Background: an optimization exercise with open tools, aiming at small area. Do not read the settings as production practice.
Where RTL was checked, it was by simulation tests only, not by an equivalence proof against the original.
The series may have gaps, and a smaller design here may also do less where the tests do not look.
Only the layout flow was run in runs 2, 4, 5 and 8 to 11; the RTL was not checked for function there.
No activity file was given, so power comes from the tool's default toggle rates.

**flow/run.sh**
```bash
#!/bin/bash
# synth_recipe.tcl (not shown) runs the flow's synth.tcl, then flattens the netlist and writes it again
# the make line also repeats each setting of config.mk as NAME=value (left out here)
make -C /OpenROAD-flow-scripts/flow DESIGN_CONFIG=/design/flow/config.mk WORK_HOME=/design/flow/orfs CLKGATE_MAP_FILE= SYNTH_SCRIPT=/design/flow/synth_recipe.tcl finish
```
**flow/config.mk**
```make
export PLATFORM = sky130hd
export DESIGN_NAME = car
export DESIGN_NICKNAME = car
export VERILOG_FILES = /design/flow/design.v
export SDC_FILE = /design/flow/constraint.sdc
export NUM_CORES = 4
export LEC_CHECK = 0
export CAP_MARGIN = 20
export CORE_MARGIN = 2
export CORE_UTILIZATION = 40
export SLEW_MARGIN = 20
```
**flow/constraint.sdc**
```tcl
create_clock -name core_clock -period 20.0 [get_ports {clk}]
set_input_delay 4.0000 -clock core_clock [delete_from_list [all_inputs] [get_ports {clk}]]
set_output_delay 4.0000 -clock core_clock [all_outputs]
set_load 0.01 [all_outputs]
```
**flow/design.v**
```verilog
module distribute(clk,out1,out2);
input clk;
output reg[3:0] out1;
output reg[3:0] out2;
always @(posedge clk)
begin
out1 <= 4'b1111;
out2 <= 4'b0000;
end
endmodule
module ultrasonic_new(iclk,rst,trigcenter,centerecho,data6,data7,distance);
input iclk,rst,centerecho;
output trigcenter;
output [3:0]data6;
output [7:0]data7;
reg trigcenter;
reg [20:0]centerdistance;
output reg [20:0]distance;
reg [9:0]cnt;               
reg [16:0] cnt1;            
reg [10:0]cntcenter3;
reg [3:0]                   
datacenter1,
datacenter2,
datacenter3,
datacenter4;
reg [3:0]data6;             
reg [7:0]data7;             
reg[1:0]cnt4;               
reg
echo_buf_center,
echo_rising_center,
echo_falling_center;
reg
flagcenter1;                
reg clk;                    
reg[19:0] cnt5;             
reg [3:0] qian,bai,shi,ge;
reg [12:0]cnt61,cnt62;
reg clk61,clk62;
wire en61   = (cnt61 == 1) && !clk61;           
wire en62   = en61 && (cnt62 == 4) && !clk62;   
wire endisp = (cnt5 == 20000) && !clk;          
function [7:0] dis;
input [3:0] d;
begin
case(d)
4'd0: dis = 8'b11111100;
4'd1: dis = 8'b01100000;
4'd2: dis = 8'b11011010;
4'd3: dis = 8'b11110010;
4'd4: dis = 8'b01100110;
4'd5: dis = 8'b10110110;
4'd6: dis = 8'b10111110;
4'd7: dis = 8'b11100000;
4'd8: dis = 8'b11111110;
4'd9: dis = 8'b11110110;
default: dis = 8'b00000000;
endcase
end
endfunction
always @(posedge iclk)
	 begin
	 if(rst)
		begin
		cnt61 <= 0;
		clk61 <= 0;
		end
	 else
		begin
		cnt61 <= cnt61 + 1;
		if(cnt61 == 1)
			begin
			clk61 <= ~clk61;
			cnt61 <= 0;
			end
		end
	 end
always @(posedge iclk)
	 begin
	 if(rst)
		begin
		cnt62 <= 0;
		clk62 <= 0;
		end
	 else if(en61)
		begin
		cnt62 <= cnt62 + 1;
		if(cnt62 == 4)
			begin
			clk62 <= ~clk62;
			cnt62 <= 0;
			end
		end
	 end
always @(posedge iclk)
	 begin
	 if(rst)
		distance <= 0;
	 else if(en62)
		distance <= centerdistance;
	 end
always@(posedge iclk)
	begin
		if(rst)
			cnt <= 0;
		else if(cnt == 624)
			cnt <= 1'b0;
		else
			cnt <= cnt +1;
	end
always@(posedge iclk)
	begin
		if(rst)
			begin
			trigcenter <= 1'b0;
			cnt1 <= 0;
			end
		else if(cnt == 624)
			if(cnt1 == 39999)
				begin
				trigcenter <= 1'b1;
				cnt1 <= 1'b0;
				end
			else
				begin
				trigcenter <= 1'b0;
				cnt1 <= cnt1 + 1'b1;
				end
	end
always@(posedge iclk)
begin
if(rst)
	begin
	echo_buf_center <= 1'b0;
	echo_rising_center <= 1'b0;
	echo_falling_center <= 1'b0;
	end
else
	begin
	echo_buf_center <= centerecho;
	echo_rising_center <= centerecho & (~echo_buf_center);
	echo_falling_center <= (~centerecho) & echo_buf_center;
	end
end
always@(posedge iclk)
begin
if(rst)
	flagcenter1 <= 1'b0;
else if(echo_rising_center == 1'b1)
	flagcenter1 <= 1'b1;
else if(echo_falling_center == 1'b1)
	flagcenter1 <= 1'b0;
end
always@(posedge iclk)
begin
if(rst)
cntcenter3 <= 0;
else if(flagcenter1 == 1'b1)
begin
if(cntcenter3 == 288)                      
cntcenter3 <= 1'b0;
else
cntcenter3 <= cntcenter3 + 1'b1;
end
else if(echo_rising_center == 1'b1)
cntcenter3 <= 1'b0;
end
always@(posedge iclk)
begin
if(rst)
datacenter1 <= 0;
else if(flagcenter1 == 1'b1)
begin
if(cntcenter3 == 288)
if(datacenter1 == 9)                       
datacenter1 <= 4'd0;
else
datacenter1 <= datacenter1 + 1'b1;
end
else if(echo_rising_center == 1'b1)
datacenter1 <= 1'b0;
end
always@(posedge iclk)
begin
if(rst)
datacenter2 <= 0;
else if(flagcenter1 == 1'b1)
begin
if(datacenter1 == 9 && cntcenter3 == 288)
if(datacenter2 == 9)                      
datacenter2 <= 1'b0;
else
datacenter2 <= datacenter2 + 1'b1;
end
else if(echo_rising_center == 1'b1)
datacenter2 <= 1'b0;
end
always@(posedge iclk)
begin
if(rst)
datacenter3 <= 0;
else if(flagcenter1 == 1'b1)
begin
if(datacenter2 == 9 && datacenter1 == 9 && cntcenter3 == 288)
if(datacenter3 == 9)                     
datacenter3 <= 1'b0;
else
datacenter3 <= datacenter3 + 1'b1;
end
else if(echo_rising_center == 1'b1)
datacenter3 <= 1'b0;
end
always@(posedge iclk)
begin
if(rst)
datacenter4 <= 0;
else if(flagcenter1 == 1'b1)
begin
if(datacenter3 == 9 && datacenter2 == 9 && datacenter1 == 9 && cntcenter3 == 288)
if(datacenter4 == 9)
datacenter4 <= 1'b0;
else
datacenter4 <= datacenter4 + 1'b1;
end
else if(echo_rising_center == 1'b1)
datacenter4 <= 1'b0;
end
always@(posedge iclk)
begin
if(rst)
	begin
	clk <= 1'b0;
	cnt5 <= 0;
	end
else if(cnt5 == 20000)
	begin
	clk <= ~clk;
	cnt5 <= 1'b0;
	end
else
	cnt5 <= cnt5 + 1'b1;
end
always@(posedge iclk)
begin
if(rst)
	cnt4 <= 2'b00;
else if(endisp)
	cnt4 <= cnt4 + 1'b1;
end
always @(*)
begin
ge  = ((centerdistance % 1000) % 100) % 10;
shi = ((centerdistance % 1000) % 100)/10;
bai = (centerdistance % 1000)/100;
qian = datacenter4;
end
always@(posedge iclk)
begin
	if(rst)
	begin
		data7 <= 8'b00000000;
		data6 <= 4'b0000;
		centerdistance <= 0;
	end
	else if(endisp)
	begin
	if(flagcenter1 == 1'b0)
	begin
		case(cnt4)
		2'b00:
			begin
			data7 <= dis(ge);
			data6 <= 4'b0001;
			end
		2'b01:
			begin
			data7 <= dis(shi);
			data6 <= 4'b0010;
			end
		2'b10:
			begin
			data7 <= dis(bai);
			data6 <= 4'b0100;
			end
		2'b11:
			begin
			centerdistance <= 1000 * datacenter4 + 100 * datacenter3 + 10 * datacenter2 + datacenter1;
			data7 <= dis(qian);
			data6 <= 4'b1000;
			end
		default: ;
		endcase
	end
	else
		begin
		data7 <= dis(4'd0);
		data6 <= 4'b1111;
		centerdistance <= 0;
		end
	end
end
endmodule
module bizhang(clk,rst,left_wheel_PWM_OUT,right_wheel_PWM_OUT,left_echo,right_echo,mid_echo,fire,steering_engine_PWM_OUT,switch);
		input		clk;
		input		rst;
		input		[20:0]left_echo;
		input 	[20:0]right_echo;
		input    [20:0]mid_echo;
		input		[3:0]switch;
		input		[3:0]fire;
		output reg right_wheel_PWM_OUT;
		output reg left_wheel_PWM_OUT;
		output reg steering_engine_PWM_OUT;
		reg   [19:0] 	steering_PWM_counter;
		reg   [19:0] 	steering_PWM_counter_out;
		reg   [9:0]		wheel_PWM_OUT;
always @(posedge clk)
begin
	if(rst)
		begin
		wheel_PWM_OUT <= 10'b0;
		right_wheel_PWM_OUT <= 1'b0;
		left_wheel_PWM_OUT  <= 1'b0;
		end
	else if(wheel_PWM_OUT <= 10'd904 )
		begin
		wheel_PWM_OUT <= wheel_PWM_OUT + 1'b1;
		if((mid_echo< 150) || (fire == 4'b1111))
			begin
			if(wheel_PWM_OUT<=10'd300)
					begin
						right_wheel_PWM_OUT <= 1'b0;
						left_wheel_PWM_OUT  <= 1'b1;
					end
				else
					begin
						right_wheel_PWM_OUT <= 1'b0;
						left_wheel_PWM_OUT  <= 1'b0;
					end
			end
			else
				begin
					if(switch==4'b0000)
					begin
							if(wheel_PWM_OUT<=10'd440)
								begin
									right_wheel_PWM_OUT <= 1'b1;
									left_wheel_PWM_OUT  <= 1'b0;
								end
							else
								begin
								right_wheel_PWM_OUT <=1'b0;
								left_wheel_PWM_OUT  <= 1'b0;
								end
					end
					else if(switch==4'b0001)
					begin
							if(wheel_PWM_OUT<=10'd450)
								begin
									right_wheel_PWM_OUT <= 1'b1;
									left_wheel_PWM_OUT  <= 1'b0;
								end
							else
								begin
								right_wheel_PWM_OUT <=1'b0;
								left_wheel_PWM_OUT  <= 1'b0;
								end
					end
					else if(switch==4'b0011)
					begin
							if(wheel_PWM_OUT<=10'd460)
								begin
									right_wheel_PWM_OUT <= 1'b1;
									left_wheel_PWM_OUT  <= 1'b0;
								end
							else
								begin
								right_wheel_PWM_OUT <=1'b0;
								left_wheel_PWM_OUT  <= 1'b0;
								end
					end
					else if(switch==4'b0111)
					begin
							if(wheel_PWM_OUT<=10'd470)
								begin
									right_wheel_PWM_OUT <= 1'b1;
									left_wheel_PWM_OUT  <= 1'b0;
								end
							else
								begin
								right_wheel_PWM_OUT <=1'b0;
								left_wheel_PWM_OUT  <= 1'b0;
								end
					end
					else if(switch==4'b1111)
					begin
							if(wheel_PWM_OUT<=10'd480)
								begin
									right_wheel_PWM_OUT <= 1'b1;
									left_wheel_PWM_OUT  <= 1'b0;
								end
							else
								begin
								right_wheel_PWM_OUT <=1'b0;
								left_wheel_PWM_OUT  <= 1'b0;
								end
					end
					else
					begin
						if(wheel_PWM_OUT<=10'd200)
							begin
								right_wheel_PWM_OUT <= 1'b1;
								left_wheel_PWM_OUT  <= 1'b0;
							end
						else begin
							right_wheel_PWM_OUT <= 1'b0;
							left_wheel_PWM_OUT  <= 1'b0;
						end
				end
			end
			end
			else
			wheel_PWM_OUT <= 10'b0;
		 end
always @(posedge clk)
	begin
	if(rst)
		begin
		steering_PWM_counter <= 20'b0;
		steering_PWM_counter_out <= 20'b0;
		steering_engine_PWM_OUT <= 1'b0;
		end
	else if(steering_PWM_counter <=20'd100_0000)
			begin
				steering_PWM_counter <= steering_PWM_counter + 1'b1;
				if((left_echo>150) && (right_echo>150))
					begin
						steering_PWM_counter_out <= 20'd72000	;
					if(steering_PWM_counter <= steering_PWM_counter_out)
						steering_engine_PWM_OUT <= 1'b1;
					else
						steering_engine_PWM_OUT <= 1'b0;
				if(fire[1]==1'b0 || fire[2]==1'b0)
					begin
						steering_PWM_counter_out <= 20'd70000	;
					if(steering_PWM_counter <= steering_PWM_counter_out)
						steering_engine_PWM_OUT <= 1'b1;
					else
						steering_engine_PWM_OUT <= 1'b0;
					end
				else if(fire[0]==1'b0)
					begin
						steering_PWM_counter_out <= 20'd80000	;
						if(steering_PWM_counter <= steering_PWM_counter_out)
							steering_engine_PWM_OUT <= 1'b1;
						else
							steering_engine_PWM_OUT <= 1'b0;
						end
				else if(fire[3]==1'b0)
					begin
						steering_PWM_counter_out <= 20'd55000	;
						if(steering_PWM_counter <= steering_PWM_counter_out)
							steering_engine_PWM_OUT <= 1'b1;
						else
							steering_engine_PWM_OUT <= 1'b0;
					end
					else
					begin
						steering_PWM_counter_out <= 20'd70000	;
						if(steering_PWM_counter <= steering_PWM_counter_out)
							steering_engine_PWM_OUT <= 1'b1;
						else
							steering_engine_PWM_OUT <= 1'b0;
					end
					end
				else if((left_echo<150) && (right_echo<150) )
					begin
						steering_PWM_counter_out <= 20'd55000	;
					if(steering_PWM_counter <= steering_PWM_counter_out)
						steering_engine_PWM_OUT <= 1'b1;
					else
						steering_engine_PWM_OUT <= 1'b0;
					end
				else if((left_echo<150) && (right_echo>=150))
						begin
						steering_PWM_counter_out <= 20'd55000	;
						if(steering_PWM_counter <= steering_PWM_counter_out)
							steering_engine_PWM_OUT <= 1'b1;
						else
							steering_engine_PWM_OUT <= 1'b0;
						end
				else if((left_echo>=150) && (right_echo<150))
							begin
							steering_PWM_counter_out <= 20'd85000	;
							if(steering_PWM_counter <= steering_PWM_counter_out)
								steering_engine_PWM_OUT <= 1'b1;
							else
								steering_engine_PWM_OUT <= 1'b0;
							end
			end
		else
				steering_PWM_counter  <= 20'b0;
		end
endmodule
module car(
	input        clk,
	input        rst,
	input        left_echo,
	input        right_echo,
	input        mid_echo,
	input  [3:0] switch,
	input  [3:0] fire,
	output       left_trig,
	output       right_trig,
	output       mid_trig,
	output       left_pwm,
	output       right_pwn,
	output       duoji,
	output [3:0] select,
	output [7:0] digit,
	output [3:0] pin_name1,
	output [7:0] pin_name2,
	output [3:0] pin_name3,
	output [7:0] pin_name4,
	output [3:0] out1,
	output [3:0] out2
);
wire [20:0] left_distance, right_distance, mid_distance;
ultrasonic_new inst8(
	.iclk(clk), .rst(rst), .trigcenter(left_trig), .centerecho(left_echo),
	.data6(pin_name1), .data7(pin_name2), .distance(left_distance));
ultrasonic_new inst11(
	.iclk(clk), .rst(rst), .trigcenter(right_trig), .centerecho(right_echo),
	.data6(pin_name3), .data7(pin_name4), .distance(right_distance));
ultrasonic_new inst(
	.iclk(clk), .rst(rst), .trigcenter(mid_trig), .centerecho(mid_echo),
	.data6(select), .data7(digit), .distance(mid_distance));
distribute inst1(.clk(clk), .out1(out1), .out2(out2));
bizhang inst2(
	.clk(clk), .rst(rst),
	.left_wheel_PWM_OUT(left_pwm), .right_wheel_PWM_OUT(right_pwn),
	.left_echo(left_distance), .right_echo(right_distance), .mid_echo(mid_distance),
	.fire(fire), .steering_engine_PWM_OUT(duoji), .switch(switch));
endmodule
```
==> impl_metrics.tcl, run 1 <==
set metrics [dict create \
    setup_tns_ns 0 \
    synth_flop_cell "dfxtp_1" \
    cp.arrival_ns 12.90 \
    cts_buffer_depth 3 \
    viasPerCell 5.56 \
    max_freq_mhz 80.7 \
    r2r_cells 38 \
    netlist_area_sq_mm 0.0399 \
    synth_cell_types 143 \
    grt_usage 0.175 \
    rsz0062_at_grt "false" \
    cp_max_fo 14 \
    post_drt_wl_per_cell_microns 14.7 \
    wl_mm 92.9 \
    setup_viol 0 \
    synth_edf_count 0 \
    hp-class "register to register" \
    skew_ns 0.0252 \
    antenna_found_initial 1 \
    coreArea_sq_mm 0.0986 \
    cts.repair.resized 0 \
    r2r-end "inst8.data7[3]" \
    post-cts-setup-buffers 0 \
    dp_hpwl_mm 68.6 \
    cts_hold_buf 0 \
    hold-path-endpoint "inst8.echo_rising_center" \
    tritoncts "done" \
    required_ns 20.51 \
    final_cell_area_sq_mm 0.0434 \
    reg2reg_slack_ns 7.61 \
    die_area_sq_mm 0.102 \
    drt_iter0_drc 2180 \
    peakVddDrop_mv 0.0770 \
    cpPeakStageDelay_ns 0.88 \
    synth_seq_area_share 0.259 \
    grt_pass1_vias 32100 \
    first_pass_iters 6 \
    cts.sinks 515 \
    drv_slew 0 \
    num_rows 115 \
    whs_path_depth 1 \
    period_share 0.619 \
    grt_overflow 0 \
    cts_inserted_buffers 59 \
    synth_top_area_frac 0.259 \
    leakagePower_uw 0.0171 \
    dpl_cell_area_sq_mm 0.0412 \
    clk_latency_ns 0.63 \
    crit_path_start_kind "register" \
    status "complete, no violations" \
    yosys.area.top_type "dfxtp_1" \
    cp-end-kind "register" \
    syn-instance-count 5044 \
    drc_errors 0 \
    layout.nets 5328 \
    slew_headroom 0.298 \
    hold_viol_final 0 \
    drv_cap 0 \
    vias 35000 \
    grt_max_degree 86 \
    hold_start "inst8.echo_buf_center" \
    drive_above_1_share 0.0634 \
    yosysWarnings 3 \
    yosysMostFrequentCell "nor2_1" \
    path_clk_slew_ns 0.06 \
    fin_total_pwr_uw 2350 \
    area_growth_pct 8.84 \
    htreeDepth 2 \
    synthTopCellsByArea "dfxtp_1 (26%), ha_1 (9.3%), nor2_1 (6.4%)" \
    min_period_ns 12.39 \
    io_pins 63 \
    antenna_left 0 \
    critical_path_class "register to register" \
    ys_ff_latch 515 \
    power_density_mw_per_mm2 54.2 \
    start_util 0.405 \
    fin_util 0.440 \
    crit_slowest_cell "mux2i_1" \
    worstMarginPinSlew_ns 1.02 \
    ys_async_sr_fraction 0 \
    place_congestion 0.881 \
    synth_area_per_cell_sq_um 7.91 \
    synthTopCellsByCount "nor2_1 (683), dfxtp_1 (515), nand2_1 (380), ha_1 (298), a21oi_1 (296)" \
    r2r_start "inst8.centerdistance[11]" \
]
## run 1: placed cells by master, fill, tap and decap left out, types with 29 or more instances in the layout
master	n
nand2_1	380
nor3_1	118
o22ai_1	29
nor2b_1	43
nor2_1	681
o211ai_1	50
a22oi_1	45
nand4_1	83
a211oi_1	36
o21ai_0	203
or2_2	29
mux2i_1	101
a21oi_1	296
a311oi_1	29
clkbuf_16	61
nand3_1	205
xor2_1	176
xnor2_1	195
fa_1	51
ha_1	298
or3_1	50
nor4_1	42
and3_1	84
and2_1	54
clkdlybuf4s50_1	50
o21a_1	29
a21o_1	53
dfxtp_1	515
inv_1	276
nand2b_1	68
a31oi_1	63
## run 1: worst max path at each step
stage,slack [ns],end,start,depth (start not counted)
after floorplan,10.46,inst8.data7[3],inst8.centerdistance[12],44
after global placement,8.07,inst8.data7[3],inst8.centerdistance[11],38
after detailed placement,7.95,inst8.data7[3],inst8.centerdistance[11],38
after CTS,7.89,inst8.data7[3],inst8.centerdistance[11],38
after global routing,6.57,inst8.data7[3],inst8.centerdistance[10],37
final,7.61,inst8.data7[3],inst8.centerdistance[11],38
## run 1: sequential cells by signal (all words and copies together), names as in the netlist, 15 cells and up, named ones only
register / count
inst11.centerdistance: 15
inst11.distance: 15
inst8.cnt1: 17
inst.cnt5: 20
inst8.distance: 15
inst.cnt1: 17
inst11.cnt1: 17
inst.centerdistance: 15
inst2.steering_PWM_counter: 20
inst11.cnt5: 20
inst8.cnt5: 20
inst8.centerdistance: 15
## run 1: report_power, final
part / internal [uW] / switching [uW]
registers: 1040 / 16.6
logic: 36.0 / 61.4
clock network: 744 / 453
total: 1820 / 531
## run 1: per-layer routing
metal / wire length [microns] / up-vias / part of all wire / GRT usage
met3: 3420 / 119 / 0.037 / 0.0187
met1: 45700 / 16400 / 0.49 / 0.244
met2: 42200 / 655 / 0.45 / 0.290
li1: - / 17900 / - / -
met5: 0 / - / 0 / 0
met4: 1570 / 0 / 0.017 / 0.0386
## run 1: final cells by class
| class | instances | area [sq um] |
|---|---|---|
| fill | 9924 | 55200 |
| multi-input combinational | 4039 | 27600 |
| sequential | 515 | 10300 |
| clock buffer | 78 | 1710 |
| tap | 1287 | 1610 |
| inverter | 276 | 1040 |
| timing repair buffer | 75 | 696 |
| clock inverter | 34 | 487 |
## run 1: stage by stage
stage	hold WS, ns	worst slack (ns)	std cells
floorplan	0.383	10.46	5053
global placement	0.388	8.07	6192
detailed placement	0.398	7.95	6192
CTS	0.404	7.89	6304
global route	0.408	6.57	6304
finish	0.402	7.61	6304
## run 1: logic make-up after synthesis
| group | share of synthesized area |
|---|---|
| simple gates | 0.236 |
| compound gates | 0.217 |
| fa+ha+maj | 0.122 |
| buf+inv | 0.0520 |
| other cells | 0.000188 |
| mux | 0.0312 |
| flops | 0.259 |
| xor+xnor | 0.0837 |
## run 1: critical path, delay by kind of cell (launching register included)
kind	cells	cell delay (ns)
AO/OA/AOI/OAI	19	5.64
XOR/XNOR	3	1.42
adder cells (fa/ha/maj)	2	0.56
buffers and inverters	1	0.11
flip-flops	1	0.51
multiplexers	4	1.75
AND/OR/NAND/NOR	9	2.29
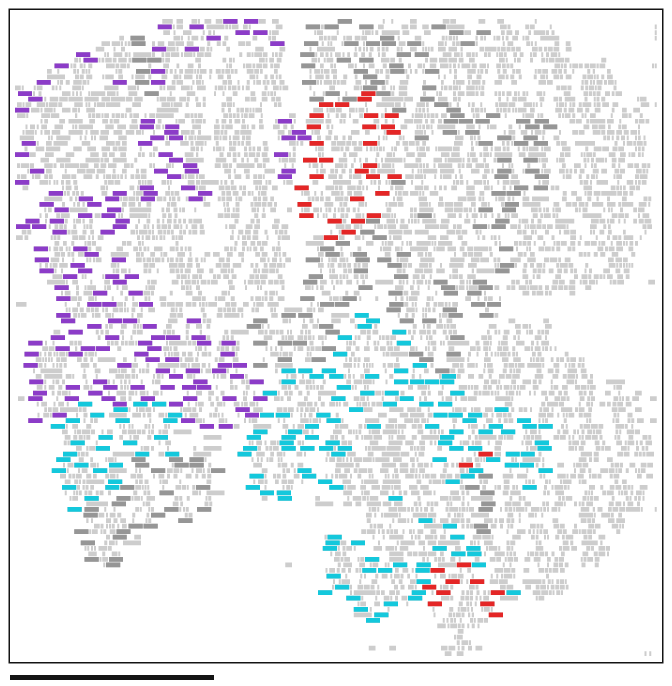
*Sequential cells colored by instance or generate block, run 1*
Bar = 100 microns. Other sequential cells in the stronger gray, the rest of the logic in the fainter gray.
Key: inst8 = purple [flops 151]; inst = cyan [flops 150]; inst2 = red [flops 42, where a column down the middle]

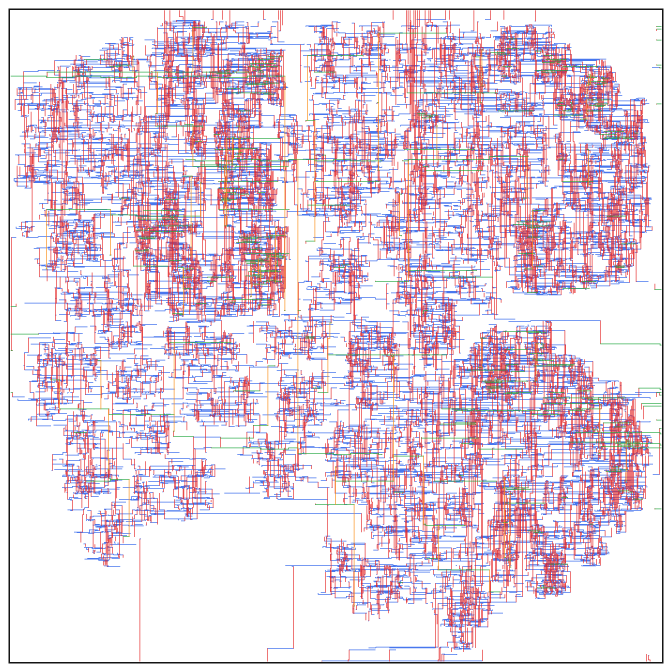
*Metal layers overlaid, run 1*
Key: M3 = green [wire length 3420 microns]; M1 = blue [wire length 45.7 mm]; M2 = red [wire length 42.2 mm]; M4 = orange [wire length 1570 microns]

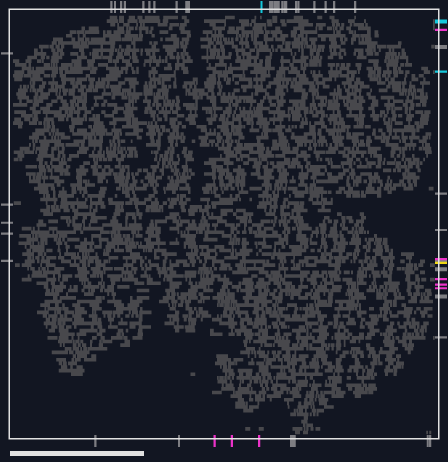
*Pin map, run 1*
Bar = 100 microns. Pins as bars across the die edge, other pins in gray.
Key: mid_echo = yellow [pins 1, direction input, edge right]; digit = magenta [pins 8, direction output, edge 5 right, 3 bottom]; out2 = cyan [pins 4, direction output, edge 3 right, 1 top]
die height: 320 microns
Buffers on Ports: 51
die width: 320 microns

### Cell area per tile, run 1

The die is cut into 32 by 32 equal tiles; black is low, pale yellow is high, 0 to 100% covered.
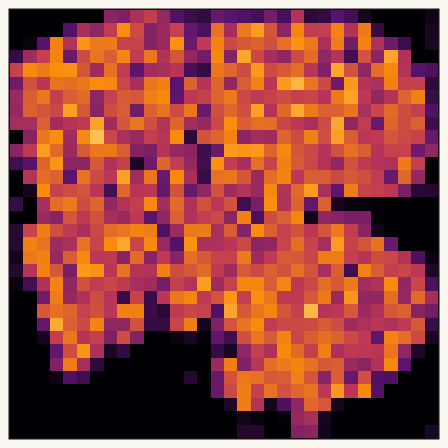

--- run 2 (changed files replaced; the others as in run 1) ---
==> flow/design.v <==
module distribute(out1,out2);
output [3:0] out1;
output [3:0] out2;
assign out1 = 4'b1111;
assign out2 = 4'b0000;
endmodule
module ultrasonic_new(clk,rst,echo,en62,endisp,latch,cur,valid,sel,seg,lt,eq);
input        clk, rst, echo;
input        en62;         
input        endisp;       
input        latch;        
input  [1:0] cur;          
input        valid;        
output [3:0] sel;
output [7:0] seg;
output reg   lt;           
output reg   eq;           
function [7:0] dis;
input [3:0] d;
begin
case(d)
4'd0: dis = 8'b11111100;
4'd1: dis = 8'b01100000;
4'd2: dis = 8'b11011010;
4'd3: dis = 8'b11110010;
4'd4: dis = 8'b01100110;
4'd5: dis = 8'b10110110;
4'd6: dis = 8'b10111110;
4'd7: dis = 8'b11100000;
4'd8: dis = 8'b11111110;
4'd9: dis = 8'b11110110;
default: dis = 8'b00000000;
endcase
end
endfunction
reg ebuf, flag;
always @(posedge clk)
	if (rst) begin
		ebuf <= 1'b0;
		flag <= 1'b0;
	end else begin
		ebuf <= echo;
		flag <= ebuf;
	end
wire rising = ebuf & ~flag;
reg  [8:0] c289;
wire       mm = (c289 == 9'h080);
always @(posedge clk)
	if (rising | mm) c289 <= 9'h0;
	else             c289 <= {c289[7:0], ~(c289[8] ^ c289[4])};
reg [3:0] d1, d2, d3, d4;
wire i1 = flag & mm;
wire i2 = i1 & (d1 == 4'd9);
wire i3 = i2 & (d2 == 4'd9);
wire i4 = i3 & (d3 == 4'd9);
always @(posedge clk)
	if (rst | rising) begin
		d1 <= 4'd0; d2 <= 4'd0; d3 <= 4'd0; d4 <= 4'd0;
	end else begin
		if (i1) d1 <= (d1 == 4'd9) ? 4'd0 : d1 + 4'd1;
		if (i2) d2 <= (d2 == 4'd9) ? 4'd0 : d2 + 4'd1;
		if (i3) d3 <= (d3 == 4'd9) ? 4'd0 : d3 + 4'd1;
		if (i4) d4 <= (d4 == 4'd9) ? 4'd0 : d4 + 4'd1;
	end
reg [3:0] l1, l2, l3, l4;
reg       all;
always @(posedge clk)
	if (rst) begin
		l1 <= 4'd0; l2 <= 4'd0; l3 <= 4'd0; l4 <= 4'd0;
		all <= 1'b0;
	end else if (endisp) begin
		all <= flag;
		if (flag) begin
			l1 <= 4'd0; l2 <= 4'd0; l3 <= 4'd0; l4 <= 4'd0;
		end else if (latch) begin
			l1 <= d1; l2 <= d2; l3 <= d3; l4 <= d4;
		end
	end
wire clt = (l4 == 4'd0) && ((l3 == 4'd0) || ((l3 == 4'd1) && (l2 < 4'd5)));
wire ceq = (l4 == 4'd0) && (l3 == 4'd1) && (l2 == 4'd5) && (l1 == 4'd0);
always @(posedge clk)
	if (rst) begin
		lt <= 1'b1;
		eq <= 1'b0;
	end else if (en62) begin
		lt <= clt;
		eq <= ceq;
	end
reg [3:0] shown;
always @(*)
	case (cur)
	2'd0: shown = l1;
	2'd1: shown = l2;
	2'd2: shown = l3;
	default: shown = l4;
	endcase
assign seg = valid ? dis(shown) : 8'b0;
assign sel = valid ? (all ? 4'b1111 : (4'b0001 << cur)) : 4'b0000;
endmodule
module bizhang(clk,rst,left_wheel_PWM_OUT,right_wheel_PWM_OUT,l_lt,l_eq,r_lt,r_eq,m_lt,fire,steering_engine_PWM_OUT,switch);
		input		clk;
		input		rst;
		input		l_lt, l_eq;      
		input		r_lt, r_eq;      
		input		m_lt;            
		input		[3:0]switch;
		input		[3:0]fire;
		output reg right_wheel_PWM_OUT;
		output reg left_wheel_PWM_OUT;
		output reg steering_engine_PWM_OUT;
reg [9:0] w;
reg [9:0] wlim;
always @(*)
	case (switch)
	4'b0000: wlim = 10'd440;
	4'b0001: wlim = 10'd450;
	4'b0011: wlim = 10'd460;
	4'b0111: wlim = 10'd470;
	4'b1111: wlim = 10'd480;
	default: wlim = 10'd200;
	endcase
wire rev = m_lt || (fire == 4'b1111);
always @(posedge clk)
	if (rst) begin
		w <= 10'd0;
		right_wheel_PWM_OUT <= 1'b0;
		left_wheel_PWM_OUT  <= 1'b0;
	end else if (w <= 10'd904) begin
		w <= w + 10'd1;
		right_wheel_PWM_OUT <= ~rev & (w <= wlim);
		left_wheel_PWM_OUT  <= rev & (w <= 10'd300);
	end else
		w <= 10'd0;
localparam K0 = 3'd0, K55 = 3'd1, K70 = 3'd2, K80 = 3'd3, K85 = 3'd4;
reg [9:0]  sh;
reg [9:0]  sl;
reg [2:0]  k;
reg        hi;
wire       sl0   = (sl == 10'h000);
wire       swrap = (sh == 10'd1001);               
always @(*)
	case (k)
	K55:     hi = (sh <= 10'd55);
	K70:     hi = (sh <= 10'd70);
	K80:     hi = (sh <= 10'd80);
	K85:     hi = (sh <= 10'd85);
	default: hi = (sh == 10'd0);
	endcase
wire l_gt = ~l_lt & ~l_eq;
wire r_gt = ~r_lt & ~r_eq;
always @(posedge clk)
	if (rst | swrap) begin
		sh <= 10'd0;
		sl <= 10'h0;
	end else if (sl0) begin
		sh <= sh + 10'd1;
		sl <= 10'h008;
	end else
		sl <= {sl[8:0], ~(sl[9] ^ sl[6])};
always @(posedge clk)
	if (rst) begin
		k <= K0;
		steering_engine_PWM_OUT <= 1'b0;
	end else if (~swrap) begin
		if (l_lt) begin
			k <= K55;
			steering_engine_PWM_OUT <= hi;
		end else if (r_lt) begin
			k <= K85;
			steering_engine_PWM_OUT <= hi;
		end else if (l_gt && r_gt) begin
			if (~fire[1] | ~fire[2]) k <= K70;
			else if (~fire[0])       k <= K80;
			else if (~fire[3])       k <= K55;
			else                     k <= K70;
			steering_engine_PWM_OUT <= hi;
		end
	end
endmodule
module car(
	input        clk,
	input        rst,
	input        left_echo,
	input        right_echo,
	input        mid_echo,
	input  [3:0] switch,
	input  [3:0] fire,
	output       left_trig,
	output       right_trig,
	output       mid_trig,
	output       left_pwm,
	output       right_pwn,
	output       duoji,
	output [3:0] select,
	output [7:0] digit,
	output [3:0] pin_name1,
	output [7:0] pin_name2,
	output [3:0] pin_name3,
	output [7:0] pin_name4,
	output [3:0] out1,
	output [3:0] out2
);
reg  [5:0] p40;
wire       en62 = (p40 == 6'h1d);                  
always @(posedge clk)
	if (rst)       p40 <= 6'h00;
	else if (en62) p40 <= 6'h34;                   
	else           p40 <= {p40[4:0], ~(p40[5] ^ p40[4])};
reg [24:0] tcnt;
reg        trig;
wire       twrap = (tcnt == 25'h1e83f9b);          
wire       tfall = (tcnt == 25'h05fff34);          
always @(posedge clk)
	if (rst | twrap) tcnt <= 25'h0;
	else             tcnt <= {tcnt[23:0], ~(tcnt[24] ^ tcnt[21])};
always @(posedge clk)
	if (rst)        trig <= 1'b0;
	else if (twrap) trig <= 1'b1;
	else if (tfall) trig <= 1'b0;
assign left_trig  = trig;
assign right_trig = trig;
assign mid_trig   = trig;
reg [15:0] dcnt;
wire       endisp = (dcnt == 16'h36c8);            
always @(posedge clk)
	if (rst)         dcnt <= 16'h0;
	else if (endisp) dcnt <= 16'ha692;             
	else             dcnt <= {dcnt[14:0], ~(dcnt[15] ^ dcnt[14] ^ dcnt[12] ^ dcnt[3])};
reg [1:0] cur;
reg       valid;
always @(posedge clk)
	if (rst) begin
		cur   <= 2'd3;
		valid <= 1'b0;
	end else if (endisp) begin
		cur   <= cur + 2'd1;
		valid <= 1'b1;
	end
wire latch = endisp & (cur == 2'd2);
wire l_lt, l_eq, r_lt, r_eq, m_lt, m_eq;
ultrasonic_new inst8(
	.clk(clk), .rst(rst), .echo(left_echo), .en62(en62), .endisp(endisp),
	.latch(latch), .cur(cur), .valid(valid),
	.sel(pin_name1), .seg(pin_name2), .lt(l_lt), .eq(l_eq));
ultrasonic_new inst11(
	.clk(clk), .rst(rst), .echo(right_echo), .en62(en62), .endisp(endisp),
	.latch(latch), .cur(cur), .valid(valid),
	.sel(pin_name3), .seg(pin_name4), .lt(r_lt), .eq(r_eq));
ultrasonic_new inst(
	.clk(clk), .rst(rst), .echo(mid_echo), .en62(en62), .endisp(endisp),
	.latch(latch), .cur(cur), .valid(valid),
	.sel(select), .seg(digit), .lt(m_lt), .eq(m_eq));
distribute inst1(.out1(out1), .out2(out2));
bizhang inst2(
	.clk(clk), .rst(rst),
	.left_wheel_PWM_OUT(left_pwm), .right_wheel_PWM_OUT(right_pwn),
	.l_lt(l_lt), .l_eq(l_eq), .r_lt(r_lt), .r_eq(r_eq), .m_lt(m_lt),
	.fire(fire), .steering_engine_PWM_OUT(duoji), .switch(switch));
endmodule
==> flow/config.mk <==
export PLATFORM = sky130hd
export DESIGN_NAME = car
export DESIGN_NICKNAME = car
export VERILOG_FILES = /design/flow/design.v
export SDC_FILE = /design/flow/constraint.sdc
export NUM_CORES = 4
export LEC_CHECK = 0
export CAP_MARGIN = 20
export CORE_MARGIN = 2
export CORE_UTILIZATION = 40
export CTS_BUF_LIST = sky130_fd_sc_hd__clkbuf_2
export CTS_CLUSTER_SIZE = 30
export SLEW_MARGIN = 20
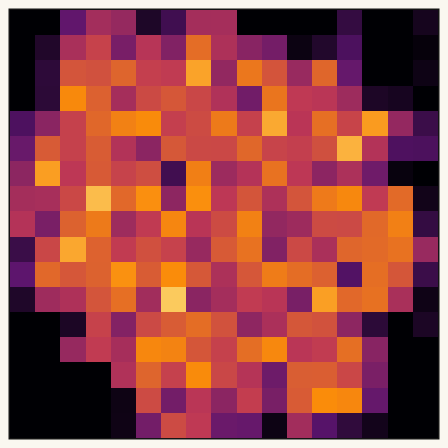
*Cell area per tile, run 2*
The die is cut into 17 by 17 equal tiles; black is low, pale yellow is high, 0 to 100% covered.
The emptiest ninth of the die: lower left. The mean over all tiles is 41%. 15% of the tiles are nearly empty. 4.2% of the tiles are over 75% full. The fullest tile reaches 88%.

==> run 2 against run 1 <==
Effect of this change: die area fell by 73%; hold slack improved by 0.062 ns; global-route usage fell by 0.14 points; critical path depth fell by 30; setup slack improved by 4.3 ns; utilization rose by 1.0 points; power fell by 64%; register-to-register slack improved by 9.6 ns; critical path type is now register to primary output; highest routed layer unchanged.
==> impl_metrics.tcl, run 2 <==
set metrics [dict create \
    ys_ff_latch 224 \
    setup_ws_ns 11.88 \
    synth_mux_area_frac 0.0419 \
    die_area_sq_mm 0.0275 \
    cp_cell_sequence "ha_1 -> mux2i_1 -> inv_1 -> ha_1 -> mux2i_1 -> a21oi_1 -> nor2b_1 -> clkdlybuf4s50_1" \
    r2r_start "cur[0]" \
    yosysMostFrequentCell "dfxtp_1" \
    synth_flop_cell "dfxtp_1" \
    required_ns 16.00 \
    synth_top_area_frac 0.427 \
    layout.nets 1276 \
    cts_inserted_buffers 58 \
    drv_cap 0 \
    post_drt_wl_per_cell_microns 15.2 \
    wl_mm 24.4 \
    cp-end-kind "primary output" \
    start_util 0.405 \
    skew_ns 0.0414 \
    critPathTopFamily "adder cells" \
    synthTopCellsByCount "dfxtp_1 (224), nor2_1 (129), inv_1 (69), and3_1 (58), nand2_1 (49)" \
    synth_edf_count 0 \
    peakVddDrop_mv 0.0375 \
    cts.repair.resized 0 \
    crit_slowest_cell "ha_1" \
    grt_usage 0.174 \
    drt_iter0_drc 610 \
    crit_path_start_kind "register" \
    place_congestion 0.804 \
    worstMarginPinSlew_ns 1.05 \
    post-cts-setup-buffers 0 \
    setup_viol 0 \
    cts_buffer_depth 3 \
    io_pins 63 \
    viasPerCell 5.37 \
    tritoncts "done" \
    syn-instance-count 1177 \
    ys_async_sr_fraction 0 \
    drv_slew 0 \
    vias 8638 \
    synth_seq_area_share 0.427 \
    power_density_mw_per_mm2 72.2 \
    fp.dieH_microns 166 \
    hold_viol_final 0 \
    route.met2.wl_mm 10.8 \
    dpl_cell_area_sq_mm 0.0112 \
    period_share 0.406 \
    final_cell_area_sq_mm 0.0117 \
    hold_start "inst.c289[0]" \
    final_common_cell "dfxtp_1" \
    synth_top_family_by_area "simple AND/OR/NAND/NOR gates" \
    yosysWarnings 3 \
    critical_path_class "register to primary output" \
    area_growth_pct 11.3 \
    dp_hpwl_mm 16.2 \
    cts_root_buf "clkbuf_2" \
    netlist_area_sq_mm 0.0105 \
    largest_register_ffs 25 \
    antenna_left 0 \
    synthTopCellsByArea "dfxtp_1 (43%), nor2_1 (4.6%), ha_1 (4.1%)" \
    startpoint "cur[0]" \
    dp_slack_ns 12.74 \
    hp-class "register to register" \
    cts.sinks 224 \
    final.fill_count 2533 \
    reg.largest.list "tcnt x25, dcnt x16" \
    htreeDepth 2 \
    largest_register "tcnt" \
    most-common-layout-cells "dfxtp_1 (224), nor2_1 (129), clkbuf_2 (78), inv_1 (69), and3_1 (58)" \
    drive_above_1_share 0.0896 \
    synth_area_per_cell_sq_um 8.92 \
    cpPeakStageDelay_ns 0.89 \
    dieWidth_microns 166 \
    synthXorXnorAreaFrac 0.0392 \
    rsz0062_at_grt "false" \
    synth_cell_types 65 \
    yosys.area_share.adder 0.0405 \
    portBuffers 51 \
    clk_latency_ns 0.84 \
    cp.arrival_ns 4.12 \
    timing.critical_path.buf_inv 2 \
    antenna_found_initial 1 \
    grt_overflow 0 \
    status "complete, no violations" \
    yosys.area.top_type "dfxtp_1" \
    synth-simple-area-share 0.248 \
    grt_pass1_wl_mm 40.7 \
    setup_tns_ns 0 \
    num_rows 59 \
    top_layer_used "met4" \
    wl_met3_mm 1.46 \
    slew_headroom 0.297 \
    path_clk_slew_ns 0.10 \
    min_period_ns 8.12 \
    synth_compound_area_frac 0.145 \
    max_freq_mhz 123 \
    cp_max_fo 20 \
    leakagePower_uw 0.00466 \
    m1WireLength_mm 11.7 \
    cts_hold_buf 0 \
    grt_pass1_vias 8194 \
    grt_max_degree 84 \
    drc_errors 0 \
    first_pass_iters 7 \
]
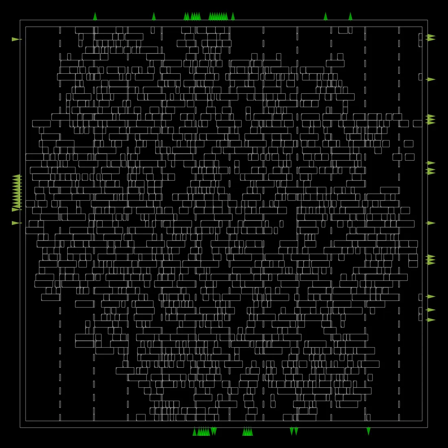
*Cell placement, run 2*
Placeable Area: 0.0259 sq mm
end-of-flow core utilization: 0.451

## run 2: path summary, 6_finish.rpt
path | endpoint | slack, ns | cells past startpoint
worst max-delay path | pin_name4[4] | 11.88 | 8
worst min-delay path | inst.c289[1] | 0.46 | 1
worst max register to register | inst.l1[1] | 17.21 | 6
worst min register to register | inst.c289[1] | 0.46 | 1
## run 2: report_power, final
group	switching, uW	internal [uW]
Clock	189	120
Sequential	12.3	463
Combinational	34.7	25.8
Total	236	608
## run 2: cell families (layout without fill, tap and decap cells)
kind of cell               Yosys count  in the layout
and+or+nand+nor                    469            469
DFF                                224            224
AOI/OAI and AO/OA                  214            214
buffers and inverters              144            230
xor gates and xnor gates            47             47
muxes                               43             43
adders and majority gates           34             34
other                                2             12
## run 2: layer usage
layer | track usage | vias to the layer above
li1 | - | 4344
met5 | 0 | -
met2 | 0.269 | 185
met4 | 0.0582 | 0
met3 | 0.0427 | 52
met1 | 0.238 | 4057
## run 2: area by class of cell
type | instances | area, sq um | area share
Clock buffer | 78 | 390 | 0.0334
Timing Repair Buffer | 57 | 551 | 0.0471
Sequential cell | 224 | 4480 | 0.384
Inverter | 70 | 263 | 0.0225
Antenna cell | 1 | 2.50 | 0.000214
Clock inverter | 25 | 124 | 0.0106
Tap cell | 335 | 419 | 0.0359
Multi-Input combinational cell | 818 | 5450 | 0.466
## run 2: worst reg2reg max path, stage by stage, from the launching register on
cell	delay (ns)
dfxtp_1	0.36
inv_1	0.09
ha_1	0.66
inv_2	0.47
nor3_2	0.87
a22oi_1	0.14
nor2_1	0.13
## run 2: per-stage QoR
stage          std cells  power [uW]   util  hold WS (ns)
3_3_place_gp        1504         544  0.431         0.436
5_1_grt             1608         892  0.451         0.462
3_5_place_dp        1504         546  0.431         0.446
4_1_cts             1607         857  0.451         0.452
2_1_floorplan       1186         529      -         0.421
6_report            1608         844  0.451         0.465
### Metal layers overlaid, run 2

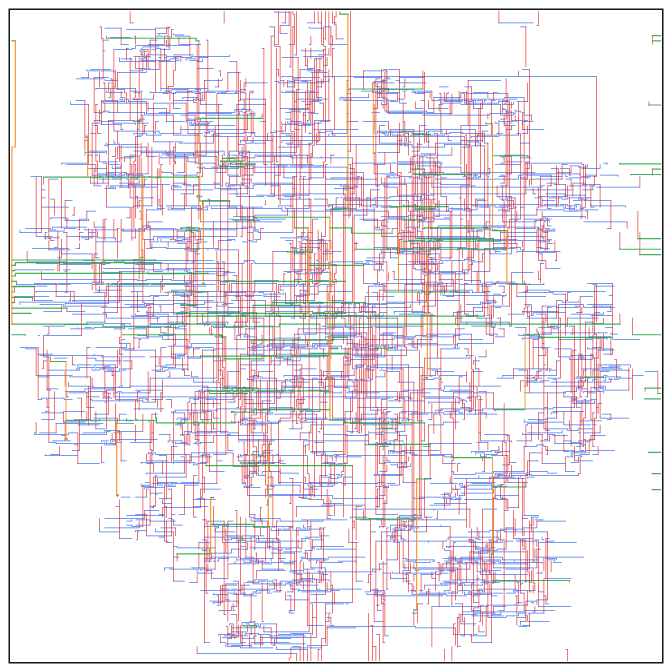

==> run 2 -> run 3 <==
--- a/flow/design.v
+++ b/flow/design.v
@@ -132,36 +132,26 @@
 	end else
 		w <= 10'd0;
 localparam K0 = 3'd0, K55 = 3'd1, K70 = 3'd2, K80 = 3'd3, K85 = 3'd4;
-reg [9:0]  sh;
-reg [9:0]  sl;
+reg [19:0] s;
 reg [2:0]  k;
 reg        hi;
-wire       sl0   = (sl == 10'h000);
-wire       swrap = (sh == 10'd1001);               
 always @(*)
 	case (k)
-	K55:     hi = (sh <= 10'd55);
-	K70:     hi = (sh <= 10'd70);
-	K80:     hi = (sh <= 10'd80);
-	K85:     hi = (sh <= 10'd85);
-	default: hi = (sh == 10'd0);
+	K55:     hi = (s <= 20'd55000);
+	K70:     hi = (s <= 20'd70000);
+	K80:     hi = (s <= 20'd80000);
+	K85:     hi = (s <= 20'd85000);
+	default: hi = (s == 20'd0);
 	endcase
 wire l_gt = ~l_lt & ~l_eq;
 wire r_gt = ~r_lt & ~r_eq;
 always @(posedge clk)
-	if (rst | swrap) begin
-		sh <= 10'd0;
-		sl <= 10'h0;
-	end else if (sl0) begin
-		sh <= sh + 10'd1;
-		sl <= 10'h008;
-	end else
-		sl <= {sl[8:0], ~(sl[9] ^ sl[6])};
-always @(posedge clk)
-	if (rst) begin
+	if (rst) begin
+		s <= 20'd0;
 		k <= K0;
 		steering_engine_PWM_OUT <= 1'b0;
-	end else if (~swrap) begin
+	end else if (s <= 20'd1000000) begin
+		s <= s + 20'd1;
 		if (l_lt) begin
 			k <= K55;
 			steering_engine_PWM_OUT <= hi;
@@ -175,7 +165,8 @@
 			else                     k <= K70;
 			steering_engine_PWM_OUT <= hi;
 		end
-	end
+	end else
+		s <= 20'd0;
 endmodule
 module car(
 	input        clk,
--- a/flow/config.mk
+++ b/flow/config.mk
@@ -8,6 +8,4 @@
 export CAP_MARGIN = 20
 export CORE_MARGIN = 2
 export CORE_UTILIZATION = 40
-export CTS_BUF_LIST = sky130_fd_sc_hd__clkbuf_2
-export CTS_CLUSTER_SIZE = 30
 export SLEW_MARGIN = 20
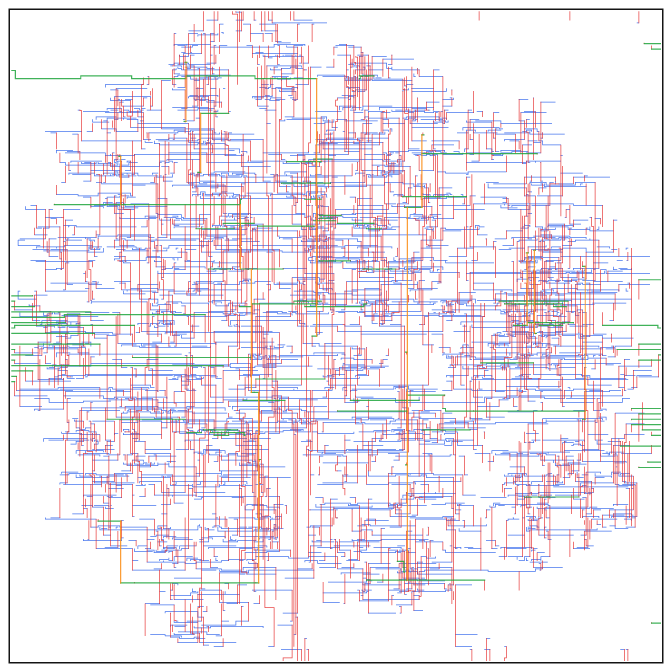
*Metal layers overlaid, run 3*
Key: M2 = red [wire length 9970 microns]; M4 = orange [wire length 410 microns]; M3 = green [wire length 1060 microns]; M1 = blue [wire length 11200 microns]

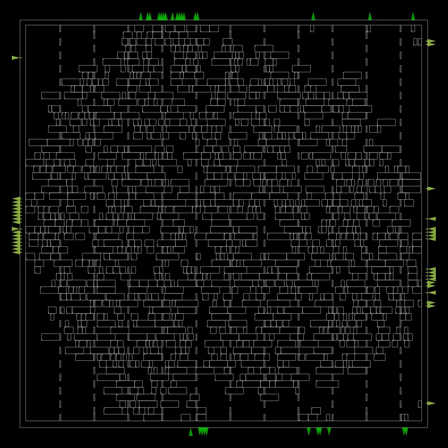
*Cell placement, run 3*
fraction of area in registers: 0.379
# rows: 59
Placeable Area: 0.0258 sq mm
Non-Filler Instances: 1572
seq_cells: 224

==> run 3 against run 2 <==
Effect of this change: power increased by 12%; still clean on timing, DRC and antenna; area after synthesis decreased by 0.86%; register-to-register slack got worse by 0.06 ns; sequential power decreased by 2%; hold slack got worse by 0.010 ns; utilization increased by 0.86 points; final cell count decreased by 2.2%; synthesized cell count increased by 2.2%.
==> impl_metrics.tcl, run 3 <==
set metrics [dict create \
    cp-end-kind "primary output" \
    critical_path_class "register to primary output" \
    dieWidth_microns 165 \
    netlist_area_sq_mm 0.0104 \
    portBuffers 51 \
    synthTopCellsByCount "dfxtp_1 (224), nor2_1 (165), nand2_1 (74), nor2b_1 (58), clkbuf_1 (55)" \
    worstMarginPinSlew_ns 1.07 \
    ys_ff_latch 224 \
    clk_latency_ns 0.51 \
    first_pass_iters 8 \
    synth_seq_area_share 0.431 \
    grt_pass1_wl_mm 38.5 \
    fin_util 0.459 \
    yosys.area.top_type "dfxtp_1" \
    min_period_ns 7.92 \
    syn-instance-count 1203 \
    grt_pass1_vias 7717 \
    synth_flop_cell "dfxtp_1" \
    io_pins 63 \
    period_share 0.396 \
    ys_async_sr_fraction 0 \
    drv_cap 0 \
    largest_register_ffs 25 \
    die_area_sq_mm 0.0273 \
    yosys.area_share.adder 0.0385 \
    yosysMostFrequentCell "dfxtp_1" \
    path_clk_slew_ns 0.06 \
    reg.largest.list "tcnt x25, inst2.s x20, dcnt x16" \
    start_util 0.404 \
    fp.dieH_microns 165 \
    grt_usage 0.170 \
    hp-class "register to register" \
    vias 8344 \
    synthXorXnorAreaFrac 0.0463 \
    status "complete, no violations" \
    grt_overflow 0 \
    setup_viol 0 \
    timing.critical_path.buf_inv 3 \
    antenna_left 0 \
    place_congestion 0.860 \
    crit_slowest_cell "o21ai_0" \
    synth_mux_area_frac 0.0183 \
    cp_max_fo 18 \
    cts_inserted_buffers 25 \
    fin_total_pwr_uw 945 \
    crit_path_start_kind "register" \
    n_antenna_cell 0 \
    htreeDepth 1 \
    peakVddDrop_mv 0.0622 \
    drt_iter0_drc 562 \
    synth_cell_types 67 \
    wl_mm 22.7 \
    viasPerCell 5.31 \
    leakagePower_uw 0.00458 \
    synth-simple-area-share 0.264 \
    largest_register "tcnt" \
    cp.arrival_ns 3.92 \
    dp_hpwl_mm 15.5 \
    most-common-layout-cells "dfxtp_1 (223), nor2_1 (165), nand2_1 (74), nor2b_1 (58), a22oi_1 (51)" \
    critPathTopFamily "buffers and inverters" \
]
[run 3: changes by cell type after synthesis, moves of 14 or more]
cell	change
o21ai_0	+16
nor2_1	+36
mux2i_1	-17
and3_1	-14
o32ai_1	-23
inv_1	-32
nand2_1	+25
[run 3: area by class of cell]
class / count / area [sq um]
timing repair buffer: 55 / 536
clock buffer: 35 / 723
fill: 2517 / 13900
sequential: 224 / 4490
multi-input combinational: 876 / 5450
inverter: 38 / 143
clock inverter: 9 / 78.8
tap: 335 / 419
[run 3: worst paths after layout]
kind | from | to | cells after the start
setup / recovery | cur[0] | digit[2] | 9
hold / removal | inst11.c289[7] | inst11.c289[8] | 1
setup reg to reg | dcnt[14] | inst11.l4[0] | 8
hold reg to reg | inst11.c289[7] | inst11.c289[8] | 1
[run 3: report_power, final]
| group | switching, uW | internal (uW) | leakage, uW | total, uW |
|---|---|---|---|---|
| Combinational | 19.7 | 15.9 | 0.00237 | 35.6 |
| Clock | 178 | 264 | 0.000394 | 442 |
| Sequential | 8.22 | 459 | 0.00182 | 467 |
| Total | 206 | 739 | 0.00458 | 945 |
[run 3: stage by stage]
stage          cells  instance area, sq um  setup slack (ns)
2_1_floorplan   1212                 10400             13.67
3_3_place_gp    1528                 11000             12.81
3_5_place_dp    1528                 11000             12.62
4_1_cts         1572                 11800             12.05
5_1_grt         1572                 11800             11.84
6_report        1572                 11800             12.08
[run 3: cells by family after synthesis]
logic type | Yosys count
simple gates | 525
compound gates | 234
flops | 224
buf+inv | 112
xor+xnor | 55
fa+ha+maj | 32
mux | 19
other cells | 2
[run 3: layer usage]
metal / up-vias / wire (microns) / global-route usage
met3: 35 / 1060 / 0.0317
li1: 4263 / - / -
met2: 147 / 9970 / 0.272
met4: 0 / 410 / 0.0391
met5: - / 0 / 0
met1: 3899 / 11200 / 0.237
### Cell area per tile, run 3

The die is cut into 17 by 17 equal tiles; black is low, pale yellow is high, 0 to 100% covered.
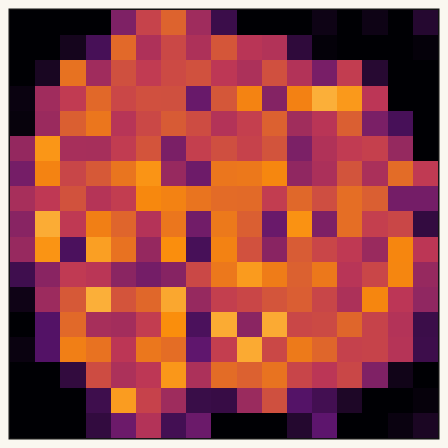

==> run 4: a larger rewrite; changed files in full <==
removed: flow/run.sh
==> flow/design.v <==
module distribute(out1,out2);
output [3:0] out1;
output [3:0] out2;
assign out1 = 4'b1111;
assign out2 = 4'b0000;
endmodule
module ultrasonic_new(clk,rst,echo,en62,endisp,latch,cur,oh,sel,seg,lt,eq);
input        clk, rst, echo;
input        en62;         
input        endisp;       
input        latch;        
input  [1:0] cur;          
input  [3:0] oh;           
output [3:0] sel;
output [7:0] seg;
output reg   lt;           
output reg   eq;           
function [3:0] inc;
input [3:0] d;
inc = {d[3] ^ (d[2] & ~d[0]), d[1] & d[0], d[0], ~d[2]};
endfunction
function is9;
input [3:0] d;
is9 = d[3] & d[2] & ~d[0];
endfunction
function [7:0] dis;
input [3:0] d;
begin
case(d)
4'b0000: dis = 8'b11111100;
4'b0001: dis = 8'b01100000;
4'b0010: dis = 8'b00000000;
4'b0011: dis = 8'b11011010;
4'b0100: dis = 8'b11111110;
4'b0101: dis = 8'b01100010;
4'b0110: dis = 8'b01100110;
4'b0111: dis = 8'b11110010;
4'b1000: dis = 8'b10110110;
4'b1001: dis = 8'b10111110;
4'b1010: dis = 8'b10100000;
4'b1011: dis = 8'b11100000;
4'b1100: dis = 8'b11110110;
4'b1101: dis = 8'b11111110;
4'b1110: dis = 8'b11110110;
4'b1111: dis = 8'b11111110;
endcase
end
endfunction
reg ebuf, flag;
always @(posedge clk)
	if (rst) begin
		ebuf <= 1'b0;
		flag <= 1'b0;
	end else begin
		ebuf <= echo;
		flag <= ebuf;
	end
wire rising = ebuf & ~flag;
reg  [8:0] c289;
wire       mm = (c289 == 9'h07f);
always @(posedge clk)
	if (rising | mm) c289 <= 9'h0;
	else             c289 <= {~c289[7:0], ~(c289[8] ^ c289[4])};
reg [3:0] d1, d2, d3, d4;
wire i1 = flag & mm;
wire i2 = i1 & is9(d1);
wire i3 = i2 & is9(d2);
wire i4 = i3 & is9(d3);
always @(posedge clk)
	if (rst | rising) begin
		d1 <= 4'b0000; d2 <= 4'b0000; d3 <= 4'b0000; d4 <= 4'b0000;
	end else begin
		if (i1) d1 <= inc(d1);
		if (i2) d2 <= inc(d2);
		if (i3) d3 <= inc(d3);
		if (i4) d4 <= inc(d4);
	end
reg [3:0] l1, l2, l3, l4;
reg       all;
always @(posedge clk)
	if (rst) begin
		l1 <= 4'b0000; l2 <= 4'b0000; l3 <= 4'b0000; l4 <= 4'b0010;
		all <= 1'b0;
	end else if (endisp) begin
		all <= flag;
		if (flag) begin
			l1 <= 4'b0000; l2 <= 4'b0000; l3 <= 4'b0000; l4 <= 4'b0000;
		end else if (latch) begin
			l1 <= d1; l2 <= d2; l3 <= d3; l4 <= d4;
		end
	end
wire l4z  = ~l4[3] & ~l4[2] & ~l4[0];              
wire l3lo = ~l3[3] & ~l3[2] & ~l3[1];              
wire clt  = l4z & l3lo & (~l3[0] | ~l2[3]);        
wire ceq  = l4z & l3lo & l3[0] & l2[3] & ~l2[2] & ~l2[0]
            & ~l1[3] & ~l1[2] & ~l1[0];            
always @(posedge clk)
	if (rst) begin
		lt <= 1'b1;
		eq <= 1'b0;
	end else if (en62) begin
		lt <= clt;
		eq <= ceq;
	end
reg [3:0] shown;
always @(*)
	case (cur)
	2'd0: shown = l1;
	2'd1: shown = l2;
	2'd2: shown = l3;
	default: shown = l4;
	endcase
assign seg = dis(shown);
assign sel = {4{all}} | oh;
endmodule
module bizhang(clk,rst,left_wheel_PWM_OUT,right_wheel_PWM_OUT,l_lt,l_eq,r_lt,r_eq,m_lt,fire,steering_engine_PWM_OUT,switch);
		input		clk;
		input		rst;
		input		l_lt, l_eq;      
		input		r_lt, r_eq;      
		input		m_lt;            
		input		[3:0]switch;
		input		[3:0]fire;
		output reg right_wheel_PWM_OUT;
		output reg left_wheel_PWM_OUT;
		output reg steering_engine_PWM_OUT;
reg [9:0] w;
reg [9:0] wlim;
always @(*)
	case (switch)
	4'b0000: wlim = 10'd440;
	4'b0001: wlim = 10'd450;
	4'b0011: wlim = 10'd460;
	4'b0111: wlim = 10'd470;
	4'b1111: wlim = 10'd480;
	default: wlim = 10'd200;
	endcase
wire rev = m_lt || (fire == 4'b1111);
always @(posedge clk)
	if (rst) begin
		w <= 10'd0;
		right_wheel_PWM_OUT <= 1'b0;
		left_wheel_PWM_OUT  <= 1'b0;
	end else if (w <= 10'd904) begin
		w <= w + 10'd1;
		right_wheel_PWM_OUT <= ~rev & (w <= wlim);
		left_wheel_PWM_OUT  <= rev & (w <= 10'd300);
	end else
		w <= 10'd0;
localparam K0 = 3'd0, K55 = 3'd1, K70 = 3'd2, K80 = 3'd3, K85 = 3'd4;
reg [9:0]  sh;
reg [9:0]  sl;
reg [2:0]  k;
reg        hi;
wire       sl0   = (sl == 10'h000);
wire       swrap = (sh == 10'd1001);               
always @(*)
	case (k)
	K55:     hi = (sh <= 10'd55);
	K70:     hi = (sh <= 10'd70);
	K80:     hi = (sh <= 10'd80);
	K85:     hi = (sh <= 10'd85);
	default: hi = (sh == 10'd0);
	endcase
wire l_gt = ~l_lt & ~l_eq;
wire r_gt = ~r_lt & ~r_eq;
always @(posedge clk)
	if (rst | swrap) begin
		sh <= 10'd0;
		sl <= 10'h0;
	end else if (sl0) begin
		sh <= sh + 10'd1;
		sl <= 10'h3f0;
	end else
		sl <= {~sl[8:0], sl[9] ^ sl[6]};
always @(posedge clk)
	if (rst) begin
		k <= K0;
		steering_engine_PWM_OUT <= 1'b0;
	end else if (~swrap) begin
		if (l_lt) begin
			k <= K55;
			steering_engine_PWM_OUT <= hi;
		end else if (r_lt) begin
			k <= K85;
			steering_engine_PWM_OUT <= hi;
		end else if (l_gt && r_gt) begin
			if (~fire[1] | ~fire[2]) k <= K70;
			else if (~fire[0])       k <= K80;
			else if (~fire[3])       k <= K55;
			else                     k <= K70;
			steering_engine_PWM_OUT <= hi;
		end
	end
endmodule
module car(
	input        clk,
	input        rst,
	input        left_echo,
	input        right_echo,
	input        mid_echo,
	input  [3:0] switch,
	input  [3:0] fire,
	output       left_trig,
	output       right_trig,
	output       mid_trig,
	output       left_pwm,
	output       right_pwn,
	output       duoji,
	output [3:0] select,
	output [7:0] digit,
	output [3:0] pin_name1,
	output [7:0] pin_name2,
	output [3:0] pin_name3,
	output [7:0] pin_name4,
	output [3:0] out1,
	output [3:0] out2
);
reg  [5:0] p40;
wire       en62 = (p40 == 6'h16);                  
always @(posedge clk)
	if (rst)       p40 <= 6'h00;
	else if (en62) p40 <= 6'h27;                   
	else           p40 <= {~p40[4:0], p40[5] ^ p40[4]};
reg [24:0] tcnt;
reg        trig;
wire       twrap = (tcnt == 25'h0b02aed);          
wire       tfall = (tcnt == 25'h06aaa27);          
always @(posedge clk)
	if (rst | twrap) tcnt <= 25'h0;
	else             tcnt <= {~tcnt[23:0], tcnt[24] ^ tcnt[21]};
always @(posedge clk)
	if (rst)        trig <= 1'b0;
	else if (twrap) trig <= 1'b1;
	else if (tfall) trig <= 1'b0;
assign left_trig  = trig;
assign right_trig = trig;
assign mid_trig   = trig;
reg [15:0] dcnt;
wire       endisp = (dcnt == 16'h1247);            
always @(posedge clk)
	if (rst)         dcnt <= 16'h0;
	else if (endisp) dcnt <= 16'h6271;             
	else             dcnt <= {~dcnt[14:0], ~(dcnt[15] ^ dcnt[14] ^ dcnt[12] ^ dcnt[3])};
reg [1:0] cur;
reg       valid;
always @(posedge clk)
	if (rst) begin
		cur   <= 2'd3;
		valid <= 1'b0;
	end else if (endisp) begin
		cur   <= cur + 2'd1;
		valid <= 1'b1;
	end
wire latch = endisp & (cur == 2'd2);
wire [3:0] oh = valid ? (4'b0001 << cur) : 4'b0000;
wire l_lt, l_eq, r_lt, r_eq, m_lt, m_eq;
ultrasonic_new inst8(
	.clk(clk), .rst(rst), .echo(left_echo), .en62(en62), .endisp(endisp),
	.latch(latch), .cur(cur), .oh(oh),
	.sel(pin_name1), .seg(pin_name2), .lt(l_lt), .eq(l_eq));
ultrasonic_new inst11(
	.clk(clk), .rst(rst), .echo(right_echo), .en62(en62), .endisp(endisp),
	.latch(latch), .cur(cur), .oh(oh),
	.sel(pin_name3), .seg(pin_name4), .lt(r_lt), .eq(r_eq));
ultrasonic_new inst(
	.clk(clk), .rst(rst), .echo(mid_echo), .en62(en62), .endisp(endisp),
	.latch(latch), .cur(cur), .oh(oh),
	.sel(select), .seg(digit), .lt(m_lt), .eq(m_eq));
distribute inst1(.out1(out1), .out2(out2));
bizhang inst2(
	.clk(clk), .rst(rst),
	.left_wheel_PWM_OUT(left_pwm), .right_wheel_PWM_OUT(right_pwn),
	.l_lt(l_lt), .l_eq(l_eq), .r_lt(r_lt), .r_eq(r_eq), .m_lt(m_lt),
	.fire(fire), .steering_engine_PWM_OUT(duoji), .switch(switch));
endmodule
==> flow/flow/run.sh <==
#!/bin/bash
# Own layout flow: the standard synthesis, then the combinational logic
# between the (unchanged) registers is re-mapped by ABC for area, then the
# standard ORFS layout steps. Each tool's output goes to a log file here.
set -euo pipefail
W=$(pwd)
R=$W/orfs/results/$FLOW_PLATFORM/car/base
LIB=$FLOW_HOME/platforms/$FLOW_PLATFORM/lib/sky130_fd_sc_hd__tt_025C_1v80.lib

# 1. standard synthesis
bash standard.sh synth > $W/flow_synth.log 2>&1

# 2. area re-mapping of the logic; registers and tie cells are kept as they are
DU=$(sed -n '/^export DONT_USE_CELLS/,/^$/p' $FLOW_HOME/platforms/$FLOW_PLATFORM/config.mk \
     | tr -d '\\' | tr ' \t' '\n\n' | grep '^sky130' | sed 's/^/-dont_use /' | tr '\n' ' ')
cp $R/1_2_yosys.v $W/std_synth.v
cat > $W/remap.ys <<EOT
read_liberty -ignore_miss_func $LIB
blackbox sky130_fd_sc_hd__df* sky130_fd_sc_hd__conb_1
read_verilog $W/std_synth.v
hierarchy -top $FLOW_TOP
flatten
delete t:\$scopeinfo
opt_clean
opt
abc -liberty $LIB $DU
opt_clean -purge
read_liberty -lib -overwrite $LIB
hilomap -singleton -hicell sky130_fd_sc_hd__conb_1 HI -locell sky130_fd_sc_hd__conb_1 LO
splitnets
opt_clean -purge
tee -o $W/remap_stat.txt stat -liberty $LIB
check -assert -mapped
write_verilog -noattr -nohex -nodec $W/remap.v
EOT
yosys -s $W/remap.ys > $W/flow_remap.log 2>&1
cp $W/remap.v $R/1_2_yosys.v
touch $R/1_2_yosys.v

# 3. layout
export BUFFER_PORTS_ARGS="-buffer_cell sky130_fd_sc_hd__buf_1"
export CTS_ARGS="-sink_clustering_enable -repair_clock_nets -dont_use_dummy_load -buf_list sky130_fd_sc_hd__clkbuf_4 -sink_clustering_size 10 -sink_clustering_max_diameter 40"
bash standard.sh finish > $W/flow_finish.log 2>&1
==> flow/standard.sh <==
#!/bin/bash
# synth_recipe.tcl (not shown) runs the flow's synth.tcl, then flattens the netlist and writes it again
# the make line also repeats each setting of config.mk as NAME=value (left out here)
make -C /OpenROAD-flow-scripts/flow DESIGN_CONFIG=/design/flow/config.mk WORK_HOME=/design/flow/orfs CLKGATE_MAP_FILE= SYNTH_SCRIPT=/design/flow/synth_recipe.tcl "${@:-finish}"
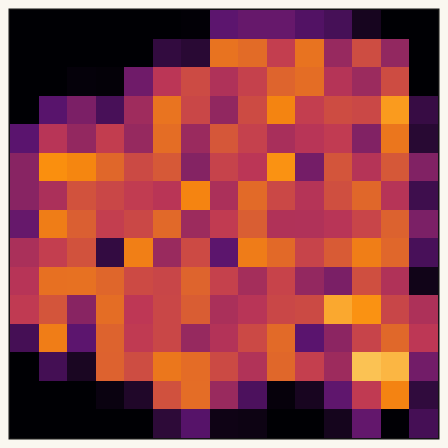
*Cell area per tile, run 4*
The die is cut into 15 by 15 equal tiles; black is low, pale yellow is high, 0 to 100% covered.
The mean over all tiles is 40%. The fullest tile reaches 87%. 15% of the tiles are nearly empty. The emptiest ninth of the die: upper left. 3.1% of the tiles are over 75% full.
Initial Util: 0.410
end-of-flow core utilization: 0.452
Placeable Area: 0.0204 sq mm

==> run 4 against run 3 <==
Effect of this change: wire length down 17%; die area is 19% lower; hold slack worse by 0.059 ns; area after synthesis shrank 20%; power shrank 21%; final cell count decreased by 19%; critical endpoint is now digit[3].
==> impl_metrics.tcl, run 4 <==
set metrics [dict create \
    clk_latency_ns 0.68 \
    htreeDepth 1 \
    dp_hpwl_mm 13.1 \
    required_ns 16.00 \
    r2r_cells 7 \
    antenna_left 0 \
    final.fill_count 2034 \
    crit_slowest_cell "nor2b_2" \
    syn-instance-count 910 \
    antenna_found_initial 1 \
    startpoint "cur[1]" \
    io_pins 63 \
    hp-class "register to register" \
    min_period_ns 7.59 \
    period_share 0.379 \
    hold_viol_final 0 \
    dieWidth_microns 149 \
    grt-busiest-layer "met2" \
    place_congestion 0.796 \
    setup_tns_ns 0 \
    wl_mm 18.8 \
    max_freq_mhz 132 \
    cpPeakStageDelay_ns 0.85 \
    cp.arrival_ns 3.59 \
    critPathTopFamily "simple AND/OR/NAND/NOR gates" \
    dpl_cell_area_sq_mm 0.00896 \
    grt_pass1_wl_mm 31.2 \
    fp.dieH_microns 149 \
    final_cell_area_sq_mm 0.00921 \
    tritoncts "done" \
    largest_register "tcnt" \
    cp_max_fo 24 \
    rsz0062_at_grt "false" \
    final_common_cell "dfxtp_1" \
    reg2reg_slack_ns 16.97 \
    cp_cell_sequence "nor2b_2 -> a22oi_1 -> a21oi_1 -> and2_0 -> nor2_1 -> a21oi_1 -> a21oi_1 -> buf_1" \
    netlist_area_sq_mm 0.00835 \
    largest_register_ffs 25 \
    post_drt_wl_per_cell_microns 14.7 \
    skew_ns 0.0581 \
    portBuffers 51 \
    drc_errors 0 \
    slew_headroom 0.334 \
    most-common-layout-cells "dfxtp_1 (224), nor2_1 (155), a21oi_1 (60), nand2_1 (57), buf_1 (50)" \
    area_growth_pct 10.2 \
    viasPerCell 5.43 \
    crit_top_cell "a21oi_1" \
    r2r-end "inst.d4[2]" \
    cts_inserted_buffers 31 \
    crit_path_start_kind "register" \
    use_met3 0.0291 \
    grt_overflow 0 \
    num_rows 52 \
    vias 6948 \
    grt_max_degree 46 \
    drv_slew 0 \
    gr-usage-met1 0.251 \
    grt_pass1_vias 6165 \
    power_density_mw_per_mm2 80.9 \
    grt_usage 0.169 \
    timing.critical_path.buf_inv 1 \
    drv_cap 0 \
    endpoint "digit[3]" \
    yosysWarnings 3 \
    status "complete, no violations" \
    cts_hold_buf 0 \
    setup_ws_ns 12.41 \
    die_area_sq_mm 0.0221 \
    path_clk_slew_ns 0.11 \
    setup_viol 0 \
    met2_usage 0.255 \
    synth_area_per_cell_sq_um 9.18 \
    worstMarginPinSlew_ns 0.990 \
    peakVddDrop_mv 0.0484 \
    layout.nets 1023 \
    cts.sinks 224 \
    drt_iter0_drc 442 \
    leakagePower_uw 0.00352 \
    cts_buffer_depth 3 \
    reg.largest.list "tcnt x25, dcnt x16" \
    cp-end-kind "primary output" \
    cts_root_buf "clkbuf_4" \
    critical_path_class "register to primary output" \
    hold_start "tcnt[2]" \
    first_pass_iters 5 \
    drive_above_1_share 0.0397 \
    dp_slack_ns 13.21 \
    post-cts-setup-buffers 0 \
    cts.repair.resized 0 \
    cp.depth 8 \
    r2r_start "inst.flag" \
]
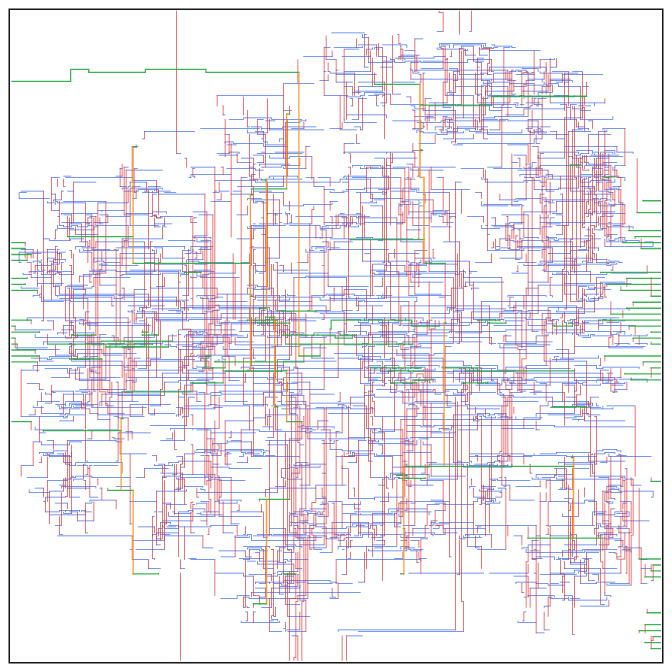
*Metal layers overlaid, run 4*
Key: M2 = red [wire length 8010 microns]; M3 = green [wire length 912 microns]; M4 = orange [wire length 386 microns]; M1 = blue [wire length 9520 microns]

-- run 4: changes by cell type in the layout (fill, tap and decap cells not counted), sizes merged, moves of 31 or more --
cell	before	now
ha	32	0
a22oi	51	20
clkdlybuf4s50	50	0
and3	44	11
inv	37	0
buf	5	56
nor2b	58	15
-- run 4: cell type report --
class | count | area [sq um] | share of cell area
flip-flops and latches | 224 | 4480 | 0.487
inverters | 26 | 97.6 | 0.0106
multi-input cells | 669 | 3810 | 0.414
well taps | 270 | 338 | 0.0367
diodes | 1 | 2.50 | 0.000272
repair buffers | 58 | 243 | 0.0264
clock buffers | 31 | 233 | 0.0253
-- run 4: metrics by stage --
stage / hold WS, ns / utilization / instances / power (uW)
floorplan: 0.380 / - / 919 / 526
detailed placement: 0.393 / 0.440 / 1246 / 545
global route: 0.416 / 0.452 / 1279 / 787
global placement: 0.391 / 0.440 / 1246 / 544
CTS: 0.398 / 0.452 / 1277 / 756
finish: 0.395 / 0.452 / 1279 / 745
-- run 4: worst min path at each step --
| stage | end | slack [ns] | cells past startpoint |
|---|---|---|---|
| after floorplan | p40[1] | 0.38 | 1 |
| after global placement | tcnt[14] | 0.39 | 1 |
| after detailed placement | p40[1] | 0.39 | 1 |
| after CTS | inst.c289[7] | 0.40 | 1 |
| after global routing | inst.c289[7] | 0.42 | 1 |
| final | tcnt[3] | 0.40 | 1 |
-- run 4: where the power goes --
group	switching [uW]	internal [uW]	leakage, uW
clock network	140	70.6	0.000143
logic	31.1	19.8	0.00154
registers	15.3	468	0.00184
-- run 4: metal layers --
metal,share of wire,routed length (microns),vias to the layer above
met5,0,0,-
met4,0.020,385,0
met3,0.048,911,36
met2,0.43,8010,164
met1,0.51,9520,3219
li1,-,-,3529
### Cell placement, run 4

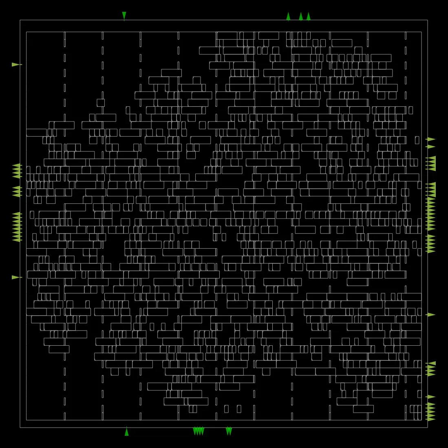

==> run 4 -> run 5 <==
--- a/flow/flow/run.sh
+++ b/flow/flow/run.sh
@@ -39,5 +39,5 @@
 
 # 3. layout
 export BUFFER_PORTS_ARGS="-buffer_cell sky130_fd_sc_hd__buf_1"
-export CTS_ARGS="-sink_clustering_enable -repair_clock_nets -dont_use_dummy_load -buf_list sky130_fd_sc_hd__clkbuf_4 -sink_clustering_size 10 -sink_clustering_max_diameter 40"
+export CTS_ARGS="-sink_clustering_enable -repair_clock_nets -dont_use_dummy_load -buf_list sky130_fd_sc_hd__clkbuf_8 -sink_clustering_size 20 -sink_clustering_max_diameter 50"
 bash standard.sh finish > $W/flow_finish.log 2>&1
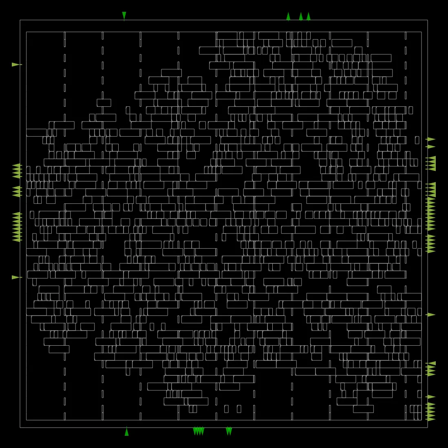
*Cell placement, run 5*
fill count: 2009
fraction of area in registers: 0.483

==> run 5 against run 4 <==
Effect of this change: via count decreased by 1.0%; design area increased by 0.88%; clock skew decreased by 0.014 ns; setup slack improved by 0.18 ns; hold slack got worse by 0.0028 ns; largest power group unchanged; critical path depth unchanged; highest routed layer unchanged; global-route usage decreased by 0.11 points.
==> impl_metrics.tcl, run 5 <==
set metrics [dict create \
    cp.arrival_ns 3.41 \
    layout.nets 1015 \
    cts_root_buf "clkbuf_8" \
    critical_path_class "register to primary output" \
    netlist_area_sq_mm 0.00835 \
    grt_usage 0.168 \
    io_pins 63 \
    grt_pass1_wl_mm 30.9 \
    largest_register "tcnt" \
    setup_tns_ns 0 \
    drc_errors 0 \
    whs_ns 0.392 \
    power_density_mw_per_mm2 83.8 \
    wl_mm 18.8 \
    hold_viol_final 0 \
    cts.sinks 224 \
    post_drt_wl_per_cell_microns 14.8 \
    coreArea_sq_mm 0.0204 \
    place_congestion 0.796 \
    critPathTopFamily "simple AND/OR/NAND/NOR gates" \
    antenna_left 0 \
    timing.critical_path.buf_inv 1 \
    min_period_ns 7.41 \
    peakVddDrop_mv 0.0472 \
    grt_overflow 0 \
    cp_max_fo 24 \
    cts.repair.resized 0 \
    period_share 0.370 \
    drv_cap 0 \
    post-cts-setup-buffers 0 \
    portBuffers 51 \
    syn-instance-count 910 \
    dp_hpwl_mm 13.1 \
    rsz0062_at_grt "false" \
    setup_viol 0 \
    antenna_found_initial 0 \
    slew_headroom 0.333 \
    first_pass_iters 5 \
    num_rows 52 \
    cp_cell_sequence "nor2b_2 -> a22oi_1 -> a21oi_1 -> and2_0 -> nor2_1 -> a21oi_1 -> a21oi_1 -> buf_1" \
    whs_path_depth 1 \
    drive_above_1_share 0.0320 \
    n_antenna_cell 0 \
    crit_top_cell "a21oi_1" \
    vias 6877 \
    path_clk_slew_ns 0.10 \
    reg.largest.list "tcnt x25, dcnt x16" \
    cts_buffer_depth 3 \
    drt_iter0_drc 460 \
    cp-end-kind "primary output" \
    max_freq_mhz 135 \
    numPlacedInstances 1246 \
    yosysWarnings 3 \
    most-common-layout-cells "dfxtp_1 (224), nor2_1 (155), a21oi_1 (60), nand2_1 (57), buf_1 (50)" \
    largest_register_ffs 25 \
    cpPeakStageDelay_ns 0.85 \
    grt_pass1_vias 6121 \
    multi_input_area_sq_mm 0.00381 \
    cts_hold_buf 0 \
    grt_max_degree 46 \
    required_ns 16.00 \
    worstMarginPinSlew_ns 0.991 \
    fp.dieH_microns 149 \
    dieWidth_microns 149 \
    synth_area_per_cell_sq_um 9.18 \
    drv_slew 0 \
    r2r_cells 7 \
    crit_slowest_cell "nor2b_2" \
    start_util 0.410 \
    skew_ns 0.0437 \
    tritoncts "done" \
    clk_latency_ns 0.53 \
    cp.depth 8 \
    cts_inserted_buffers 23 \
    regArea_sq_mm 0.00448 \
    crit_path_start_kind "register" \
    area_growth_pct 11.2 \
    leakagePower_uw 0.00355 \
    htreeDepth 1 \
    hp-class "register to register" \
    final_common_cell "dfxtp_1" \
    status "complete, no violations" \
    viasPerCell 5.41 \
]
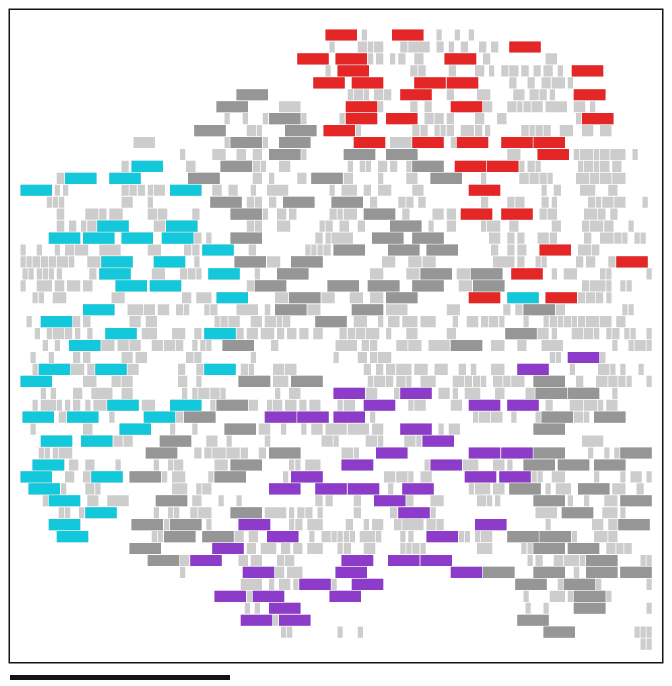
*Sequential cells colored by instance or generate block, run 5*
Bar = 50 microns. Other sequential cells in the stronger gray, the rest of the logic in the fainter gray.
Key: inst2 = red [flops 36]; inst = cyan [flops 45, where middle left]; inst8 = purple [flops 46]
Another 97 sequential cells are not colored.
Die ar.: 0.0221 sq mm
Non-Filler Instances: 1270
end-of-flow core utilization: 0.456

[run 5: through the flow]
step	setup slack [ns]	area [sq um]	util	total power, uW
floorplan	13.53	8390	-	526
detailed placement	13.21	8960	0.440	545
global route	12.28	9290	0.456	817
global placement	13.35	8960	0.440	544
finish	12.59	9290	0.456	778
CTS	12.62	9280	0.456	789
[run 5: power by group]
part	internal (uW)	total, uW	switching, uW
combinational	19.9	51.0	31.1
sequential	468	484	15.3
clock	102	243	141
[run 5: area by class of cell]
class	instances	area share
clock buffer	23	0.0341
inverter	26	0.0105
multi-input combinational	669	0.410
sequential	224	0.483
tap	270	0.0364
timing repair buffer	58	0.0261
[run 5: worst paths after layout]
path | startpoint | to | slack [ns]
setup / recovery | cur[1] | digit[3] | 12.59
hold reg to reg | tcnt[2] | tcnt[3] | 0.39
hold / removal | tcnt[2] | tcnt[3] | 0.39
setup reg to reg | inst.flag | inst.d4[2] | 16.95
[run 5: per-layer routing]
metal | vias to the layer above | global-route usage | wire length [microns]
met2 | 162 | 0.256 | 7990
met4 | 0 | 0.0390 | 301
met5 | - | 0 | 0
met1 | 3198 | 0.251 | 9490
li1 | 3489 | - | -
met3 | 28 | 0.0270 | 1020
### Register map, names as in the netlist, run 5

Other sequential cells in the stronger gray, the rest of the logic in the fainter gray.
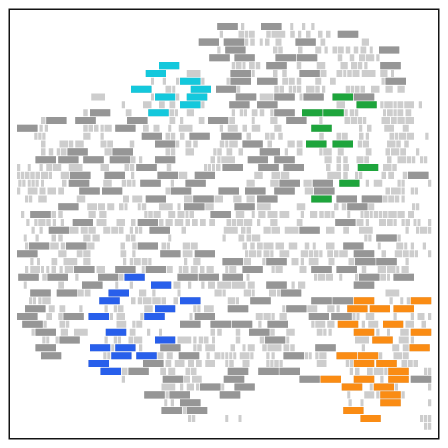

==> run 5 -> run 6 <==
--- a/flow/design.v
+++ b/flow/design.v
@@ -147,7 +147,7 @@
 		left_wheel_PWM_OUT  <= rev & (w <= 10'd300);
 	end else
 		w <= 10'd0;
-localparam K0 = 3'd0, K55 = 3'd1, K70 = 3'd2, K80 = 3'd3, K85 = 3'd4;
+localparam K0 = 3'd6, K55 = 3'd0, K70 = 3'd1, K80 = 3'd3, K85 = 3'd2;
 reg [9:0]  sh;
 reg [9:0]  sl;
 reg [2:0]  k;
--- a/flow/flow/run.sh
+++ b/flow/flow/run.sh
@@ -23,7 +23,7 @@
 delete t:\$scopeinfo
 opt_clean
 opt
-abc -liberty $LIB $DU
+abc -script $W/flow/area.abc -liberty $LIB $DU
 opt_clean -purge
 read_liberty -lib -overwrite $LIB
 hilomap -singleton -hicell sky130_fd_sc_hd__conb_1 HI -locell sky130_fd_sc_hd__conb_1 LO
@@ -39,5 +39,5 @@
 
 # 3. layout
 export BUFFER_PORTS_ARGS="-buffer_cell sky130_fd_sc_hd__buf_1"
-export CTS_ARGS="-sink_clustering_enable -repair_clock_nets -dont_use_dummy_load -buf_list sky130_fd_sc_hd__clkbuf_8 -sink_clustering_size 20 -sink_clustering_max_diameter 50"
+export CTS_ARGS="$(cat $W/flow/cts.args)"
 bash standard.sh finish > $W/flow_finish.log 2>&1
==> flow/flow/area.abc (new file) <==
strash
&get -n
&fraig -x
&put
scorr
dc2
strash
&get -n
&dch -f
&nf -R 1000
&put
strash
&get -n
&dch -f
&nf -R 1000
&put
==> flow/flow/cts.args (new file) <==
-sink_clustering_enable -repair_clock_nets -dont_use_dummy_load -buf_list sky130_fd_sc_hd__clkbuf_8 -sink_clustering_size 16 -sink_clustering_max_diameter 40
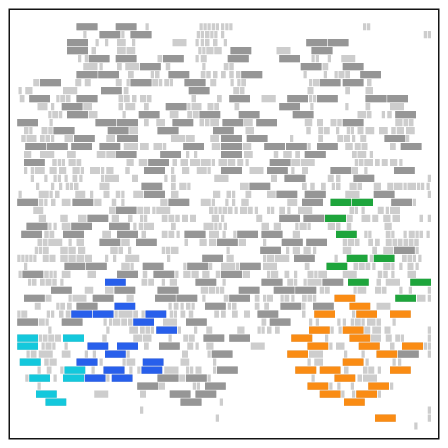
*Register map, names as in the netlist, run 6*
Other sequential cells in the stronger gray, the rest of the logic in the fainter gray.
Key: tcnt = orange [flops 25, where lower right]; inst2.w = green [flops 10, where middle right]; inst11.c289 = cyan [flops 9, where lower left]; dcnt = blue [flops 16, where lower left]

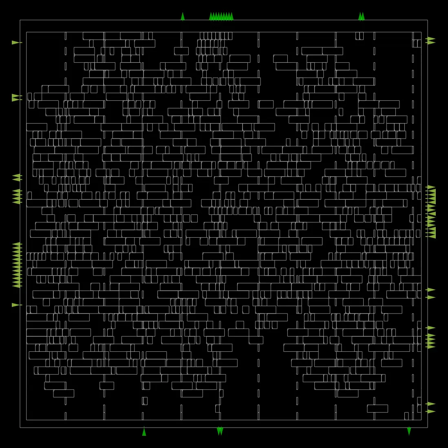
*Cell placement, run 6*
Non-Filler Instances: 1240
# rows: 51
fraction of area in registers: 0.490
fill count: 1961

==> run 6 against run 5 <==
Effect of this change: power rose by 6.8%; die area fell by 3.6%; register-to-register slack got worse by 0.16 ns; sequential power hardly changed; clock skew is 0.015 ns lower; design area fell by 1.5%; critical endpoint is now digit[4]; flip-flop and latch count stayed put.
==> impl_metrics.tcl, run 6 <==
set metrics [dict create \
    drv_slew 0 \
    first_pass_iters 5 \
    grt_pass1_vias 6198 \
    cts_inserted_buffers 36 \
    setup_tns_ns 0 \
    area_growth_pct 13.8 \
    crit_path_start_kind "register" \
    regArea_sq_mm 0.00448 \
    leakagePower_uw 0.00359 \
    hp-class "register to register" \
    antenna_left 0 \
    cts.sinks 224 \
    rsz0062_at_grt "false" \
    vias 6553 \
    yosysWarnings 3 \
    whs_ns 0.386 \
    cts_hold_buf 0 \
    min_period_ns 7.17 \
    grt_pass1_wl_mm 29.6 \
    cts_buffer_depth 3 \
    cts.repair.resized 0 \
    setup_ws_ns 12.83 \
    status "complete, no violations" \
    r2r-end "inst8.d4[3]" \
    fp.dieH_microns 146 \
    grt_overflow 0 \
    crit_slowest_cell "nor2b_1" \
    coreArea_sq_mm 0.0196 \
    grt_max_degree 51 \
    hold_viol_final 0 \
    reg.largest.list "tcnt x25, dcnt x16" \
    cpPeakStageDelay_ns 0.85 \
    portBuffers 51 \
    start_util 0.410 \
    r2r_start "inst8.flag" \
    cp_max_fo 14 \
    antenna_found_initial 0 \
    io_pins 63 \
    n_antenna_cell 0 \
    syn-instance-count 872 \
    multi_input_area_sq_mm 0.00354 \
    slew_headroom 0.267 \
    peakVddDrop_mv 0.0536 \
    period_share 0.358 \
    cp.arrival_ns 3.17 \
    tritoncts "done" \
    r2r_cells 11 \
    endpoint "digit[4]" \
    cp-end-kind "primary output" \
    path_clk_slew_ns 0.07 \
    die_area_sq_mm 0.0213 \
    max_freq_mhz 140 \
    startpoint "cur[0]" \
    most-common-layout-cells "dfxtp_1 (224), nor2_1 (172), nand2_1 (56), a21oi_1 (54), buf_1 (50)" \
    fin_total_pwr_uw 831 \
    post-cts-setup-buffers 0 \
    layout.nets 990 \
    grt_usage 0.166 \
    skew_ns 0.0287 \
    cp_cell_sequence "nor2b_1 -> a22oi_1 -> a22oi_1 -> nand2_1 -> nand2_1 -> o21bai_1 -> a21boi_0 -> buf_1" \
    viasPerCell 5.28 \
    required_ns 16.00 \
    drv_cap 0 \
    post_drt_wl_per_cell_microns 14.4 \
    dp_slack_ns 13.38 \
    htreeDepth 2 \
    clk_latency_ns 0.52 \
    final_common_cell "dfxtp_1" \
    drc_errors 0 \
    fin_util 0.467 \
    largest_register "tcnt" \
    drive_above_1_share 0.0462 \
    netlist_area_sq_mm 0.00804 \
    cts_root_buf "clkbuf_8" \
    dp_hpwl_mm 12.4 \
    worstMarginPinSlew_ns 1.10 \
    dieWidth_microns 146 \
    drt_iter0_drc 391 \
    wl_mm 17.8 \
    power_density_mw_per_mm2 90.9 \
    largest_register_ffs 25 \
    reg2reg_slack_ns 16.79 \
    place_congestion 0.859 \
    critical_path_class "register to primary output" \
    setup_viol 0 \
    synth_area_per_cell_sq_um 9.22 \
]
==> run 6: how the worst min path moves through the flow <==
stage / startpoint / to / slack (ns) / cells past startpoint
6_report: dcnt[11] / dcnt[12] / 0.39 / 1
5_1_grt: dcnt[2] / dcnt[3] / 0.41 / 1
4_1_cts: dcnt[11] / dcnt[12] / 0.39 / 1
3_5_place_dp: dcnt[9] / dcnt[10] / 0.40 / 1
3_3_place_gp: p40[0] / p40[1] / 0.39 / 1
2_1_floorplan: dcnt[8] / dcnt[9] / 0.38 / 1
==> run 6: worst max-delay path: cells and delay by family (launching register included) <==
family,cells,cell delay (ns)
DFF,1,0.50
AOI/OAI and AO/OA,4,0.90
buffers and inverters,1,0.17
and+or+nand+nor,3,1.08
==> run 6: through the flow <==
stage | instance area, sq um | cells
after floorplan | 8070 | 881
after global placement | 8650 | 1204
after detailed placement | 8650 | 1204
after CTS | 9150 | 1240
after global routing | 9150 | 1240
final | 9150 | 1240
==> run 6: area by class of cell <==
class / count / area share
timing repair buffer: 58 / 0.0268
clock buffer: 36 / 0.0542
tap: 265 / 0.0362
sequential: 224 / 0.490
inverter: 14 / 0.00574
multi-input combinational: 643 / 0.387
==> run 6: report_power, final <==
part	internal [uW]	switching, uW	leakage [uW]
Clock	159	154	0.000259
Sequential	470	14.7	0.00184
Combinational	13.6	19.8	0.00150
Total	643	189	0.00359
==> run 6: routing by layer <==
metal	track usage	share of wire	vias to the layer above	routed length [microns]
met2	0.260	0.44	147	7930
met3	0.0335	0.048	26	856
met4	0.0603	0.020	0	355
li1	-	-	3346	-
met1	0.227	0.49	3034	8700
met5	0	0	-	0
### Cell area per tile, run 6

The die is cut into 15 by 15 equal tiles; black is low, pale yellow is high, 0 to 100% covered.
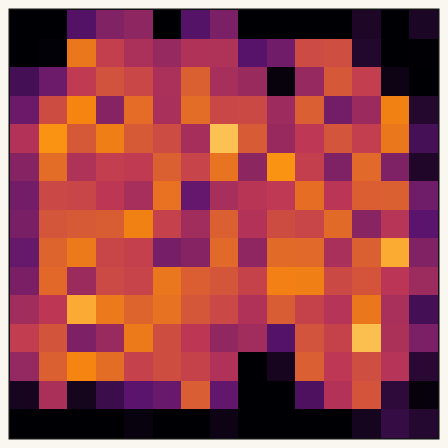

==> run 6 -> run 7 <==
==> flow/flow/cts.args (replaced) <==
-sink_clustering_enable -repair_clock_nets -dont_use_dummy_load -buf_list sky130_fd_sc_hd__clkbuf_4 -sink_clustering_size 10 -sink_clustering_max_diameter 40
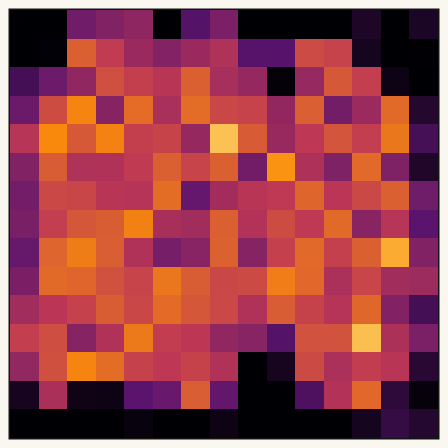
*Cell area per tile, run 7*
The die is cut into 15 by 15 equal tiles; black is low, pale yellow is high, 0 to 100% covered.
1.8% of the tiles are over 75% full. The mean over all tiles is 40%. The fullest tile reaches 87%.

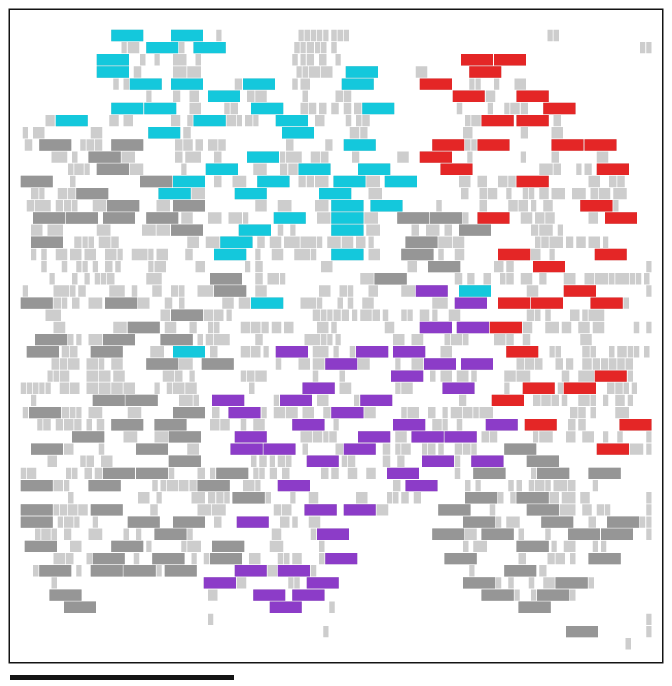
*Sequential cells colored by instance or generate block, run 7*
Bar = 50 microns. Other sequential cells in the stronger gray, the rest of the logic in the fainter gray.
Key: inst8 = purple [flops 46]; inst2 = red [flops 36]; inst = cyan [flops 45]

==> run 7 against run 6 <==
Effect of this change: flip-flop and latch count stayed put; non-clock buffer count stayed put; clock-buffer cell count stayed put; largest power group unchanged; synthesized cell count stayed put; clock skew is 0.027 ns higher; first-iteration DRC count is 1.5% lower; still clean.
==> impl_metrics.tcl, run 7 <==
set metrics [dict create \
    status "complete, no violations" \
    drv_cap 0 \
    switchingPower_uw 179 \
    dp_slack_ns 13.38 \
    dieWidth_microns 146 \
    grt_pass1_vias 6196 \
    antenna_left 0 \
    fp.dieH_microns 146 \
    worstMarginPinSlew_ns 1.06 \
    min_period_ns 7.26 \
    p_int_uw 566 \
    cts_buffer_depth 3 \
    required_ns 16.00 \
    setup_tns_ns 0 \
    grt_pass1_wl_mm 29.7 \
    most-common-layout-cells "dfxtp_1 (224), nor2_1 (172), nand2_1 (56), a21oi_1 (54), buf_1 (50)" \
    area_growth_pct 11.0 \
    drv_slew 0 \
    p_clk_frac 0.305 \
    num_rows 51 \
    layout.nets 990 \
    synth_area_per_cell_sq_um 9.22 \
    cts_hold_buf 0 \
    netlist_area_sq_mm 0.00804 \
    wl_mm 17.8 \
    cts_root_buf "clkbuf_4" \
    skew_ns 0.0556 \
    leakagePower_uw 0.00350 \
    reg.largest.list "tcnt x25, dcnt x16" \
    period_share 0.363 \
    cp.arrival_ns 3.26 \
    largest_register_ffs 25 \
    drive_above_1_share 0.0462 \
    switching_share 0.240 \
    tritoncts "done" \
    cts_inserted_buffers 36 \
    hold_viol_final 0 \
    first_pass_iters 5 \
    die_area_sq_mm 0.0213 \
    cts.sinks 224 \
    cp-end-kind "primary output" \
    final_common_cell "dfxtp_1" \
    grt_overflow 0 \
    grt_max_degree 51 \
    power_density_mw_per_mm2 83.4 \
    htreeDepth 2 \
    seq_power_share 0.650 \
    rsz0062_at_grt "false" \
    numPlacedInstances 1204 \
    start_util 0.410 \
    post-cts-setup-buffers 0 \
    io_pins 63 \
    crit_path_start_kind "register" \
    place_congestion 0.859 \
    post_drt_wl_per_cell_microns 14.3 \
    critical_path_class "register to primary output" \
    vias 6598 \
    setup_ws_ns 12.74 \
    clk_latency_ns 0.62 \
    portBuffers 51 \
    drc_errors 0 \
    setup_viol 0 \
    cp_max_fo 14 \
    dp_hpwl_mm 12.4 \
    path_clk_slew_ns 0.10 \
    peakVddDrop_mv 0.0575 \
    slew_headroom 0.288 \
    yosysWarnings 3 \
    coreArea_sq_mm 0.0196 \
    antenna_found_initial 0 \
    grt_usage 0.166 \
    largest_register "tcnt" \
    p_comb_frac 0.045 \
    fin_cells 1240 \
    cts.repair.resized 0 \
    max_freq_mhz 138 \
    viasPerCell 5.32 \
    n_antenna_cell 0 \
    drt_iter0_drc 385 \
    hp-class "register to register" \
    syn-instance-count 872 \
]
run 7: area by class of cell:
cell class,count,area [sq um]
fill,1984,10700
sequential,224,4480
multi-input combinational,643,3540
inverter,14,52.6
clock buffer,36,270
tap,265,332
timing repair buffer,58,245
run 7: path summary, 6_finish.rpt:
check	from	end	slack [ns]	cells past startpoint
worst min register to register	dcnt[9]	dcnt[10]	0.38	1
worst min-delay path	dcnt[9]	dcnt[10]	0.38	1
worst max-delay path	cur[0]	digit[4]	12.74	8
worst max register to register	inst8.flag	inst8.d4[3]	16.78	11
run 7: power by group through the flow:
stage	combinational, uW	clock [uW]	sequential (uW)
floorplan	24.4	0	490
global placement	33.0	0	494
CTS	33.8	238	484
finish	33.4	227	484
detailed placement	33.9	0	494
global route	38.6	257	487
run 7: critical path, cell delays in order, from the launching register on:
cell	delay, ns
dfxtp_1	0.51
nor2b_1	0.86
a22oi_1	0.15
a22oi_1	0.41
nand2_1	0.12
nand2_1	0.10
o21bai_1	0.13
a21boi_0	0.22
buf_1	0.17
run 7: per-layer routing:
layer  wire length (microns)  up-vias  part of all wire  global-route usage
met4                     410        0             0.023              0.0564
met5                       0        -                 0                   0
li1                        -     3363                 -                   -
met3                     900       38             0.051              0.0345
met1                    8660     3046              0.49               0.228
met2                    7790      151              0.44               0.260
run 7: stage by stage:
stage                     area (sq um)  hold WS, ns  utilization  power [uW]
after CTS                         8920        0.387        0.455         756
after detailed placement          8650        0.396        0.442         528
final                             8920        0.381        0.456         744
after global placement            8650        0.391        0.442         527
after floorplan                   8070        0.377            -         514
after global routing              8920        0.400        0.456         783
### Cell placement, run 7

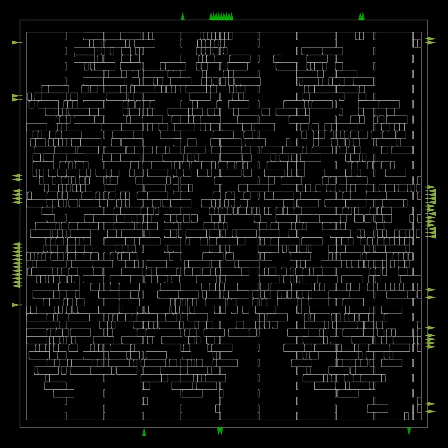

==> run 7 -> run 8 <==
--- a/flow/design.v
+++ b/flow/design.v
@@ -224,10 +224,11 @@
 	else           p40 <= {~p40[4:0], p40[5] ^ p40[4]};
 reg [24:0] tcnt;
 reg        trig;
-wire       twrap = (tcnt == 25'h0b02aed);          
-wire       tfall = (tcnt == 25'h06aaa27);          
-always @(posedge clk)
-	if (rst | twrap) tcnt <= 25'h0;
+wire       tmatch = ({tcnt[24:23], tcnt[21:0]} == {2'b11, 22'h04bceb});
+wire       twrap  = tmatch & ~tcnt[22];            
+wire       tfall  = tmatch &  tcnt[22];            
+always @(posedge clk)
+	if (rst | twrap) tcnt <= 25'h15f2a82;
 	else             tcnt <= {~tcnt[23:0], tcnt[24] ^ tcnt[21]};
 always @(posedge clk)
 	if (rst)        trig <= 1'b0;
--- a/flow/flow/run.sh
+++ b/flow/flow/run.sh
@@ -39,5 +39,6 @@
 
 # 3. layout
 export BUFFER_PORTS_ARGS="-buffer_cell sky130_fd_sc_hd__buf_1"
+export SKIP_REPAIR_TIE_FANOUT=1
 export CTS_ARGS="$(cat $W/flow/cts.args)"
 bash standard.sh finish > $W/flow_finish.log 2>&1
--- a/flow/config.mk
+++ b/flow/config.mk
@@ -8,4 +8,5 @@
 export CAP_MARGIN = 20
 export CORE_MARGIN = 2
 export CORE_UTILIZATION = 40
+export GPL_TIMING_DRIVEN = 0
 export SLEW_MARGIN = 20
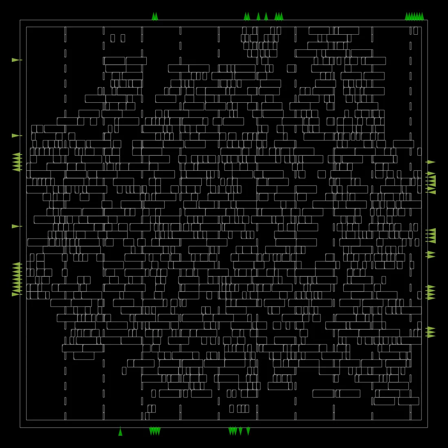
*Cell placement, run 8*
# rows: 52
Non-Filler Instances: 1259

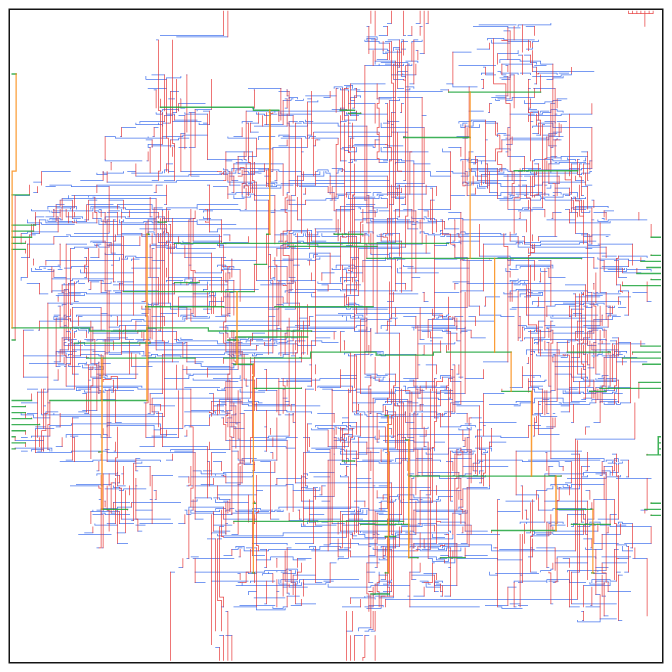
*Metal layers overlaid, run 8*
Key: M3 = green [wire length 831 microns]; M1 = blue [wire length 8600 microns]; M2 = red [wire length 8000 microns]; M4 = orange [wire length 395 microns]
Via Count: 6584
total wire length: 17.8 mm
gr usage total: 0.166

==> run 8 against run 7 <==
Effect of this change: still clean; maximum frequency down 2.9%; via count fell by 0.21%; global-route usage barely moved; wire length grew 0.37%; sequential power decreased by 1%; clock skew is 0.0029 ns higher; power fell by 3.7%; first-iteration DRC count is the same; flip-flop and latch count unchanged; register-to-register slack improved by 0.11 ns; design area up 0.97%; final cell count is 1.5% higher; critical endpoint is now pin_name2[4].
==> impl_metrics.tcl, run 8 <==
set metrics [dict create \
    status "complete, no violations" \
    skew_ns 0.0585 \
    dp_hpwl_mm 12.3 \
    largest_register_ffs 25 \
    dieWidth_microns 147 \
    largest_register "tcnt" \
    crit_top_cell "and2_0" \
    final.fill_count 1985 \
    final_common_cell "dfxtp_1" \
    area_growth_pct 10.7 \
    cts.sinks 224 \
    critical_path_class "register to primary output" \
    cts.repair.resized 0 \
    path_clk_slew_ns 0.10 \
    synth_area_per_cell_sq_um 9.03 \
    antenna_left 0 \
    cpPeakStageDelay_ns 0.86 \
    slew_headroom 0.315 \
    grt_overflow 0 \
    power_density_mw_per_mm2 79.6 \
    cp-end-kind "primary output" \
    clk_latency_ns 0.67 \
    peakVddDrop_mv 0.0392 \
    min_period_ns 7.47 \
    drc_errors 0 \
    crit_slowest_cell "and2_0" \
    grt_pass1_vias 6024 \
    viasPerCell 5.23 \
    startpoint "cur[0]" \
    leakagePower_uw 0.00348 \
    coreArea_sq_mm 0.0201 \
    period_share 0.374 \
    whs_ns 0.342 \
    dpl_cell_area_sq_mm 0.00878 \
    cts_hold_buf 0 \
    die_area_sq_mm 0.0215 \
    setup_viol 0 \
    r2r_start "inst8.c289[7]" \
    place_congestion 0.797 \
    rsz0062_at_grt "false" \
    io_pins 63 \
    hp-class "register to register" \
    drv_slew 0 \
    critPathTopFamily "simple AND/OR/NAND/NOR gates" \
    post_drt_wl_per_cell_microns 14.2 \
    setup_tns_ns 0 \
    grt_pass1_wl_mm 29.8 \
    timing.critical_path.buf_inv 1 \
    cts_root_buf "clkbuf_4" \
    htreeDepth 1 \
    worstMarginPinSlew_ns 1.02 \
    hold_viol_final 0 \
    required_ns 16.00 \
    reg2reg_slack_ns 16.89 \
    final_cell_area_sq_mm 0.00901 \
    first_pass_iters 4 \
    drive_above_1_share 0.0455 \
    antenna_found_initial 1 \
    cp.arrival_ns 3.47 \
    layout.nets 1003 \
]
## run 8: final cells by class
type                       count  area [sq um]  share of cell area
antenna                        1          2.50            0.000278
multi-input combinational    665          3650               0.405
sequential                   224          4480               0.498
clock buffer                  30           225              0.0250
timing repair buffer          57           265              0.0294
inverter                      12          45.0             0.00500
tap                          270           338              0.0375
## run 8: metrics by stage
stage / utilization / total power, uW
2_1_floorplan: - / 508
3_3_place_gp: 0.431 / 521
3_5_place_dp: 0.437 / 522
4_1_cts: 0.448 / 727
5_1_grt: 0.448 / 754
6_report: 0.448 / 717
## run 8: routing by layer
metal / up-vias / global-route usage / part of all wire
li1: 3419 / - / -
met1: 3014 / 0.226 / 0.48
met2: 116 / 0.265 / 0.45
met3: 35 / 0.0366 / 0.047
met4: 0 / 0.0471 / 0.022
met5: - / 0 / 0
## run 8: power breakdown
part	leakage, uW	total (uW)	switching [uW]	internal [uW]
logic	0.00150	32.5	19.5	13.0
registers	0.00183	479	12.3	466
clock network	0.000138	206	137	68.5
total	0.00348	717	169	548
## run 8: final timing paths
| kind | endpoint | depth (start not counted) |
|---|---|---|
| setup / recovery | pin_name2[4] | 7 |
| hold / removal | tcnt[17] | 1 |
| setup reg to reg | inst8.d4[3] | 14 |
| hold reg to reg | tcnt[17] | 1 |
## run 8: worst register-to-register path, cell delays in order (launching register included)
cell	delay, ns
dfxtp_1	0.31
nand3b_1	0.15
nor4b_1	0.35
and2_0	0.32
nor2b_1	0.35
nand3_1	0.18
nor2_1	0.17
and3_1	0.29
nand2_1	0.10
nor2_1	0.15
and2_0	0.25
nand2_1	0.08
nor2_1	0.12
nor2_1	0.05
a211oi_1	0.19
### Cell area per tile, run 8

The die is cut into 15 by 15 equal tiles; black is low, pale yellow is high, 0 to 100% covered.
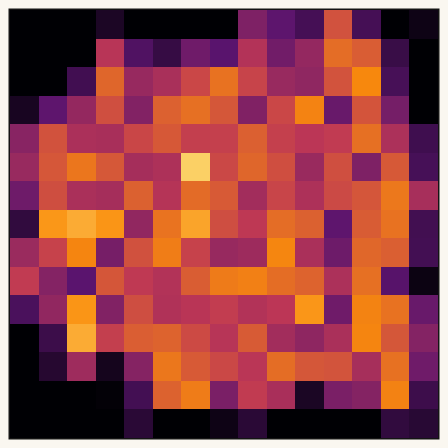

==> run 8 -> run 9 <==
--- a/flow/config.mk
+++ b/flow/config.mk
@@ -7,6 +7,6 @@
 export LEC_CHECK = 0
 export CAP_MARGIN = 20
 export CORE_MARGIN = 2
-export CORE_UTILIZATION = 40
+export CORE_UTILIZATION = 65
 export GPL_TIMING_DRIVEN = 0
 export SLEW_MARGIN = 20
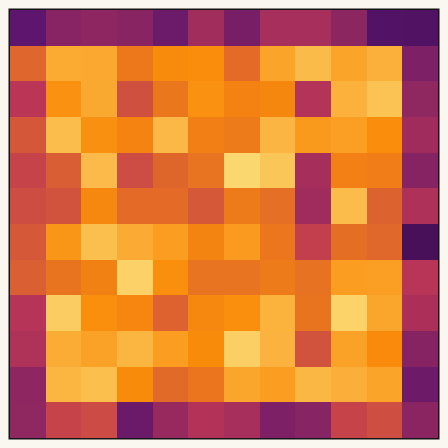
*Cell area per tile, run 9*
The die is cut into 12 by 12 equal tiles; black is low, pale yellow is high, 0 to 100% covered.
The fullest tile reaches 91%. The mean over all tiles is 64%. 36% of the tiles are over 75% full.
Placeable Area: 0.0121 sq mm
Initial Util: 0.672
end-of-flow core utilization: 0.732

==> run 9 against run 8 <==
Effect of this change: still clean on timing, DRC and antenna; die area down 38%; final cell count down 8.2%; setup slack worse by 0.0015 ns; non-clock buffer count unchanged; first-iteration DRC count up 73%; sequential share of layout area up 0.81 points; sequential power about the same; power down 0.54%; global-route usage up 9.8 points; highest routed layer unchanged.
==> impl_metrics.tcl, run 9 <==
set metrics [dict create \
    status "complete, no violations" \
    die_area_sq_mm 0.0134 \
    drv_slew 0 \
    area_growth_pct 8.90 \
    cts_inserted_buffers 29 \
    drv_cap 0 \
    multi_input_area_sq_mm 0.00363 \
    crit_path_start_kind "register" \
    reg2reg_slack_ns 16.80 \
    drt_iter0_drc 667 \
    largest_register_ffs 25 \
    slew_headroom 0.283 \
    antenna_left 0 \
    p_clk_frac 0.281 \
    setup_viol 0 \
    grt_pass1_vias 6395 \
    clk_latency_ns 0.65 \
    r2r-end "inst11.d4[3]" \
    skew_ns 0.0700 \
    wl_met3_mm 1.13 \
    cts.repair.resized 0 \
    cp.arrival_ns 3.47 \
    num_rows 40 \
    leakagePower_uw 0.00347 \
    reg.largest.list "tcnt x25, dcnt x16" \
    cts_hold_buf 0 \
    post_drt_wl_per_cell_microns 15.3 \
    hp-class "register to register" \
    final_cell_area_sq_mm 0.00886 \
    dp_hpwl_mm 12.6 \
    grt_max_degree 36 \
    seq_power_share 0.672 \
    max_freq_mhz 134 \
    peakVddDrop_mv 0.0656 \
    final.fill_count 973 \
    cpPeakStageDelay_ns 0.88 \
    switching_share 0.234 \
    tritoncts "done" \
    hold_viol_final 0 \
    p_int_uw 546 \
    layout.nets 1002 \
    hold_start "inst.c289[3]" \
    hold-path-endpoint "inst.c289[4]" \
    largest_register "tcnt" \
    dpl_cell_area_sq_mm 0.00864 \
    place_congestion 0.909 \
    regArea_sq_mm 0.00448 \
    dieWidth_microns 116 \
    required_ns 16.00 \
    wl_mm 17.7 \
    cp-end-kind "primary output" \
    whs_ns 0.369 \
    whs_path_depth 1 \
    period_share 0.374 \
    critical_path_class "register to primary output" \
    portBuffers 51 \
    cts_root_buf "clkbuf_4" \
    cts_buffer_depth 3 \
    post-cts-setup-buffers 0 \
    first_pass_iters 5 \
    numPlacedInstances 1126 \
    worstMarginPinSlew_ns 1.07 \
    route.met2.wl_mm 8.26 \
    final_common_cell "dfxtp_1" \
    most-common-layout-cells "dfxtp_1 (224), nor2_1 (160), nand2_1 (93), a21oi_1 (57), o21ai_0 (53)" \
    netlist_area_sq_mm 0.00814 \
    fp.dieH_microns 116 \
    fin_cells 1156 \
    crit_slowest_cell "nor2b_1" \
    htreeDepth 1 \
    drive_above_1_share 0.0405 \
    antenna_found_initial 1 \
    io_pins 63 \
    p_comb_frac 0.046 \
    path_clk_slew_ns 0.10 \
    r2r_start "inst11.c289[7]" \
    top_layer_used "met4" \
    setup_tns_ns 0 \
    grt_usage 0.264 \
    power_density_mw_per_mm2 80.4 \
    synth_area_per_cell_sq_um 9.03 \
    min_period_ns 7.47 \
    rsz0062_at_grt "false" \
    vias 6975 \
    cts.sinks 224 \
    syn-instance-count 901 \
    cp_max_fo 18 \
    cp_cell_sequence "nor2b_1 -> a222oi_1 -> a21boi_0 -> and2_0 -> a221oi_1 -> buf_1" \
    drc_errors 0 \
    viasPerCell 6.03 \
    m1WireLength_mm 7.86 \
    switchingPower_uw 167 \
    yosysWarnings 3 \
    r2r_cells 14 \
    grt_overflow 0 \
    grt_pass1_wl_mm 29.1 \
]
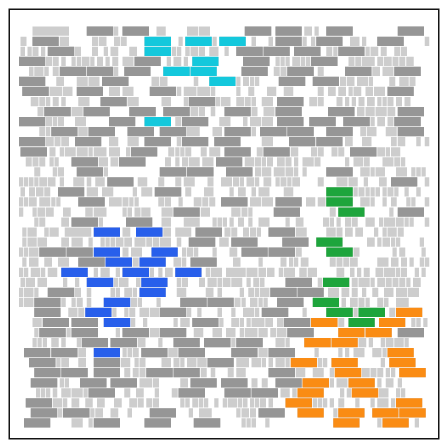
*Register map, names as in the netlist, run 9*
Other sequential cells in the stronger gray, the rest of the logic in the fainter gray.
Key: inst2.w = green [flops 10, where middle right]; tcnt = orange [flops 25, where lower right]; inst11.c289 = cyan [flops 9, where top center]; dcnt = blue [flops 16, where middle left]

[run 9: changes by cell type in the layout (fill, tap and decap cells not counted), sizes merged]
cell,change
clkbuf,-1
[run 9: power groups by stage]
stage | registers (uW) | logic [uW] | clock network (uW)
global route | 482 | 37.7 | 223
global placement | 488 | 29.9 | 0
detailed placement | 489 | 33.2 | 0
finish | 479 | 33.1 | 201
floorplan | 486 | 22.4 | 0
CTS | 479 | 33.2 | 204
[run 9: final cells by class]
| class | count | share of cell area |
|---|---|---|
| sequential | 224 | 0.506 |
| multi-input combinational | 665 | 0.409 |
| timing repair buffer | 57 | 0.0311 |
| clock buffer | 29 | 0.0246 |
| tap | 168 | 0.0237 |
| inverter | 12 | 0.00508 |
| antenna | 1 | 0.000282 |
[run 9: per-layer routing]
layer  vias to the layer above  global-route usage
met4                         0              0.0913
met1                      3269               0.342
met2                       248               0.452
met5                         -                   0
li1                       3415                   -
met3                        43              0.0392
[run 9: critical path: cells and delay by family (launching register included)]
kind	cells	cell delay (ns)
simple gates	2	1.10
flops	1	0.70
compound gates	3	0.82
buf+inv	1	0.18
[run 9: worst max path at each step]
stage | start | end | slack [ns] | depth (start not counted)
finish | cur[0] | digit[3] | 12.53 | 6
global placement | rst | inst11.l2[1] | 12.10 | 3
global route | cur[0] | digit[3] | 12.31 | 6
CTS | cur[0] | digit[3] | 12.56 | 6
detailed placement | cur[0] | digit[3] | 13.28 | 6
floorplan | cur[1] | digit[4] | 13.66 | 7
[run 9: stage by stage]
stage               worst slack [ns]  total power (uW)
floorplan                      13.66               508
global placement               12.10               518
detailed placement             13.28               523
CTS                            12.56               717
global route                   12.31               742
finish                         12.53               713
### Metal layers overlaid, run 9

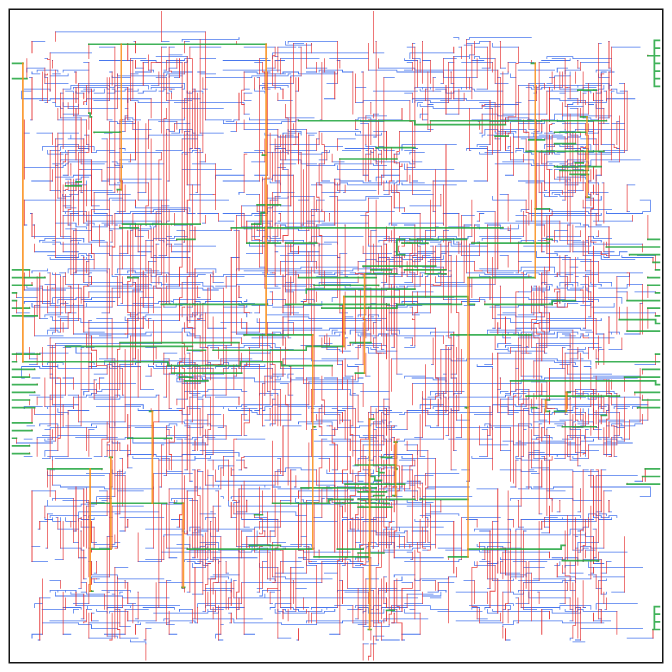

==> run 9 -> run 10 <==
==> flow/flow/run.sh (replaced) <==
#!/bin/bash
# Own layout flow: the standard synthesis; then the combinational logic
# between the (unchanged) registers is re-mapped by ABC for area (several
# ABC runs in parallel, the smallest result kept); then the standard ORFS
# layout steps with 1x port buffers, no tie-cell fanout repair and the
# clock tree settings in cts.args. Each tool's output goes to a log file here.
set -euo pipefail
W=$(pwd)
R=$W/orfs/results/$FLOW_PLATFORM/car/base
LIB=$FLOW_HOME/platforms/$FLOW_PLATFORM/lib/sky130_fd_sc_hd__tt_025C_1v80.lib

# 1. standard synthesis
bash standard.sh synth > $W/flow_synth.log 2>&1

# 2. area re-mapping of the logic; registers and tie cells are kept as they are
DU=$(sed -n '/^export DONT_USE_CELLS/,/^$/p' $FLOW_HOME/platforms/$FLOW_PLATFORM/config.mk \
     | tr -d '\\' | tr ' \t' '\n\n' | grep '^sky130' | sed 's/^/-dont_use /' | tr '\n' ' ')
cp $R/1_2_yosys.v $W/std_synth.v
for i in 0 1 2 3; do
  if [[ $i == 3 ]]; then cp $W/flow/area_fast.abc $W/area_$i.abc
  else sed "s/@SEED@/$i/" $W/flow/area.abc > $W/area_$i.abc; fi
  cat > $W/remap_$i.ys <<EOT
read_liberty -ignore_miss_func $LIB
blackbox sky130_fd_sc_hd__df* sky130_fd_sc_hd__conb_1
read_verilog $W/std_synth.v
hierarchy -top $FLOW_TOP
flatten
delete t:\$scopeinfo
opt_clean
opt
abc -script $W/area_$i.abc -liberty $LIB $DU
opt_clean -purge
read_liberty -lib -overwrite $LIB
hilomap -singleton -hicell sky130_fd_sc_hd__conb_1 HI -locell sky130_fd_sc_hd__conb_1 LO
splitnets
opt_clean -purge
tee -o $W/remap_stat_$i.txt stat -liberty $LIB
check -assert -mapped
write_verilog -noattr -nohex -nodec $W/remap_$i.v
EOT
  yosys -s $W/remap_$i.ys > $W/flow_remap_$i.log 2>&1 &
done
wait
best=""; barea=""
for i in 0 1 2 3; do
  if [[ -s $W/remap_$i.v ]] && grep -q "Chip area" $W/remap_stat_$i.txt; then
    a=$(grep "Chip area" $W/remap_stat_$i.txt | awk '{print $NF}')
    echo "remap $i: $a" >> $W/remap_choice.txt
    if [[ -z "$best" ]] || awk -v a="$a" -v b="$barea" 'BEGIN{exit !(a<b)}'; then best=$i; barea=$a; fi
  fi
done
echo "kept remap $best ($barea)" >> $W/remap_choice.txt
cp $W/remap_$best.v $R/1_2_yosys.v
touch $R/1_2_yosys.v

# 3. layout
export BUFFER_PORTS_ARGS="-buffer_cell sky130_fd_sc_hd__buf_1"
export SKIP_REPAIR_TIE_FANOUT=1
export CTS_ARGS="$(cat $W/flow/cts.args)"
bash standard.sh finish > $W/flow_finish.log 2>&1
==> flow/flow/area.abc (replaced) <==
strash
&get -n
&fraig -x
&put
scorr
dc2
strash
&get -n
&deepsyn -T 90 -S @SEED@
&put
strash
&get -n
&dch -f
&nf -R 1000
&put
==> flow/flow/area_fast.abc (new file) <==
strash
&get -n
&fraig -x
&put
scorr
dc2
strash
&get -n
&dch -f
&nf -R 1000
&put
strash
&get -n
&dch -f
&nf -R 1000
&put
--- a/flow/config.mk
+++ b/flow/config.mk
@@ -7,6 +7,6 @@
 export LEC_CHECK = 0
 export CAP_MARGIN = 20
 export CORE_MARGIN = 2
-export CORE_UTILIZATION = 65
+export CORE_UTILIZATION = 60
 export GPL_TIMING_DRIVEN = 0
 export SLEW_MARGIN = 20
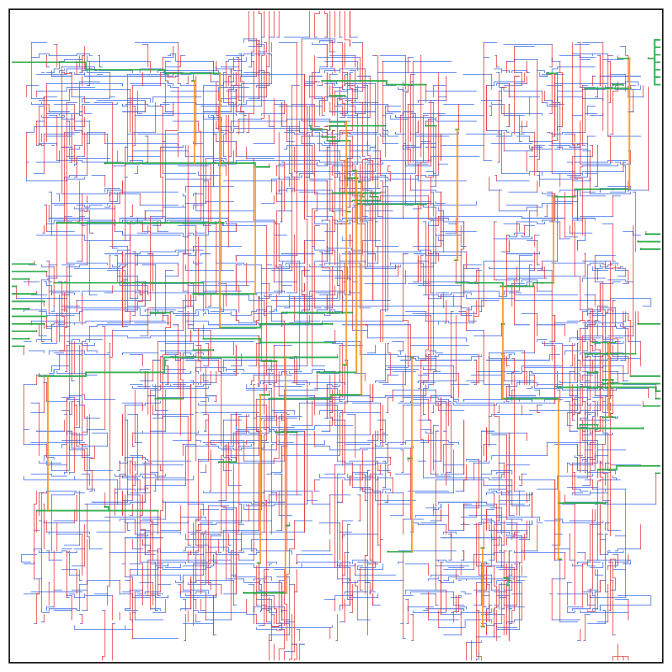
*Metal layers overlaid, run 10*
Key: M4 = orange [wire length 478 microns]; M2 = red [wire length 7850 microns]; M1 = blue [wire length 7380 microns]; M3 = green [wire length 654 microns]
gr usage total: 0.232
WL/cell: 15.1 microns

==> run 10 against run 9 <==
Effect of this change: still clean on timing, DRC and antenna; area after synthesis is 3.1% lower; sequential power hardly changed; design area is 3.3% lower; combinational power is 6% higher; hold slack better by 0.022 ns; non-clock buffer count is 2 lower; maximum frequency is 5.6% higher; die area is 4.8% higher; power is 0.10% higher; sequential share of layout area is 1.7 points higher; register-to-register slack better by 0.07 ns; clock skew is 0.028 ns lower; largest power group unchanged.
==> impl_metrics.tcl, run 10 <==
set metrics [dict create \
    status "complete, no violations" \
    slew_headroom 0.250 \
    grt_overflow 0 \
    fp.dieH_microns 119 \
    multi_input_area_sq_mm 0.00337 \
    dieWidth_microns 119 \
    max_freq_mhz 141 \
    cts_hold_buf 0 \
    area_growth_pct 8.74 \
    start_util 0.620 \
    dp_hpwl_mm 11.8 \
    antenna_found_initial 0 \
    clk_latency_ns 0.63 \
    cts_root_buf "clkbuf_4" \
    path_clk_slew_ns 0.10 \
    leakagePower_uw 0.00351 \
    grt_max_degree 35 \
    whs_path_depth 1 \
    coreArea_sq_mm 0.0127 \
    setup_viol 0 \
    fin_util 0.674 \
    r2r_cells 16 \
    drt_iter0_drc 369 \
    largest_register "tcnt" \
    cts.repair.resized 0 \
    reg.largest.list "tcnt x25, dcnt x16" \
    most-common-layout-cells "dfxtp_1 (224), nor2_1 (135), nand2_1 (93), a22o_1 (51), buf_1 (50)" \
    setup_ws_ns 12.92 \
    die_area_sq_mm 0.0141 \
    whs_ns 0.390 \
    largest_register_ffs 25 \
    hp-class "register to register" \
    yosysWarnings 3 \
    portBuffers 51 \
    synth_area_per_cell_sq_um 9.51 \
    cts_inserted_buffers 30 \
    regArea_sq_mm 0.00448 \
    hold_viol_final 0 \
    io_pins 63 \
    htreeDepth 1 \
    place_congestion 0.823 \
    rsz0062_at_grt "false" \
    tritoncts "done" \
    final_common_cell "dfxtp_1" \
    antenna_left 0 \
    grt_pass1_vias 6059 \
    post-cts-setup-buffers 0 \
    vias 6256 \
    required_ns 16.00 \
    n_antenna_cell 0 \
    period_share 0.354 \
    wl_mm 16.4 \
    first_pass_iters 5 \
    cts.sinks 224 \
    min_period_ns 7.08 \
    grt_pass1_wl_mm 27.6 \
    drive_above_1_share 0.0427 \
    cp.arrival_ns 3.08 \
    cp_max_fo 10 \
    numPlacedInstances 1056 \
    r2r-end "inst8.d4[3]" \
    hold-path-endpoint "tcnt[7]" \
    worstMarginPinSlew_ns 1.12 \
    setup_tns_ns 0 \
    cp-end-kind "primary output" \
    drv_cap 0 \
    cts_buffer_depth 3 \
    critical_path_class "register to primary output" \
    r2r_start "inst8.c289[7]" \
    crit_path_start_kind "register" \
    drv_slew 0 \
    dp_slack_ns 13.27 \
    hold_start "tcnt[6]" \
    viasPerCell 5.76 \
    power_density_mw_per_mm2 83.2 \
    final.fill_count 1086 \
    drc_errors 0 \
    layout.nets 929 \
    peakVddDrop_mv 0.0589 \
    reg2reg_slack_ns 16.87 \
    syn-instance-count 829 \
    skew_ns 0.0416 \
    netlist_area_sq_mm 0.00789 \
]
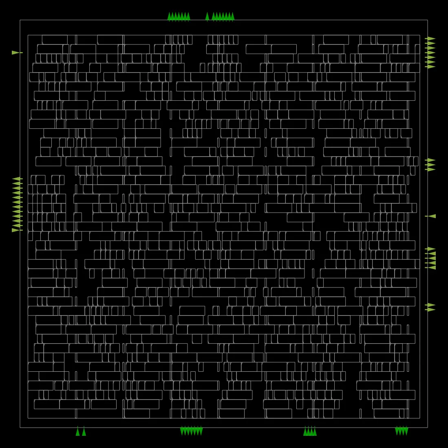
*Cell placement, run 10*
Non-Filler Instances: 1086
# rows: 41
fraction of area in registers: 0.523

run 10: how the worst max path moves through the flow:
stage / depth (start not counted) / slack [ns] / to / from
2_1_floorplan: 7 / 13.52 / inst.l4[1] / rst
3_3_place_gp: 7 / 11.61 / inst11.l2[0] / rst
3_5_place_dp: 9 / 13.27 / inst.l4[1] / rst
4_1_cts: 9 / 12.93 / digit[1] / cur[0]
5_1_grt: 9 / 12.68 / digit[1] / cur[1]
6_report: 9 / 12.92 / digit[1] / cur[0]
run 10: through the flow:
| step | total power (uW) | area [sq um] |
|---|---|---|
| after floorplan | 511 | 7890 |
| after global routing | 751 | 8580 |
| after global placement | 522 | 8290 |
| final | 714 | 8580 |
| after detailed placement | 525 | 8350 |
| after CTS | 723 | 8570 |
run 10: layout make-up:
cell class	count	share of cell area
clock buffer	30	0.0263
inverter	14	0.00613
multi-input combinational	591	0.393
sequential	224	0.523
tap	172	0.0251
timing repair buffer	55	0.0266
run 10: per-layer routing:
metal	global-route usage	vias to the layer above	share of wire
li1	-	3154	-
met4	0.0804	0	0.029
met1	0.290	2927	0.45
met2	0.404	134	0.48
met5	0	-	0
met3	0.0405	41	0.040
run 10: worst max-delay path, cell delays in order, from the launching register on:
cell and delay (ns):
dfxtp_1 0.47, or2_0 0.56, o22a_1 0.24, o221ai_1 0.16
and2_0 0.26, a21oi_1 0.20, a21oi_1 0.09, a21o_1 0.19
o211ai_1 0.08, buf_1 0.19
run 10: power breakdown:
group	total (uW)	leakage [uW]	internal, uW	switching, uW
Combinational	35.0	0.00154	13.6	21.5
Clock	199	0.000138	68.6	130
Sequential	480	0.00183	467	12.5
Total	714	0.00351	549	164
### Register map, names as in the netlist, run 10

Other sequential cells in the stronger gray, the rest of the logic in the fainter gray.
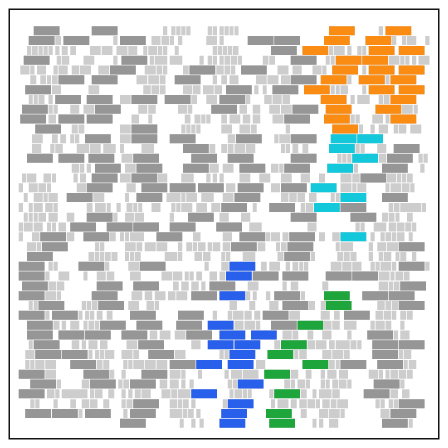

==> run 10 -> run 11 <==
--- a/flow/config.mk
+++ b/flow/config.mk
@@ -5,8 +5,8 @@
 export SDC_FILE = /design/flow/constraint.sdc
 export NUM_CORES = 4
 export LEC_CHECK = 0
-export CAP_MARGIN = 20
+export CAP_MARGIN = 0
 export CORE_MARGIN = 2
 export CORE_UTILIZATION = 60
 export GPL_TIMING_DRIVEN = 0
-export SLEW_MARGIN = 20
+export SLEW_MARGIN = 0
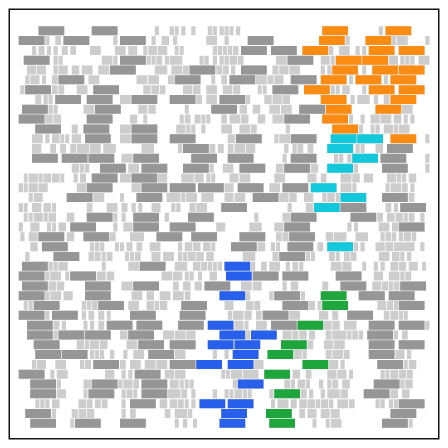
*Register map, names as in the netlist, run 11*
Other sequential cells in the stronger gray, the rest of the logic in the fainter gray.
Key: dcnt = blue [flops 16, where bottom center]; inst2.w = green [flops 10]; inst11.c289 = cyan [flops 9]; tcnt = orange [flops 25, where upper right]
Another 164 sequential cells are not colored.
Register Area: 0.00448 sq mm
end-of-flow core utilization: 0.671
fraction of area in registers: 0.526

==> run 11 against run 10 <==
Effect of this change: clock skew is 0.015 ns lower; clock power shrank 2%; sequential power barely moved; design area is 0.50% lower; wire length grew 0.60%; still clean; clock-buffer cell count down 2; largest cell class unchanged; register-to-register slack is essentially flat; critical path type unchanged.
==> impl_metrics.tcl, run 11 <==
set metrics [dict create \
    wl_mm 16.5 \
    leakagePower_uw 0.00349 \
    reg.largest.list "tcnt x25, dcnt x16" \
    power_density_mw_per_mm2 83.1 \
    setup_viol 0 \
    place_congestion 0.823 \
    antenna_found_initial 0 \
    crit_path_start_kind "register" \
    period_share 0.351 \
    cp.depth 9 \
    drc_errors 0 \
    tritoncts "done" \
    clk_latency_ns 0.63 \
    vias 6321 \
    reg2reg_slack_ns 16.86 \
    cp.arrival_ns 3.02 \
    dieWidth_microns 119 \
    cp_cell_sequence "or2_0 -> o22a_1 -> o221ai_1 -> and2_0 -> a21oi_1 -> a21oi_1 -> a21o_1 -> o211ai_1 -> buf_1" \
    hold-path-endpoint "tcnt[7]" \
    cts.sinks 224 \
    num_rows 41 \
    multi_input_area_sq_mm 0.00336 \
    cts.repair.resized 0 \
    grt_max_degree 42 \
    post-cts-setup-buffers 0 \
    die_area_sq_mm 0.0141 \
    setup_tns_ns 0 \
    drt_iter0_drc 387 \
    cts_buffer_depth 3 \
    final.fill_count 1103 \
    rsz0062_at_grt "false" \
    drive_above_1_share 0.0363 \
    critical_path_class "register to primary output" \
    io_pins 63 \
    hp-class "register to register" \
    max_freq_mhz 142 \
    post_drt_wl_per_cell_microns 15.2 \
    worstMarginPinSlew_ns 1.17 \
    status "complete, no violations" \
    path_clk_slew_ns 0.10 \
    final_cell_area_sq_mm 0.00853 \
    cts_hold_buf 0 \
    crit_top_cell "a21oi_1" \
    grt_overflow 0 \
    viasPerCell 5.84 \
    n_antenna_cell 0 \
    cp-end-kind "primary output" \
    hold_viol_final 0 \
    skew_ns 0.0263 \
    drv_slew 0 \
    slew_headroom 0.218 \
    drv_cap 0 \
    required_ns 16.00 \
    fp.dieH_microns 119 \
    crit_slowest_cell "or2_0" \
    final_common_cell "dfxtp_1" \
    grt_pass1_vias 6014 \
    antenna_left 0 \
    netlist_area_sq_mm 0.00789 \
    r2r-end "inst8.d4[3]" \
    dp_hpwl_mm 11.8 \
    portBuffers 51 \
    cpPeakStageDelay_ns 0.54 \
    cp_max_fo 10 \
    yosysWarnings 3 \
    most-common-layout-cells "dfxtp_1 (224), nor2_1 (135), nand2_1 (93), a22o_1 (51), buf_1 (50)" \
    timing.critical_path.buf_inv 1 \
    cts_root_buf "clkbuf_4" \
    start_util 0.620 \
    cts_inserted_buffers 28 \
]
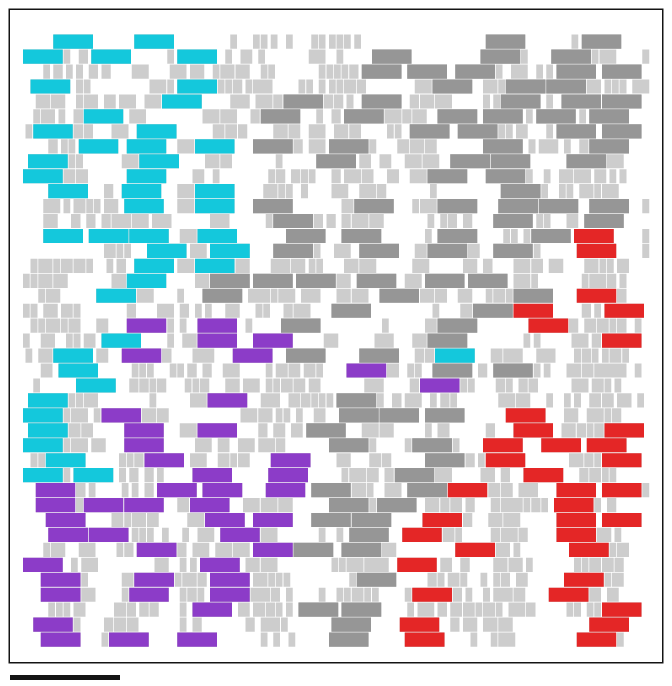
*Sequential cells colored by instance or generate block, run 11*
Bar = 20 microns. Other sequential cells in the stronger gray, the rest of the logic in the fainter gray.
Key: inst = cyan [flops 45]; inst2 = red [flops 36]; inst8 = purple [flops 46]
Another 97 sequential cells are not colored.

==> run 11: worst max path at each step <==
stage / from / slack (ns) / end
2_1_floorplan: rst / 13.52 / inst.l4[1]
3_3_place_gp: rst / 11.61 / inst11.l2[0]
3_5_place_dp: rst / 13.23 / inst11.l3[2]
4_1_cts: cur[0] / 12.95 / digit[1]
5_1_grt: cur[0] / 12.66 / pin_name2[1]
6_report: cur[0] / 12.98 / digit[1]
==> run 11: stage by stage <==
stage	utilization	hold slack, ns	instances	setup WS (ns)	total power (uW)
2_1_floorplan	-	0.353	829	13.52	511
3_3_place_gp	0.652	0.364	1052	11.61	522
3_5_place_dp	0.654	0.367	1054	13.23	525
4_1_cts	0.671	0.391	1082	12.95	716
5_1_grt	0.671	0.404	1082	12.66	743
6_report	0.671	0.390	1082	12.98	709
==> run 11: cell type report <==
class                   count  share of cell area
multi-input cells         591               0.394
clock buffers              28              0.0246
flip-flops and latches    224               0.526
repair buffers             53              0.0243
well taps                 172              0.0252
inverters                  14             0.00616
==> run 11: power by group <==
| part | internal, uW | switching (uW) | leakage (uW) | total, uW |
|---|---|---|---|---|
| registers | 467 | 12.5 | 0.00183 | 480 |
| clock network | 64.3 | 131 | 0.000129 | 195 |
| logic | 13.2 | 21.3 | 0.00152 | 34.5 |
==> run 11: per-layer routing <==
metal / routed length [microns] / track usage / share of wire
met2: 7960 / 0.402 / 0.48
met1: 7250 / 0.289 / 0.44
met4: 467 / 0.0900 / 0.028
met3: 781 / 0.0401 / 0.047
met5: 0 / 0 / 0

[re-timing with driven ports]
How much do the figures lean on ideal ports? The routed layouts below were timed once more, with nothing changed but the port constraints. Step 1 sets driving cells, clkbuf_16 on the clock port and buf_2 on the other inputs (assumed; they add their load-dependent delay and slew). Step 2, shift: input delay + t, output delay - t, t = (earliest + latest rising clock arrival at the registers) / 2. This alone moves slack from input paths to output paths. Slacks: no drivers / after step 1 / after step 2; pairs: no drivers / after step 1.
| run | t, ns | setup slack, ns | hold WS [ns] | worst setup path after step 2 |
|---|---|---|---|---|
| run 1 | 0.680 | 7.610 / 7.610 / 7.610 | 0.402 / 0.402 / 0.402 | register to register |
| run 2 | 0.865 | 11.885 / 11.844 / 12.709 | 0.465 / 0.465 / 0.465 | register to output |
| run 3 | 0.552 | 12.079 / 12.031 / 12.583 | 0.454 / 0.454 / 0.454 | register to output |
| run 4 | 0.688 | 12.413 / 12.378 / 13.066 | 0.395 / 0.395 / 0.395 | register to output |
| run 5 | 0.545 | 12.593 / 12.557 / 13.102 | 0.392 / 0.392 / 0.392 | register to output |
| run 6 | 0.539 | 12.834 / 12.798 / 13.337 | 0.386 / 0.386 / 0.386 | register to output |
| run 7 | 0.630 | 12.744 / 12.708 / 13.338 | 0.381 / 0.381 / 0.381 | register to output |
| run 8 | 0.676 | 12.528 / 12.490 / 13.167 | 0.342 / 0.342 / 0.342 | register to output |
| run 9 | 0.657 | 12.527 / 12.490 / 13.148 | 0.369 / 0.369 / 0.369 | register to output |
| run 10 | 0.649 | 12.920 / 12.885 / 13.197 | 0.390 / 0.390 / 0.390 | input to register |
| run 11 | 0.649 | 12.977 / 12.942 / 13.220 | 0.390 / 0.390 / 0.390 | input to register |
After both steps setup and hold are still met in every run listed.
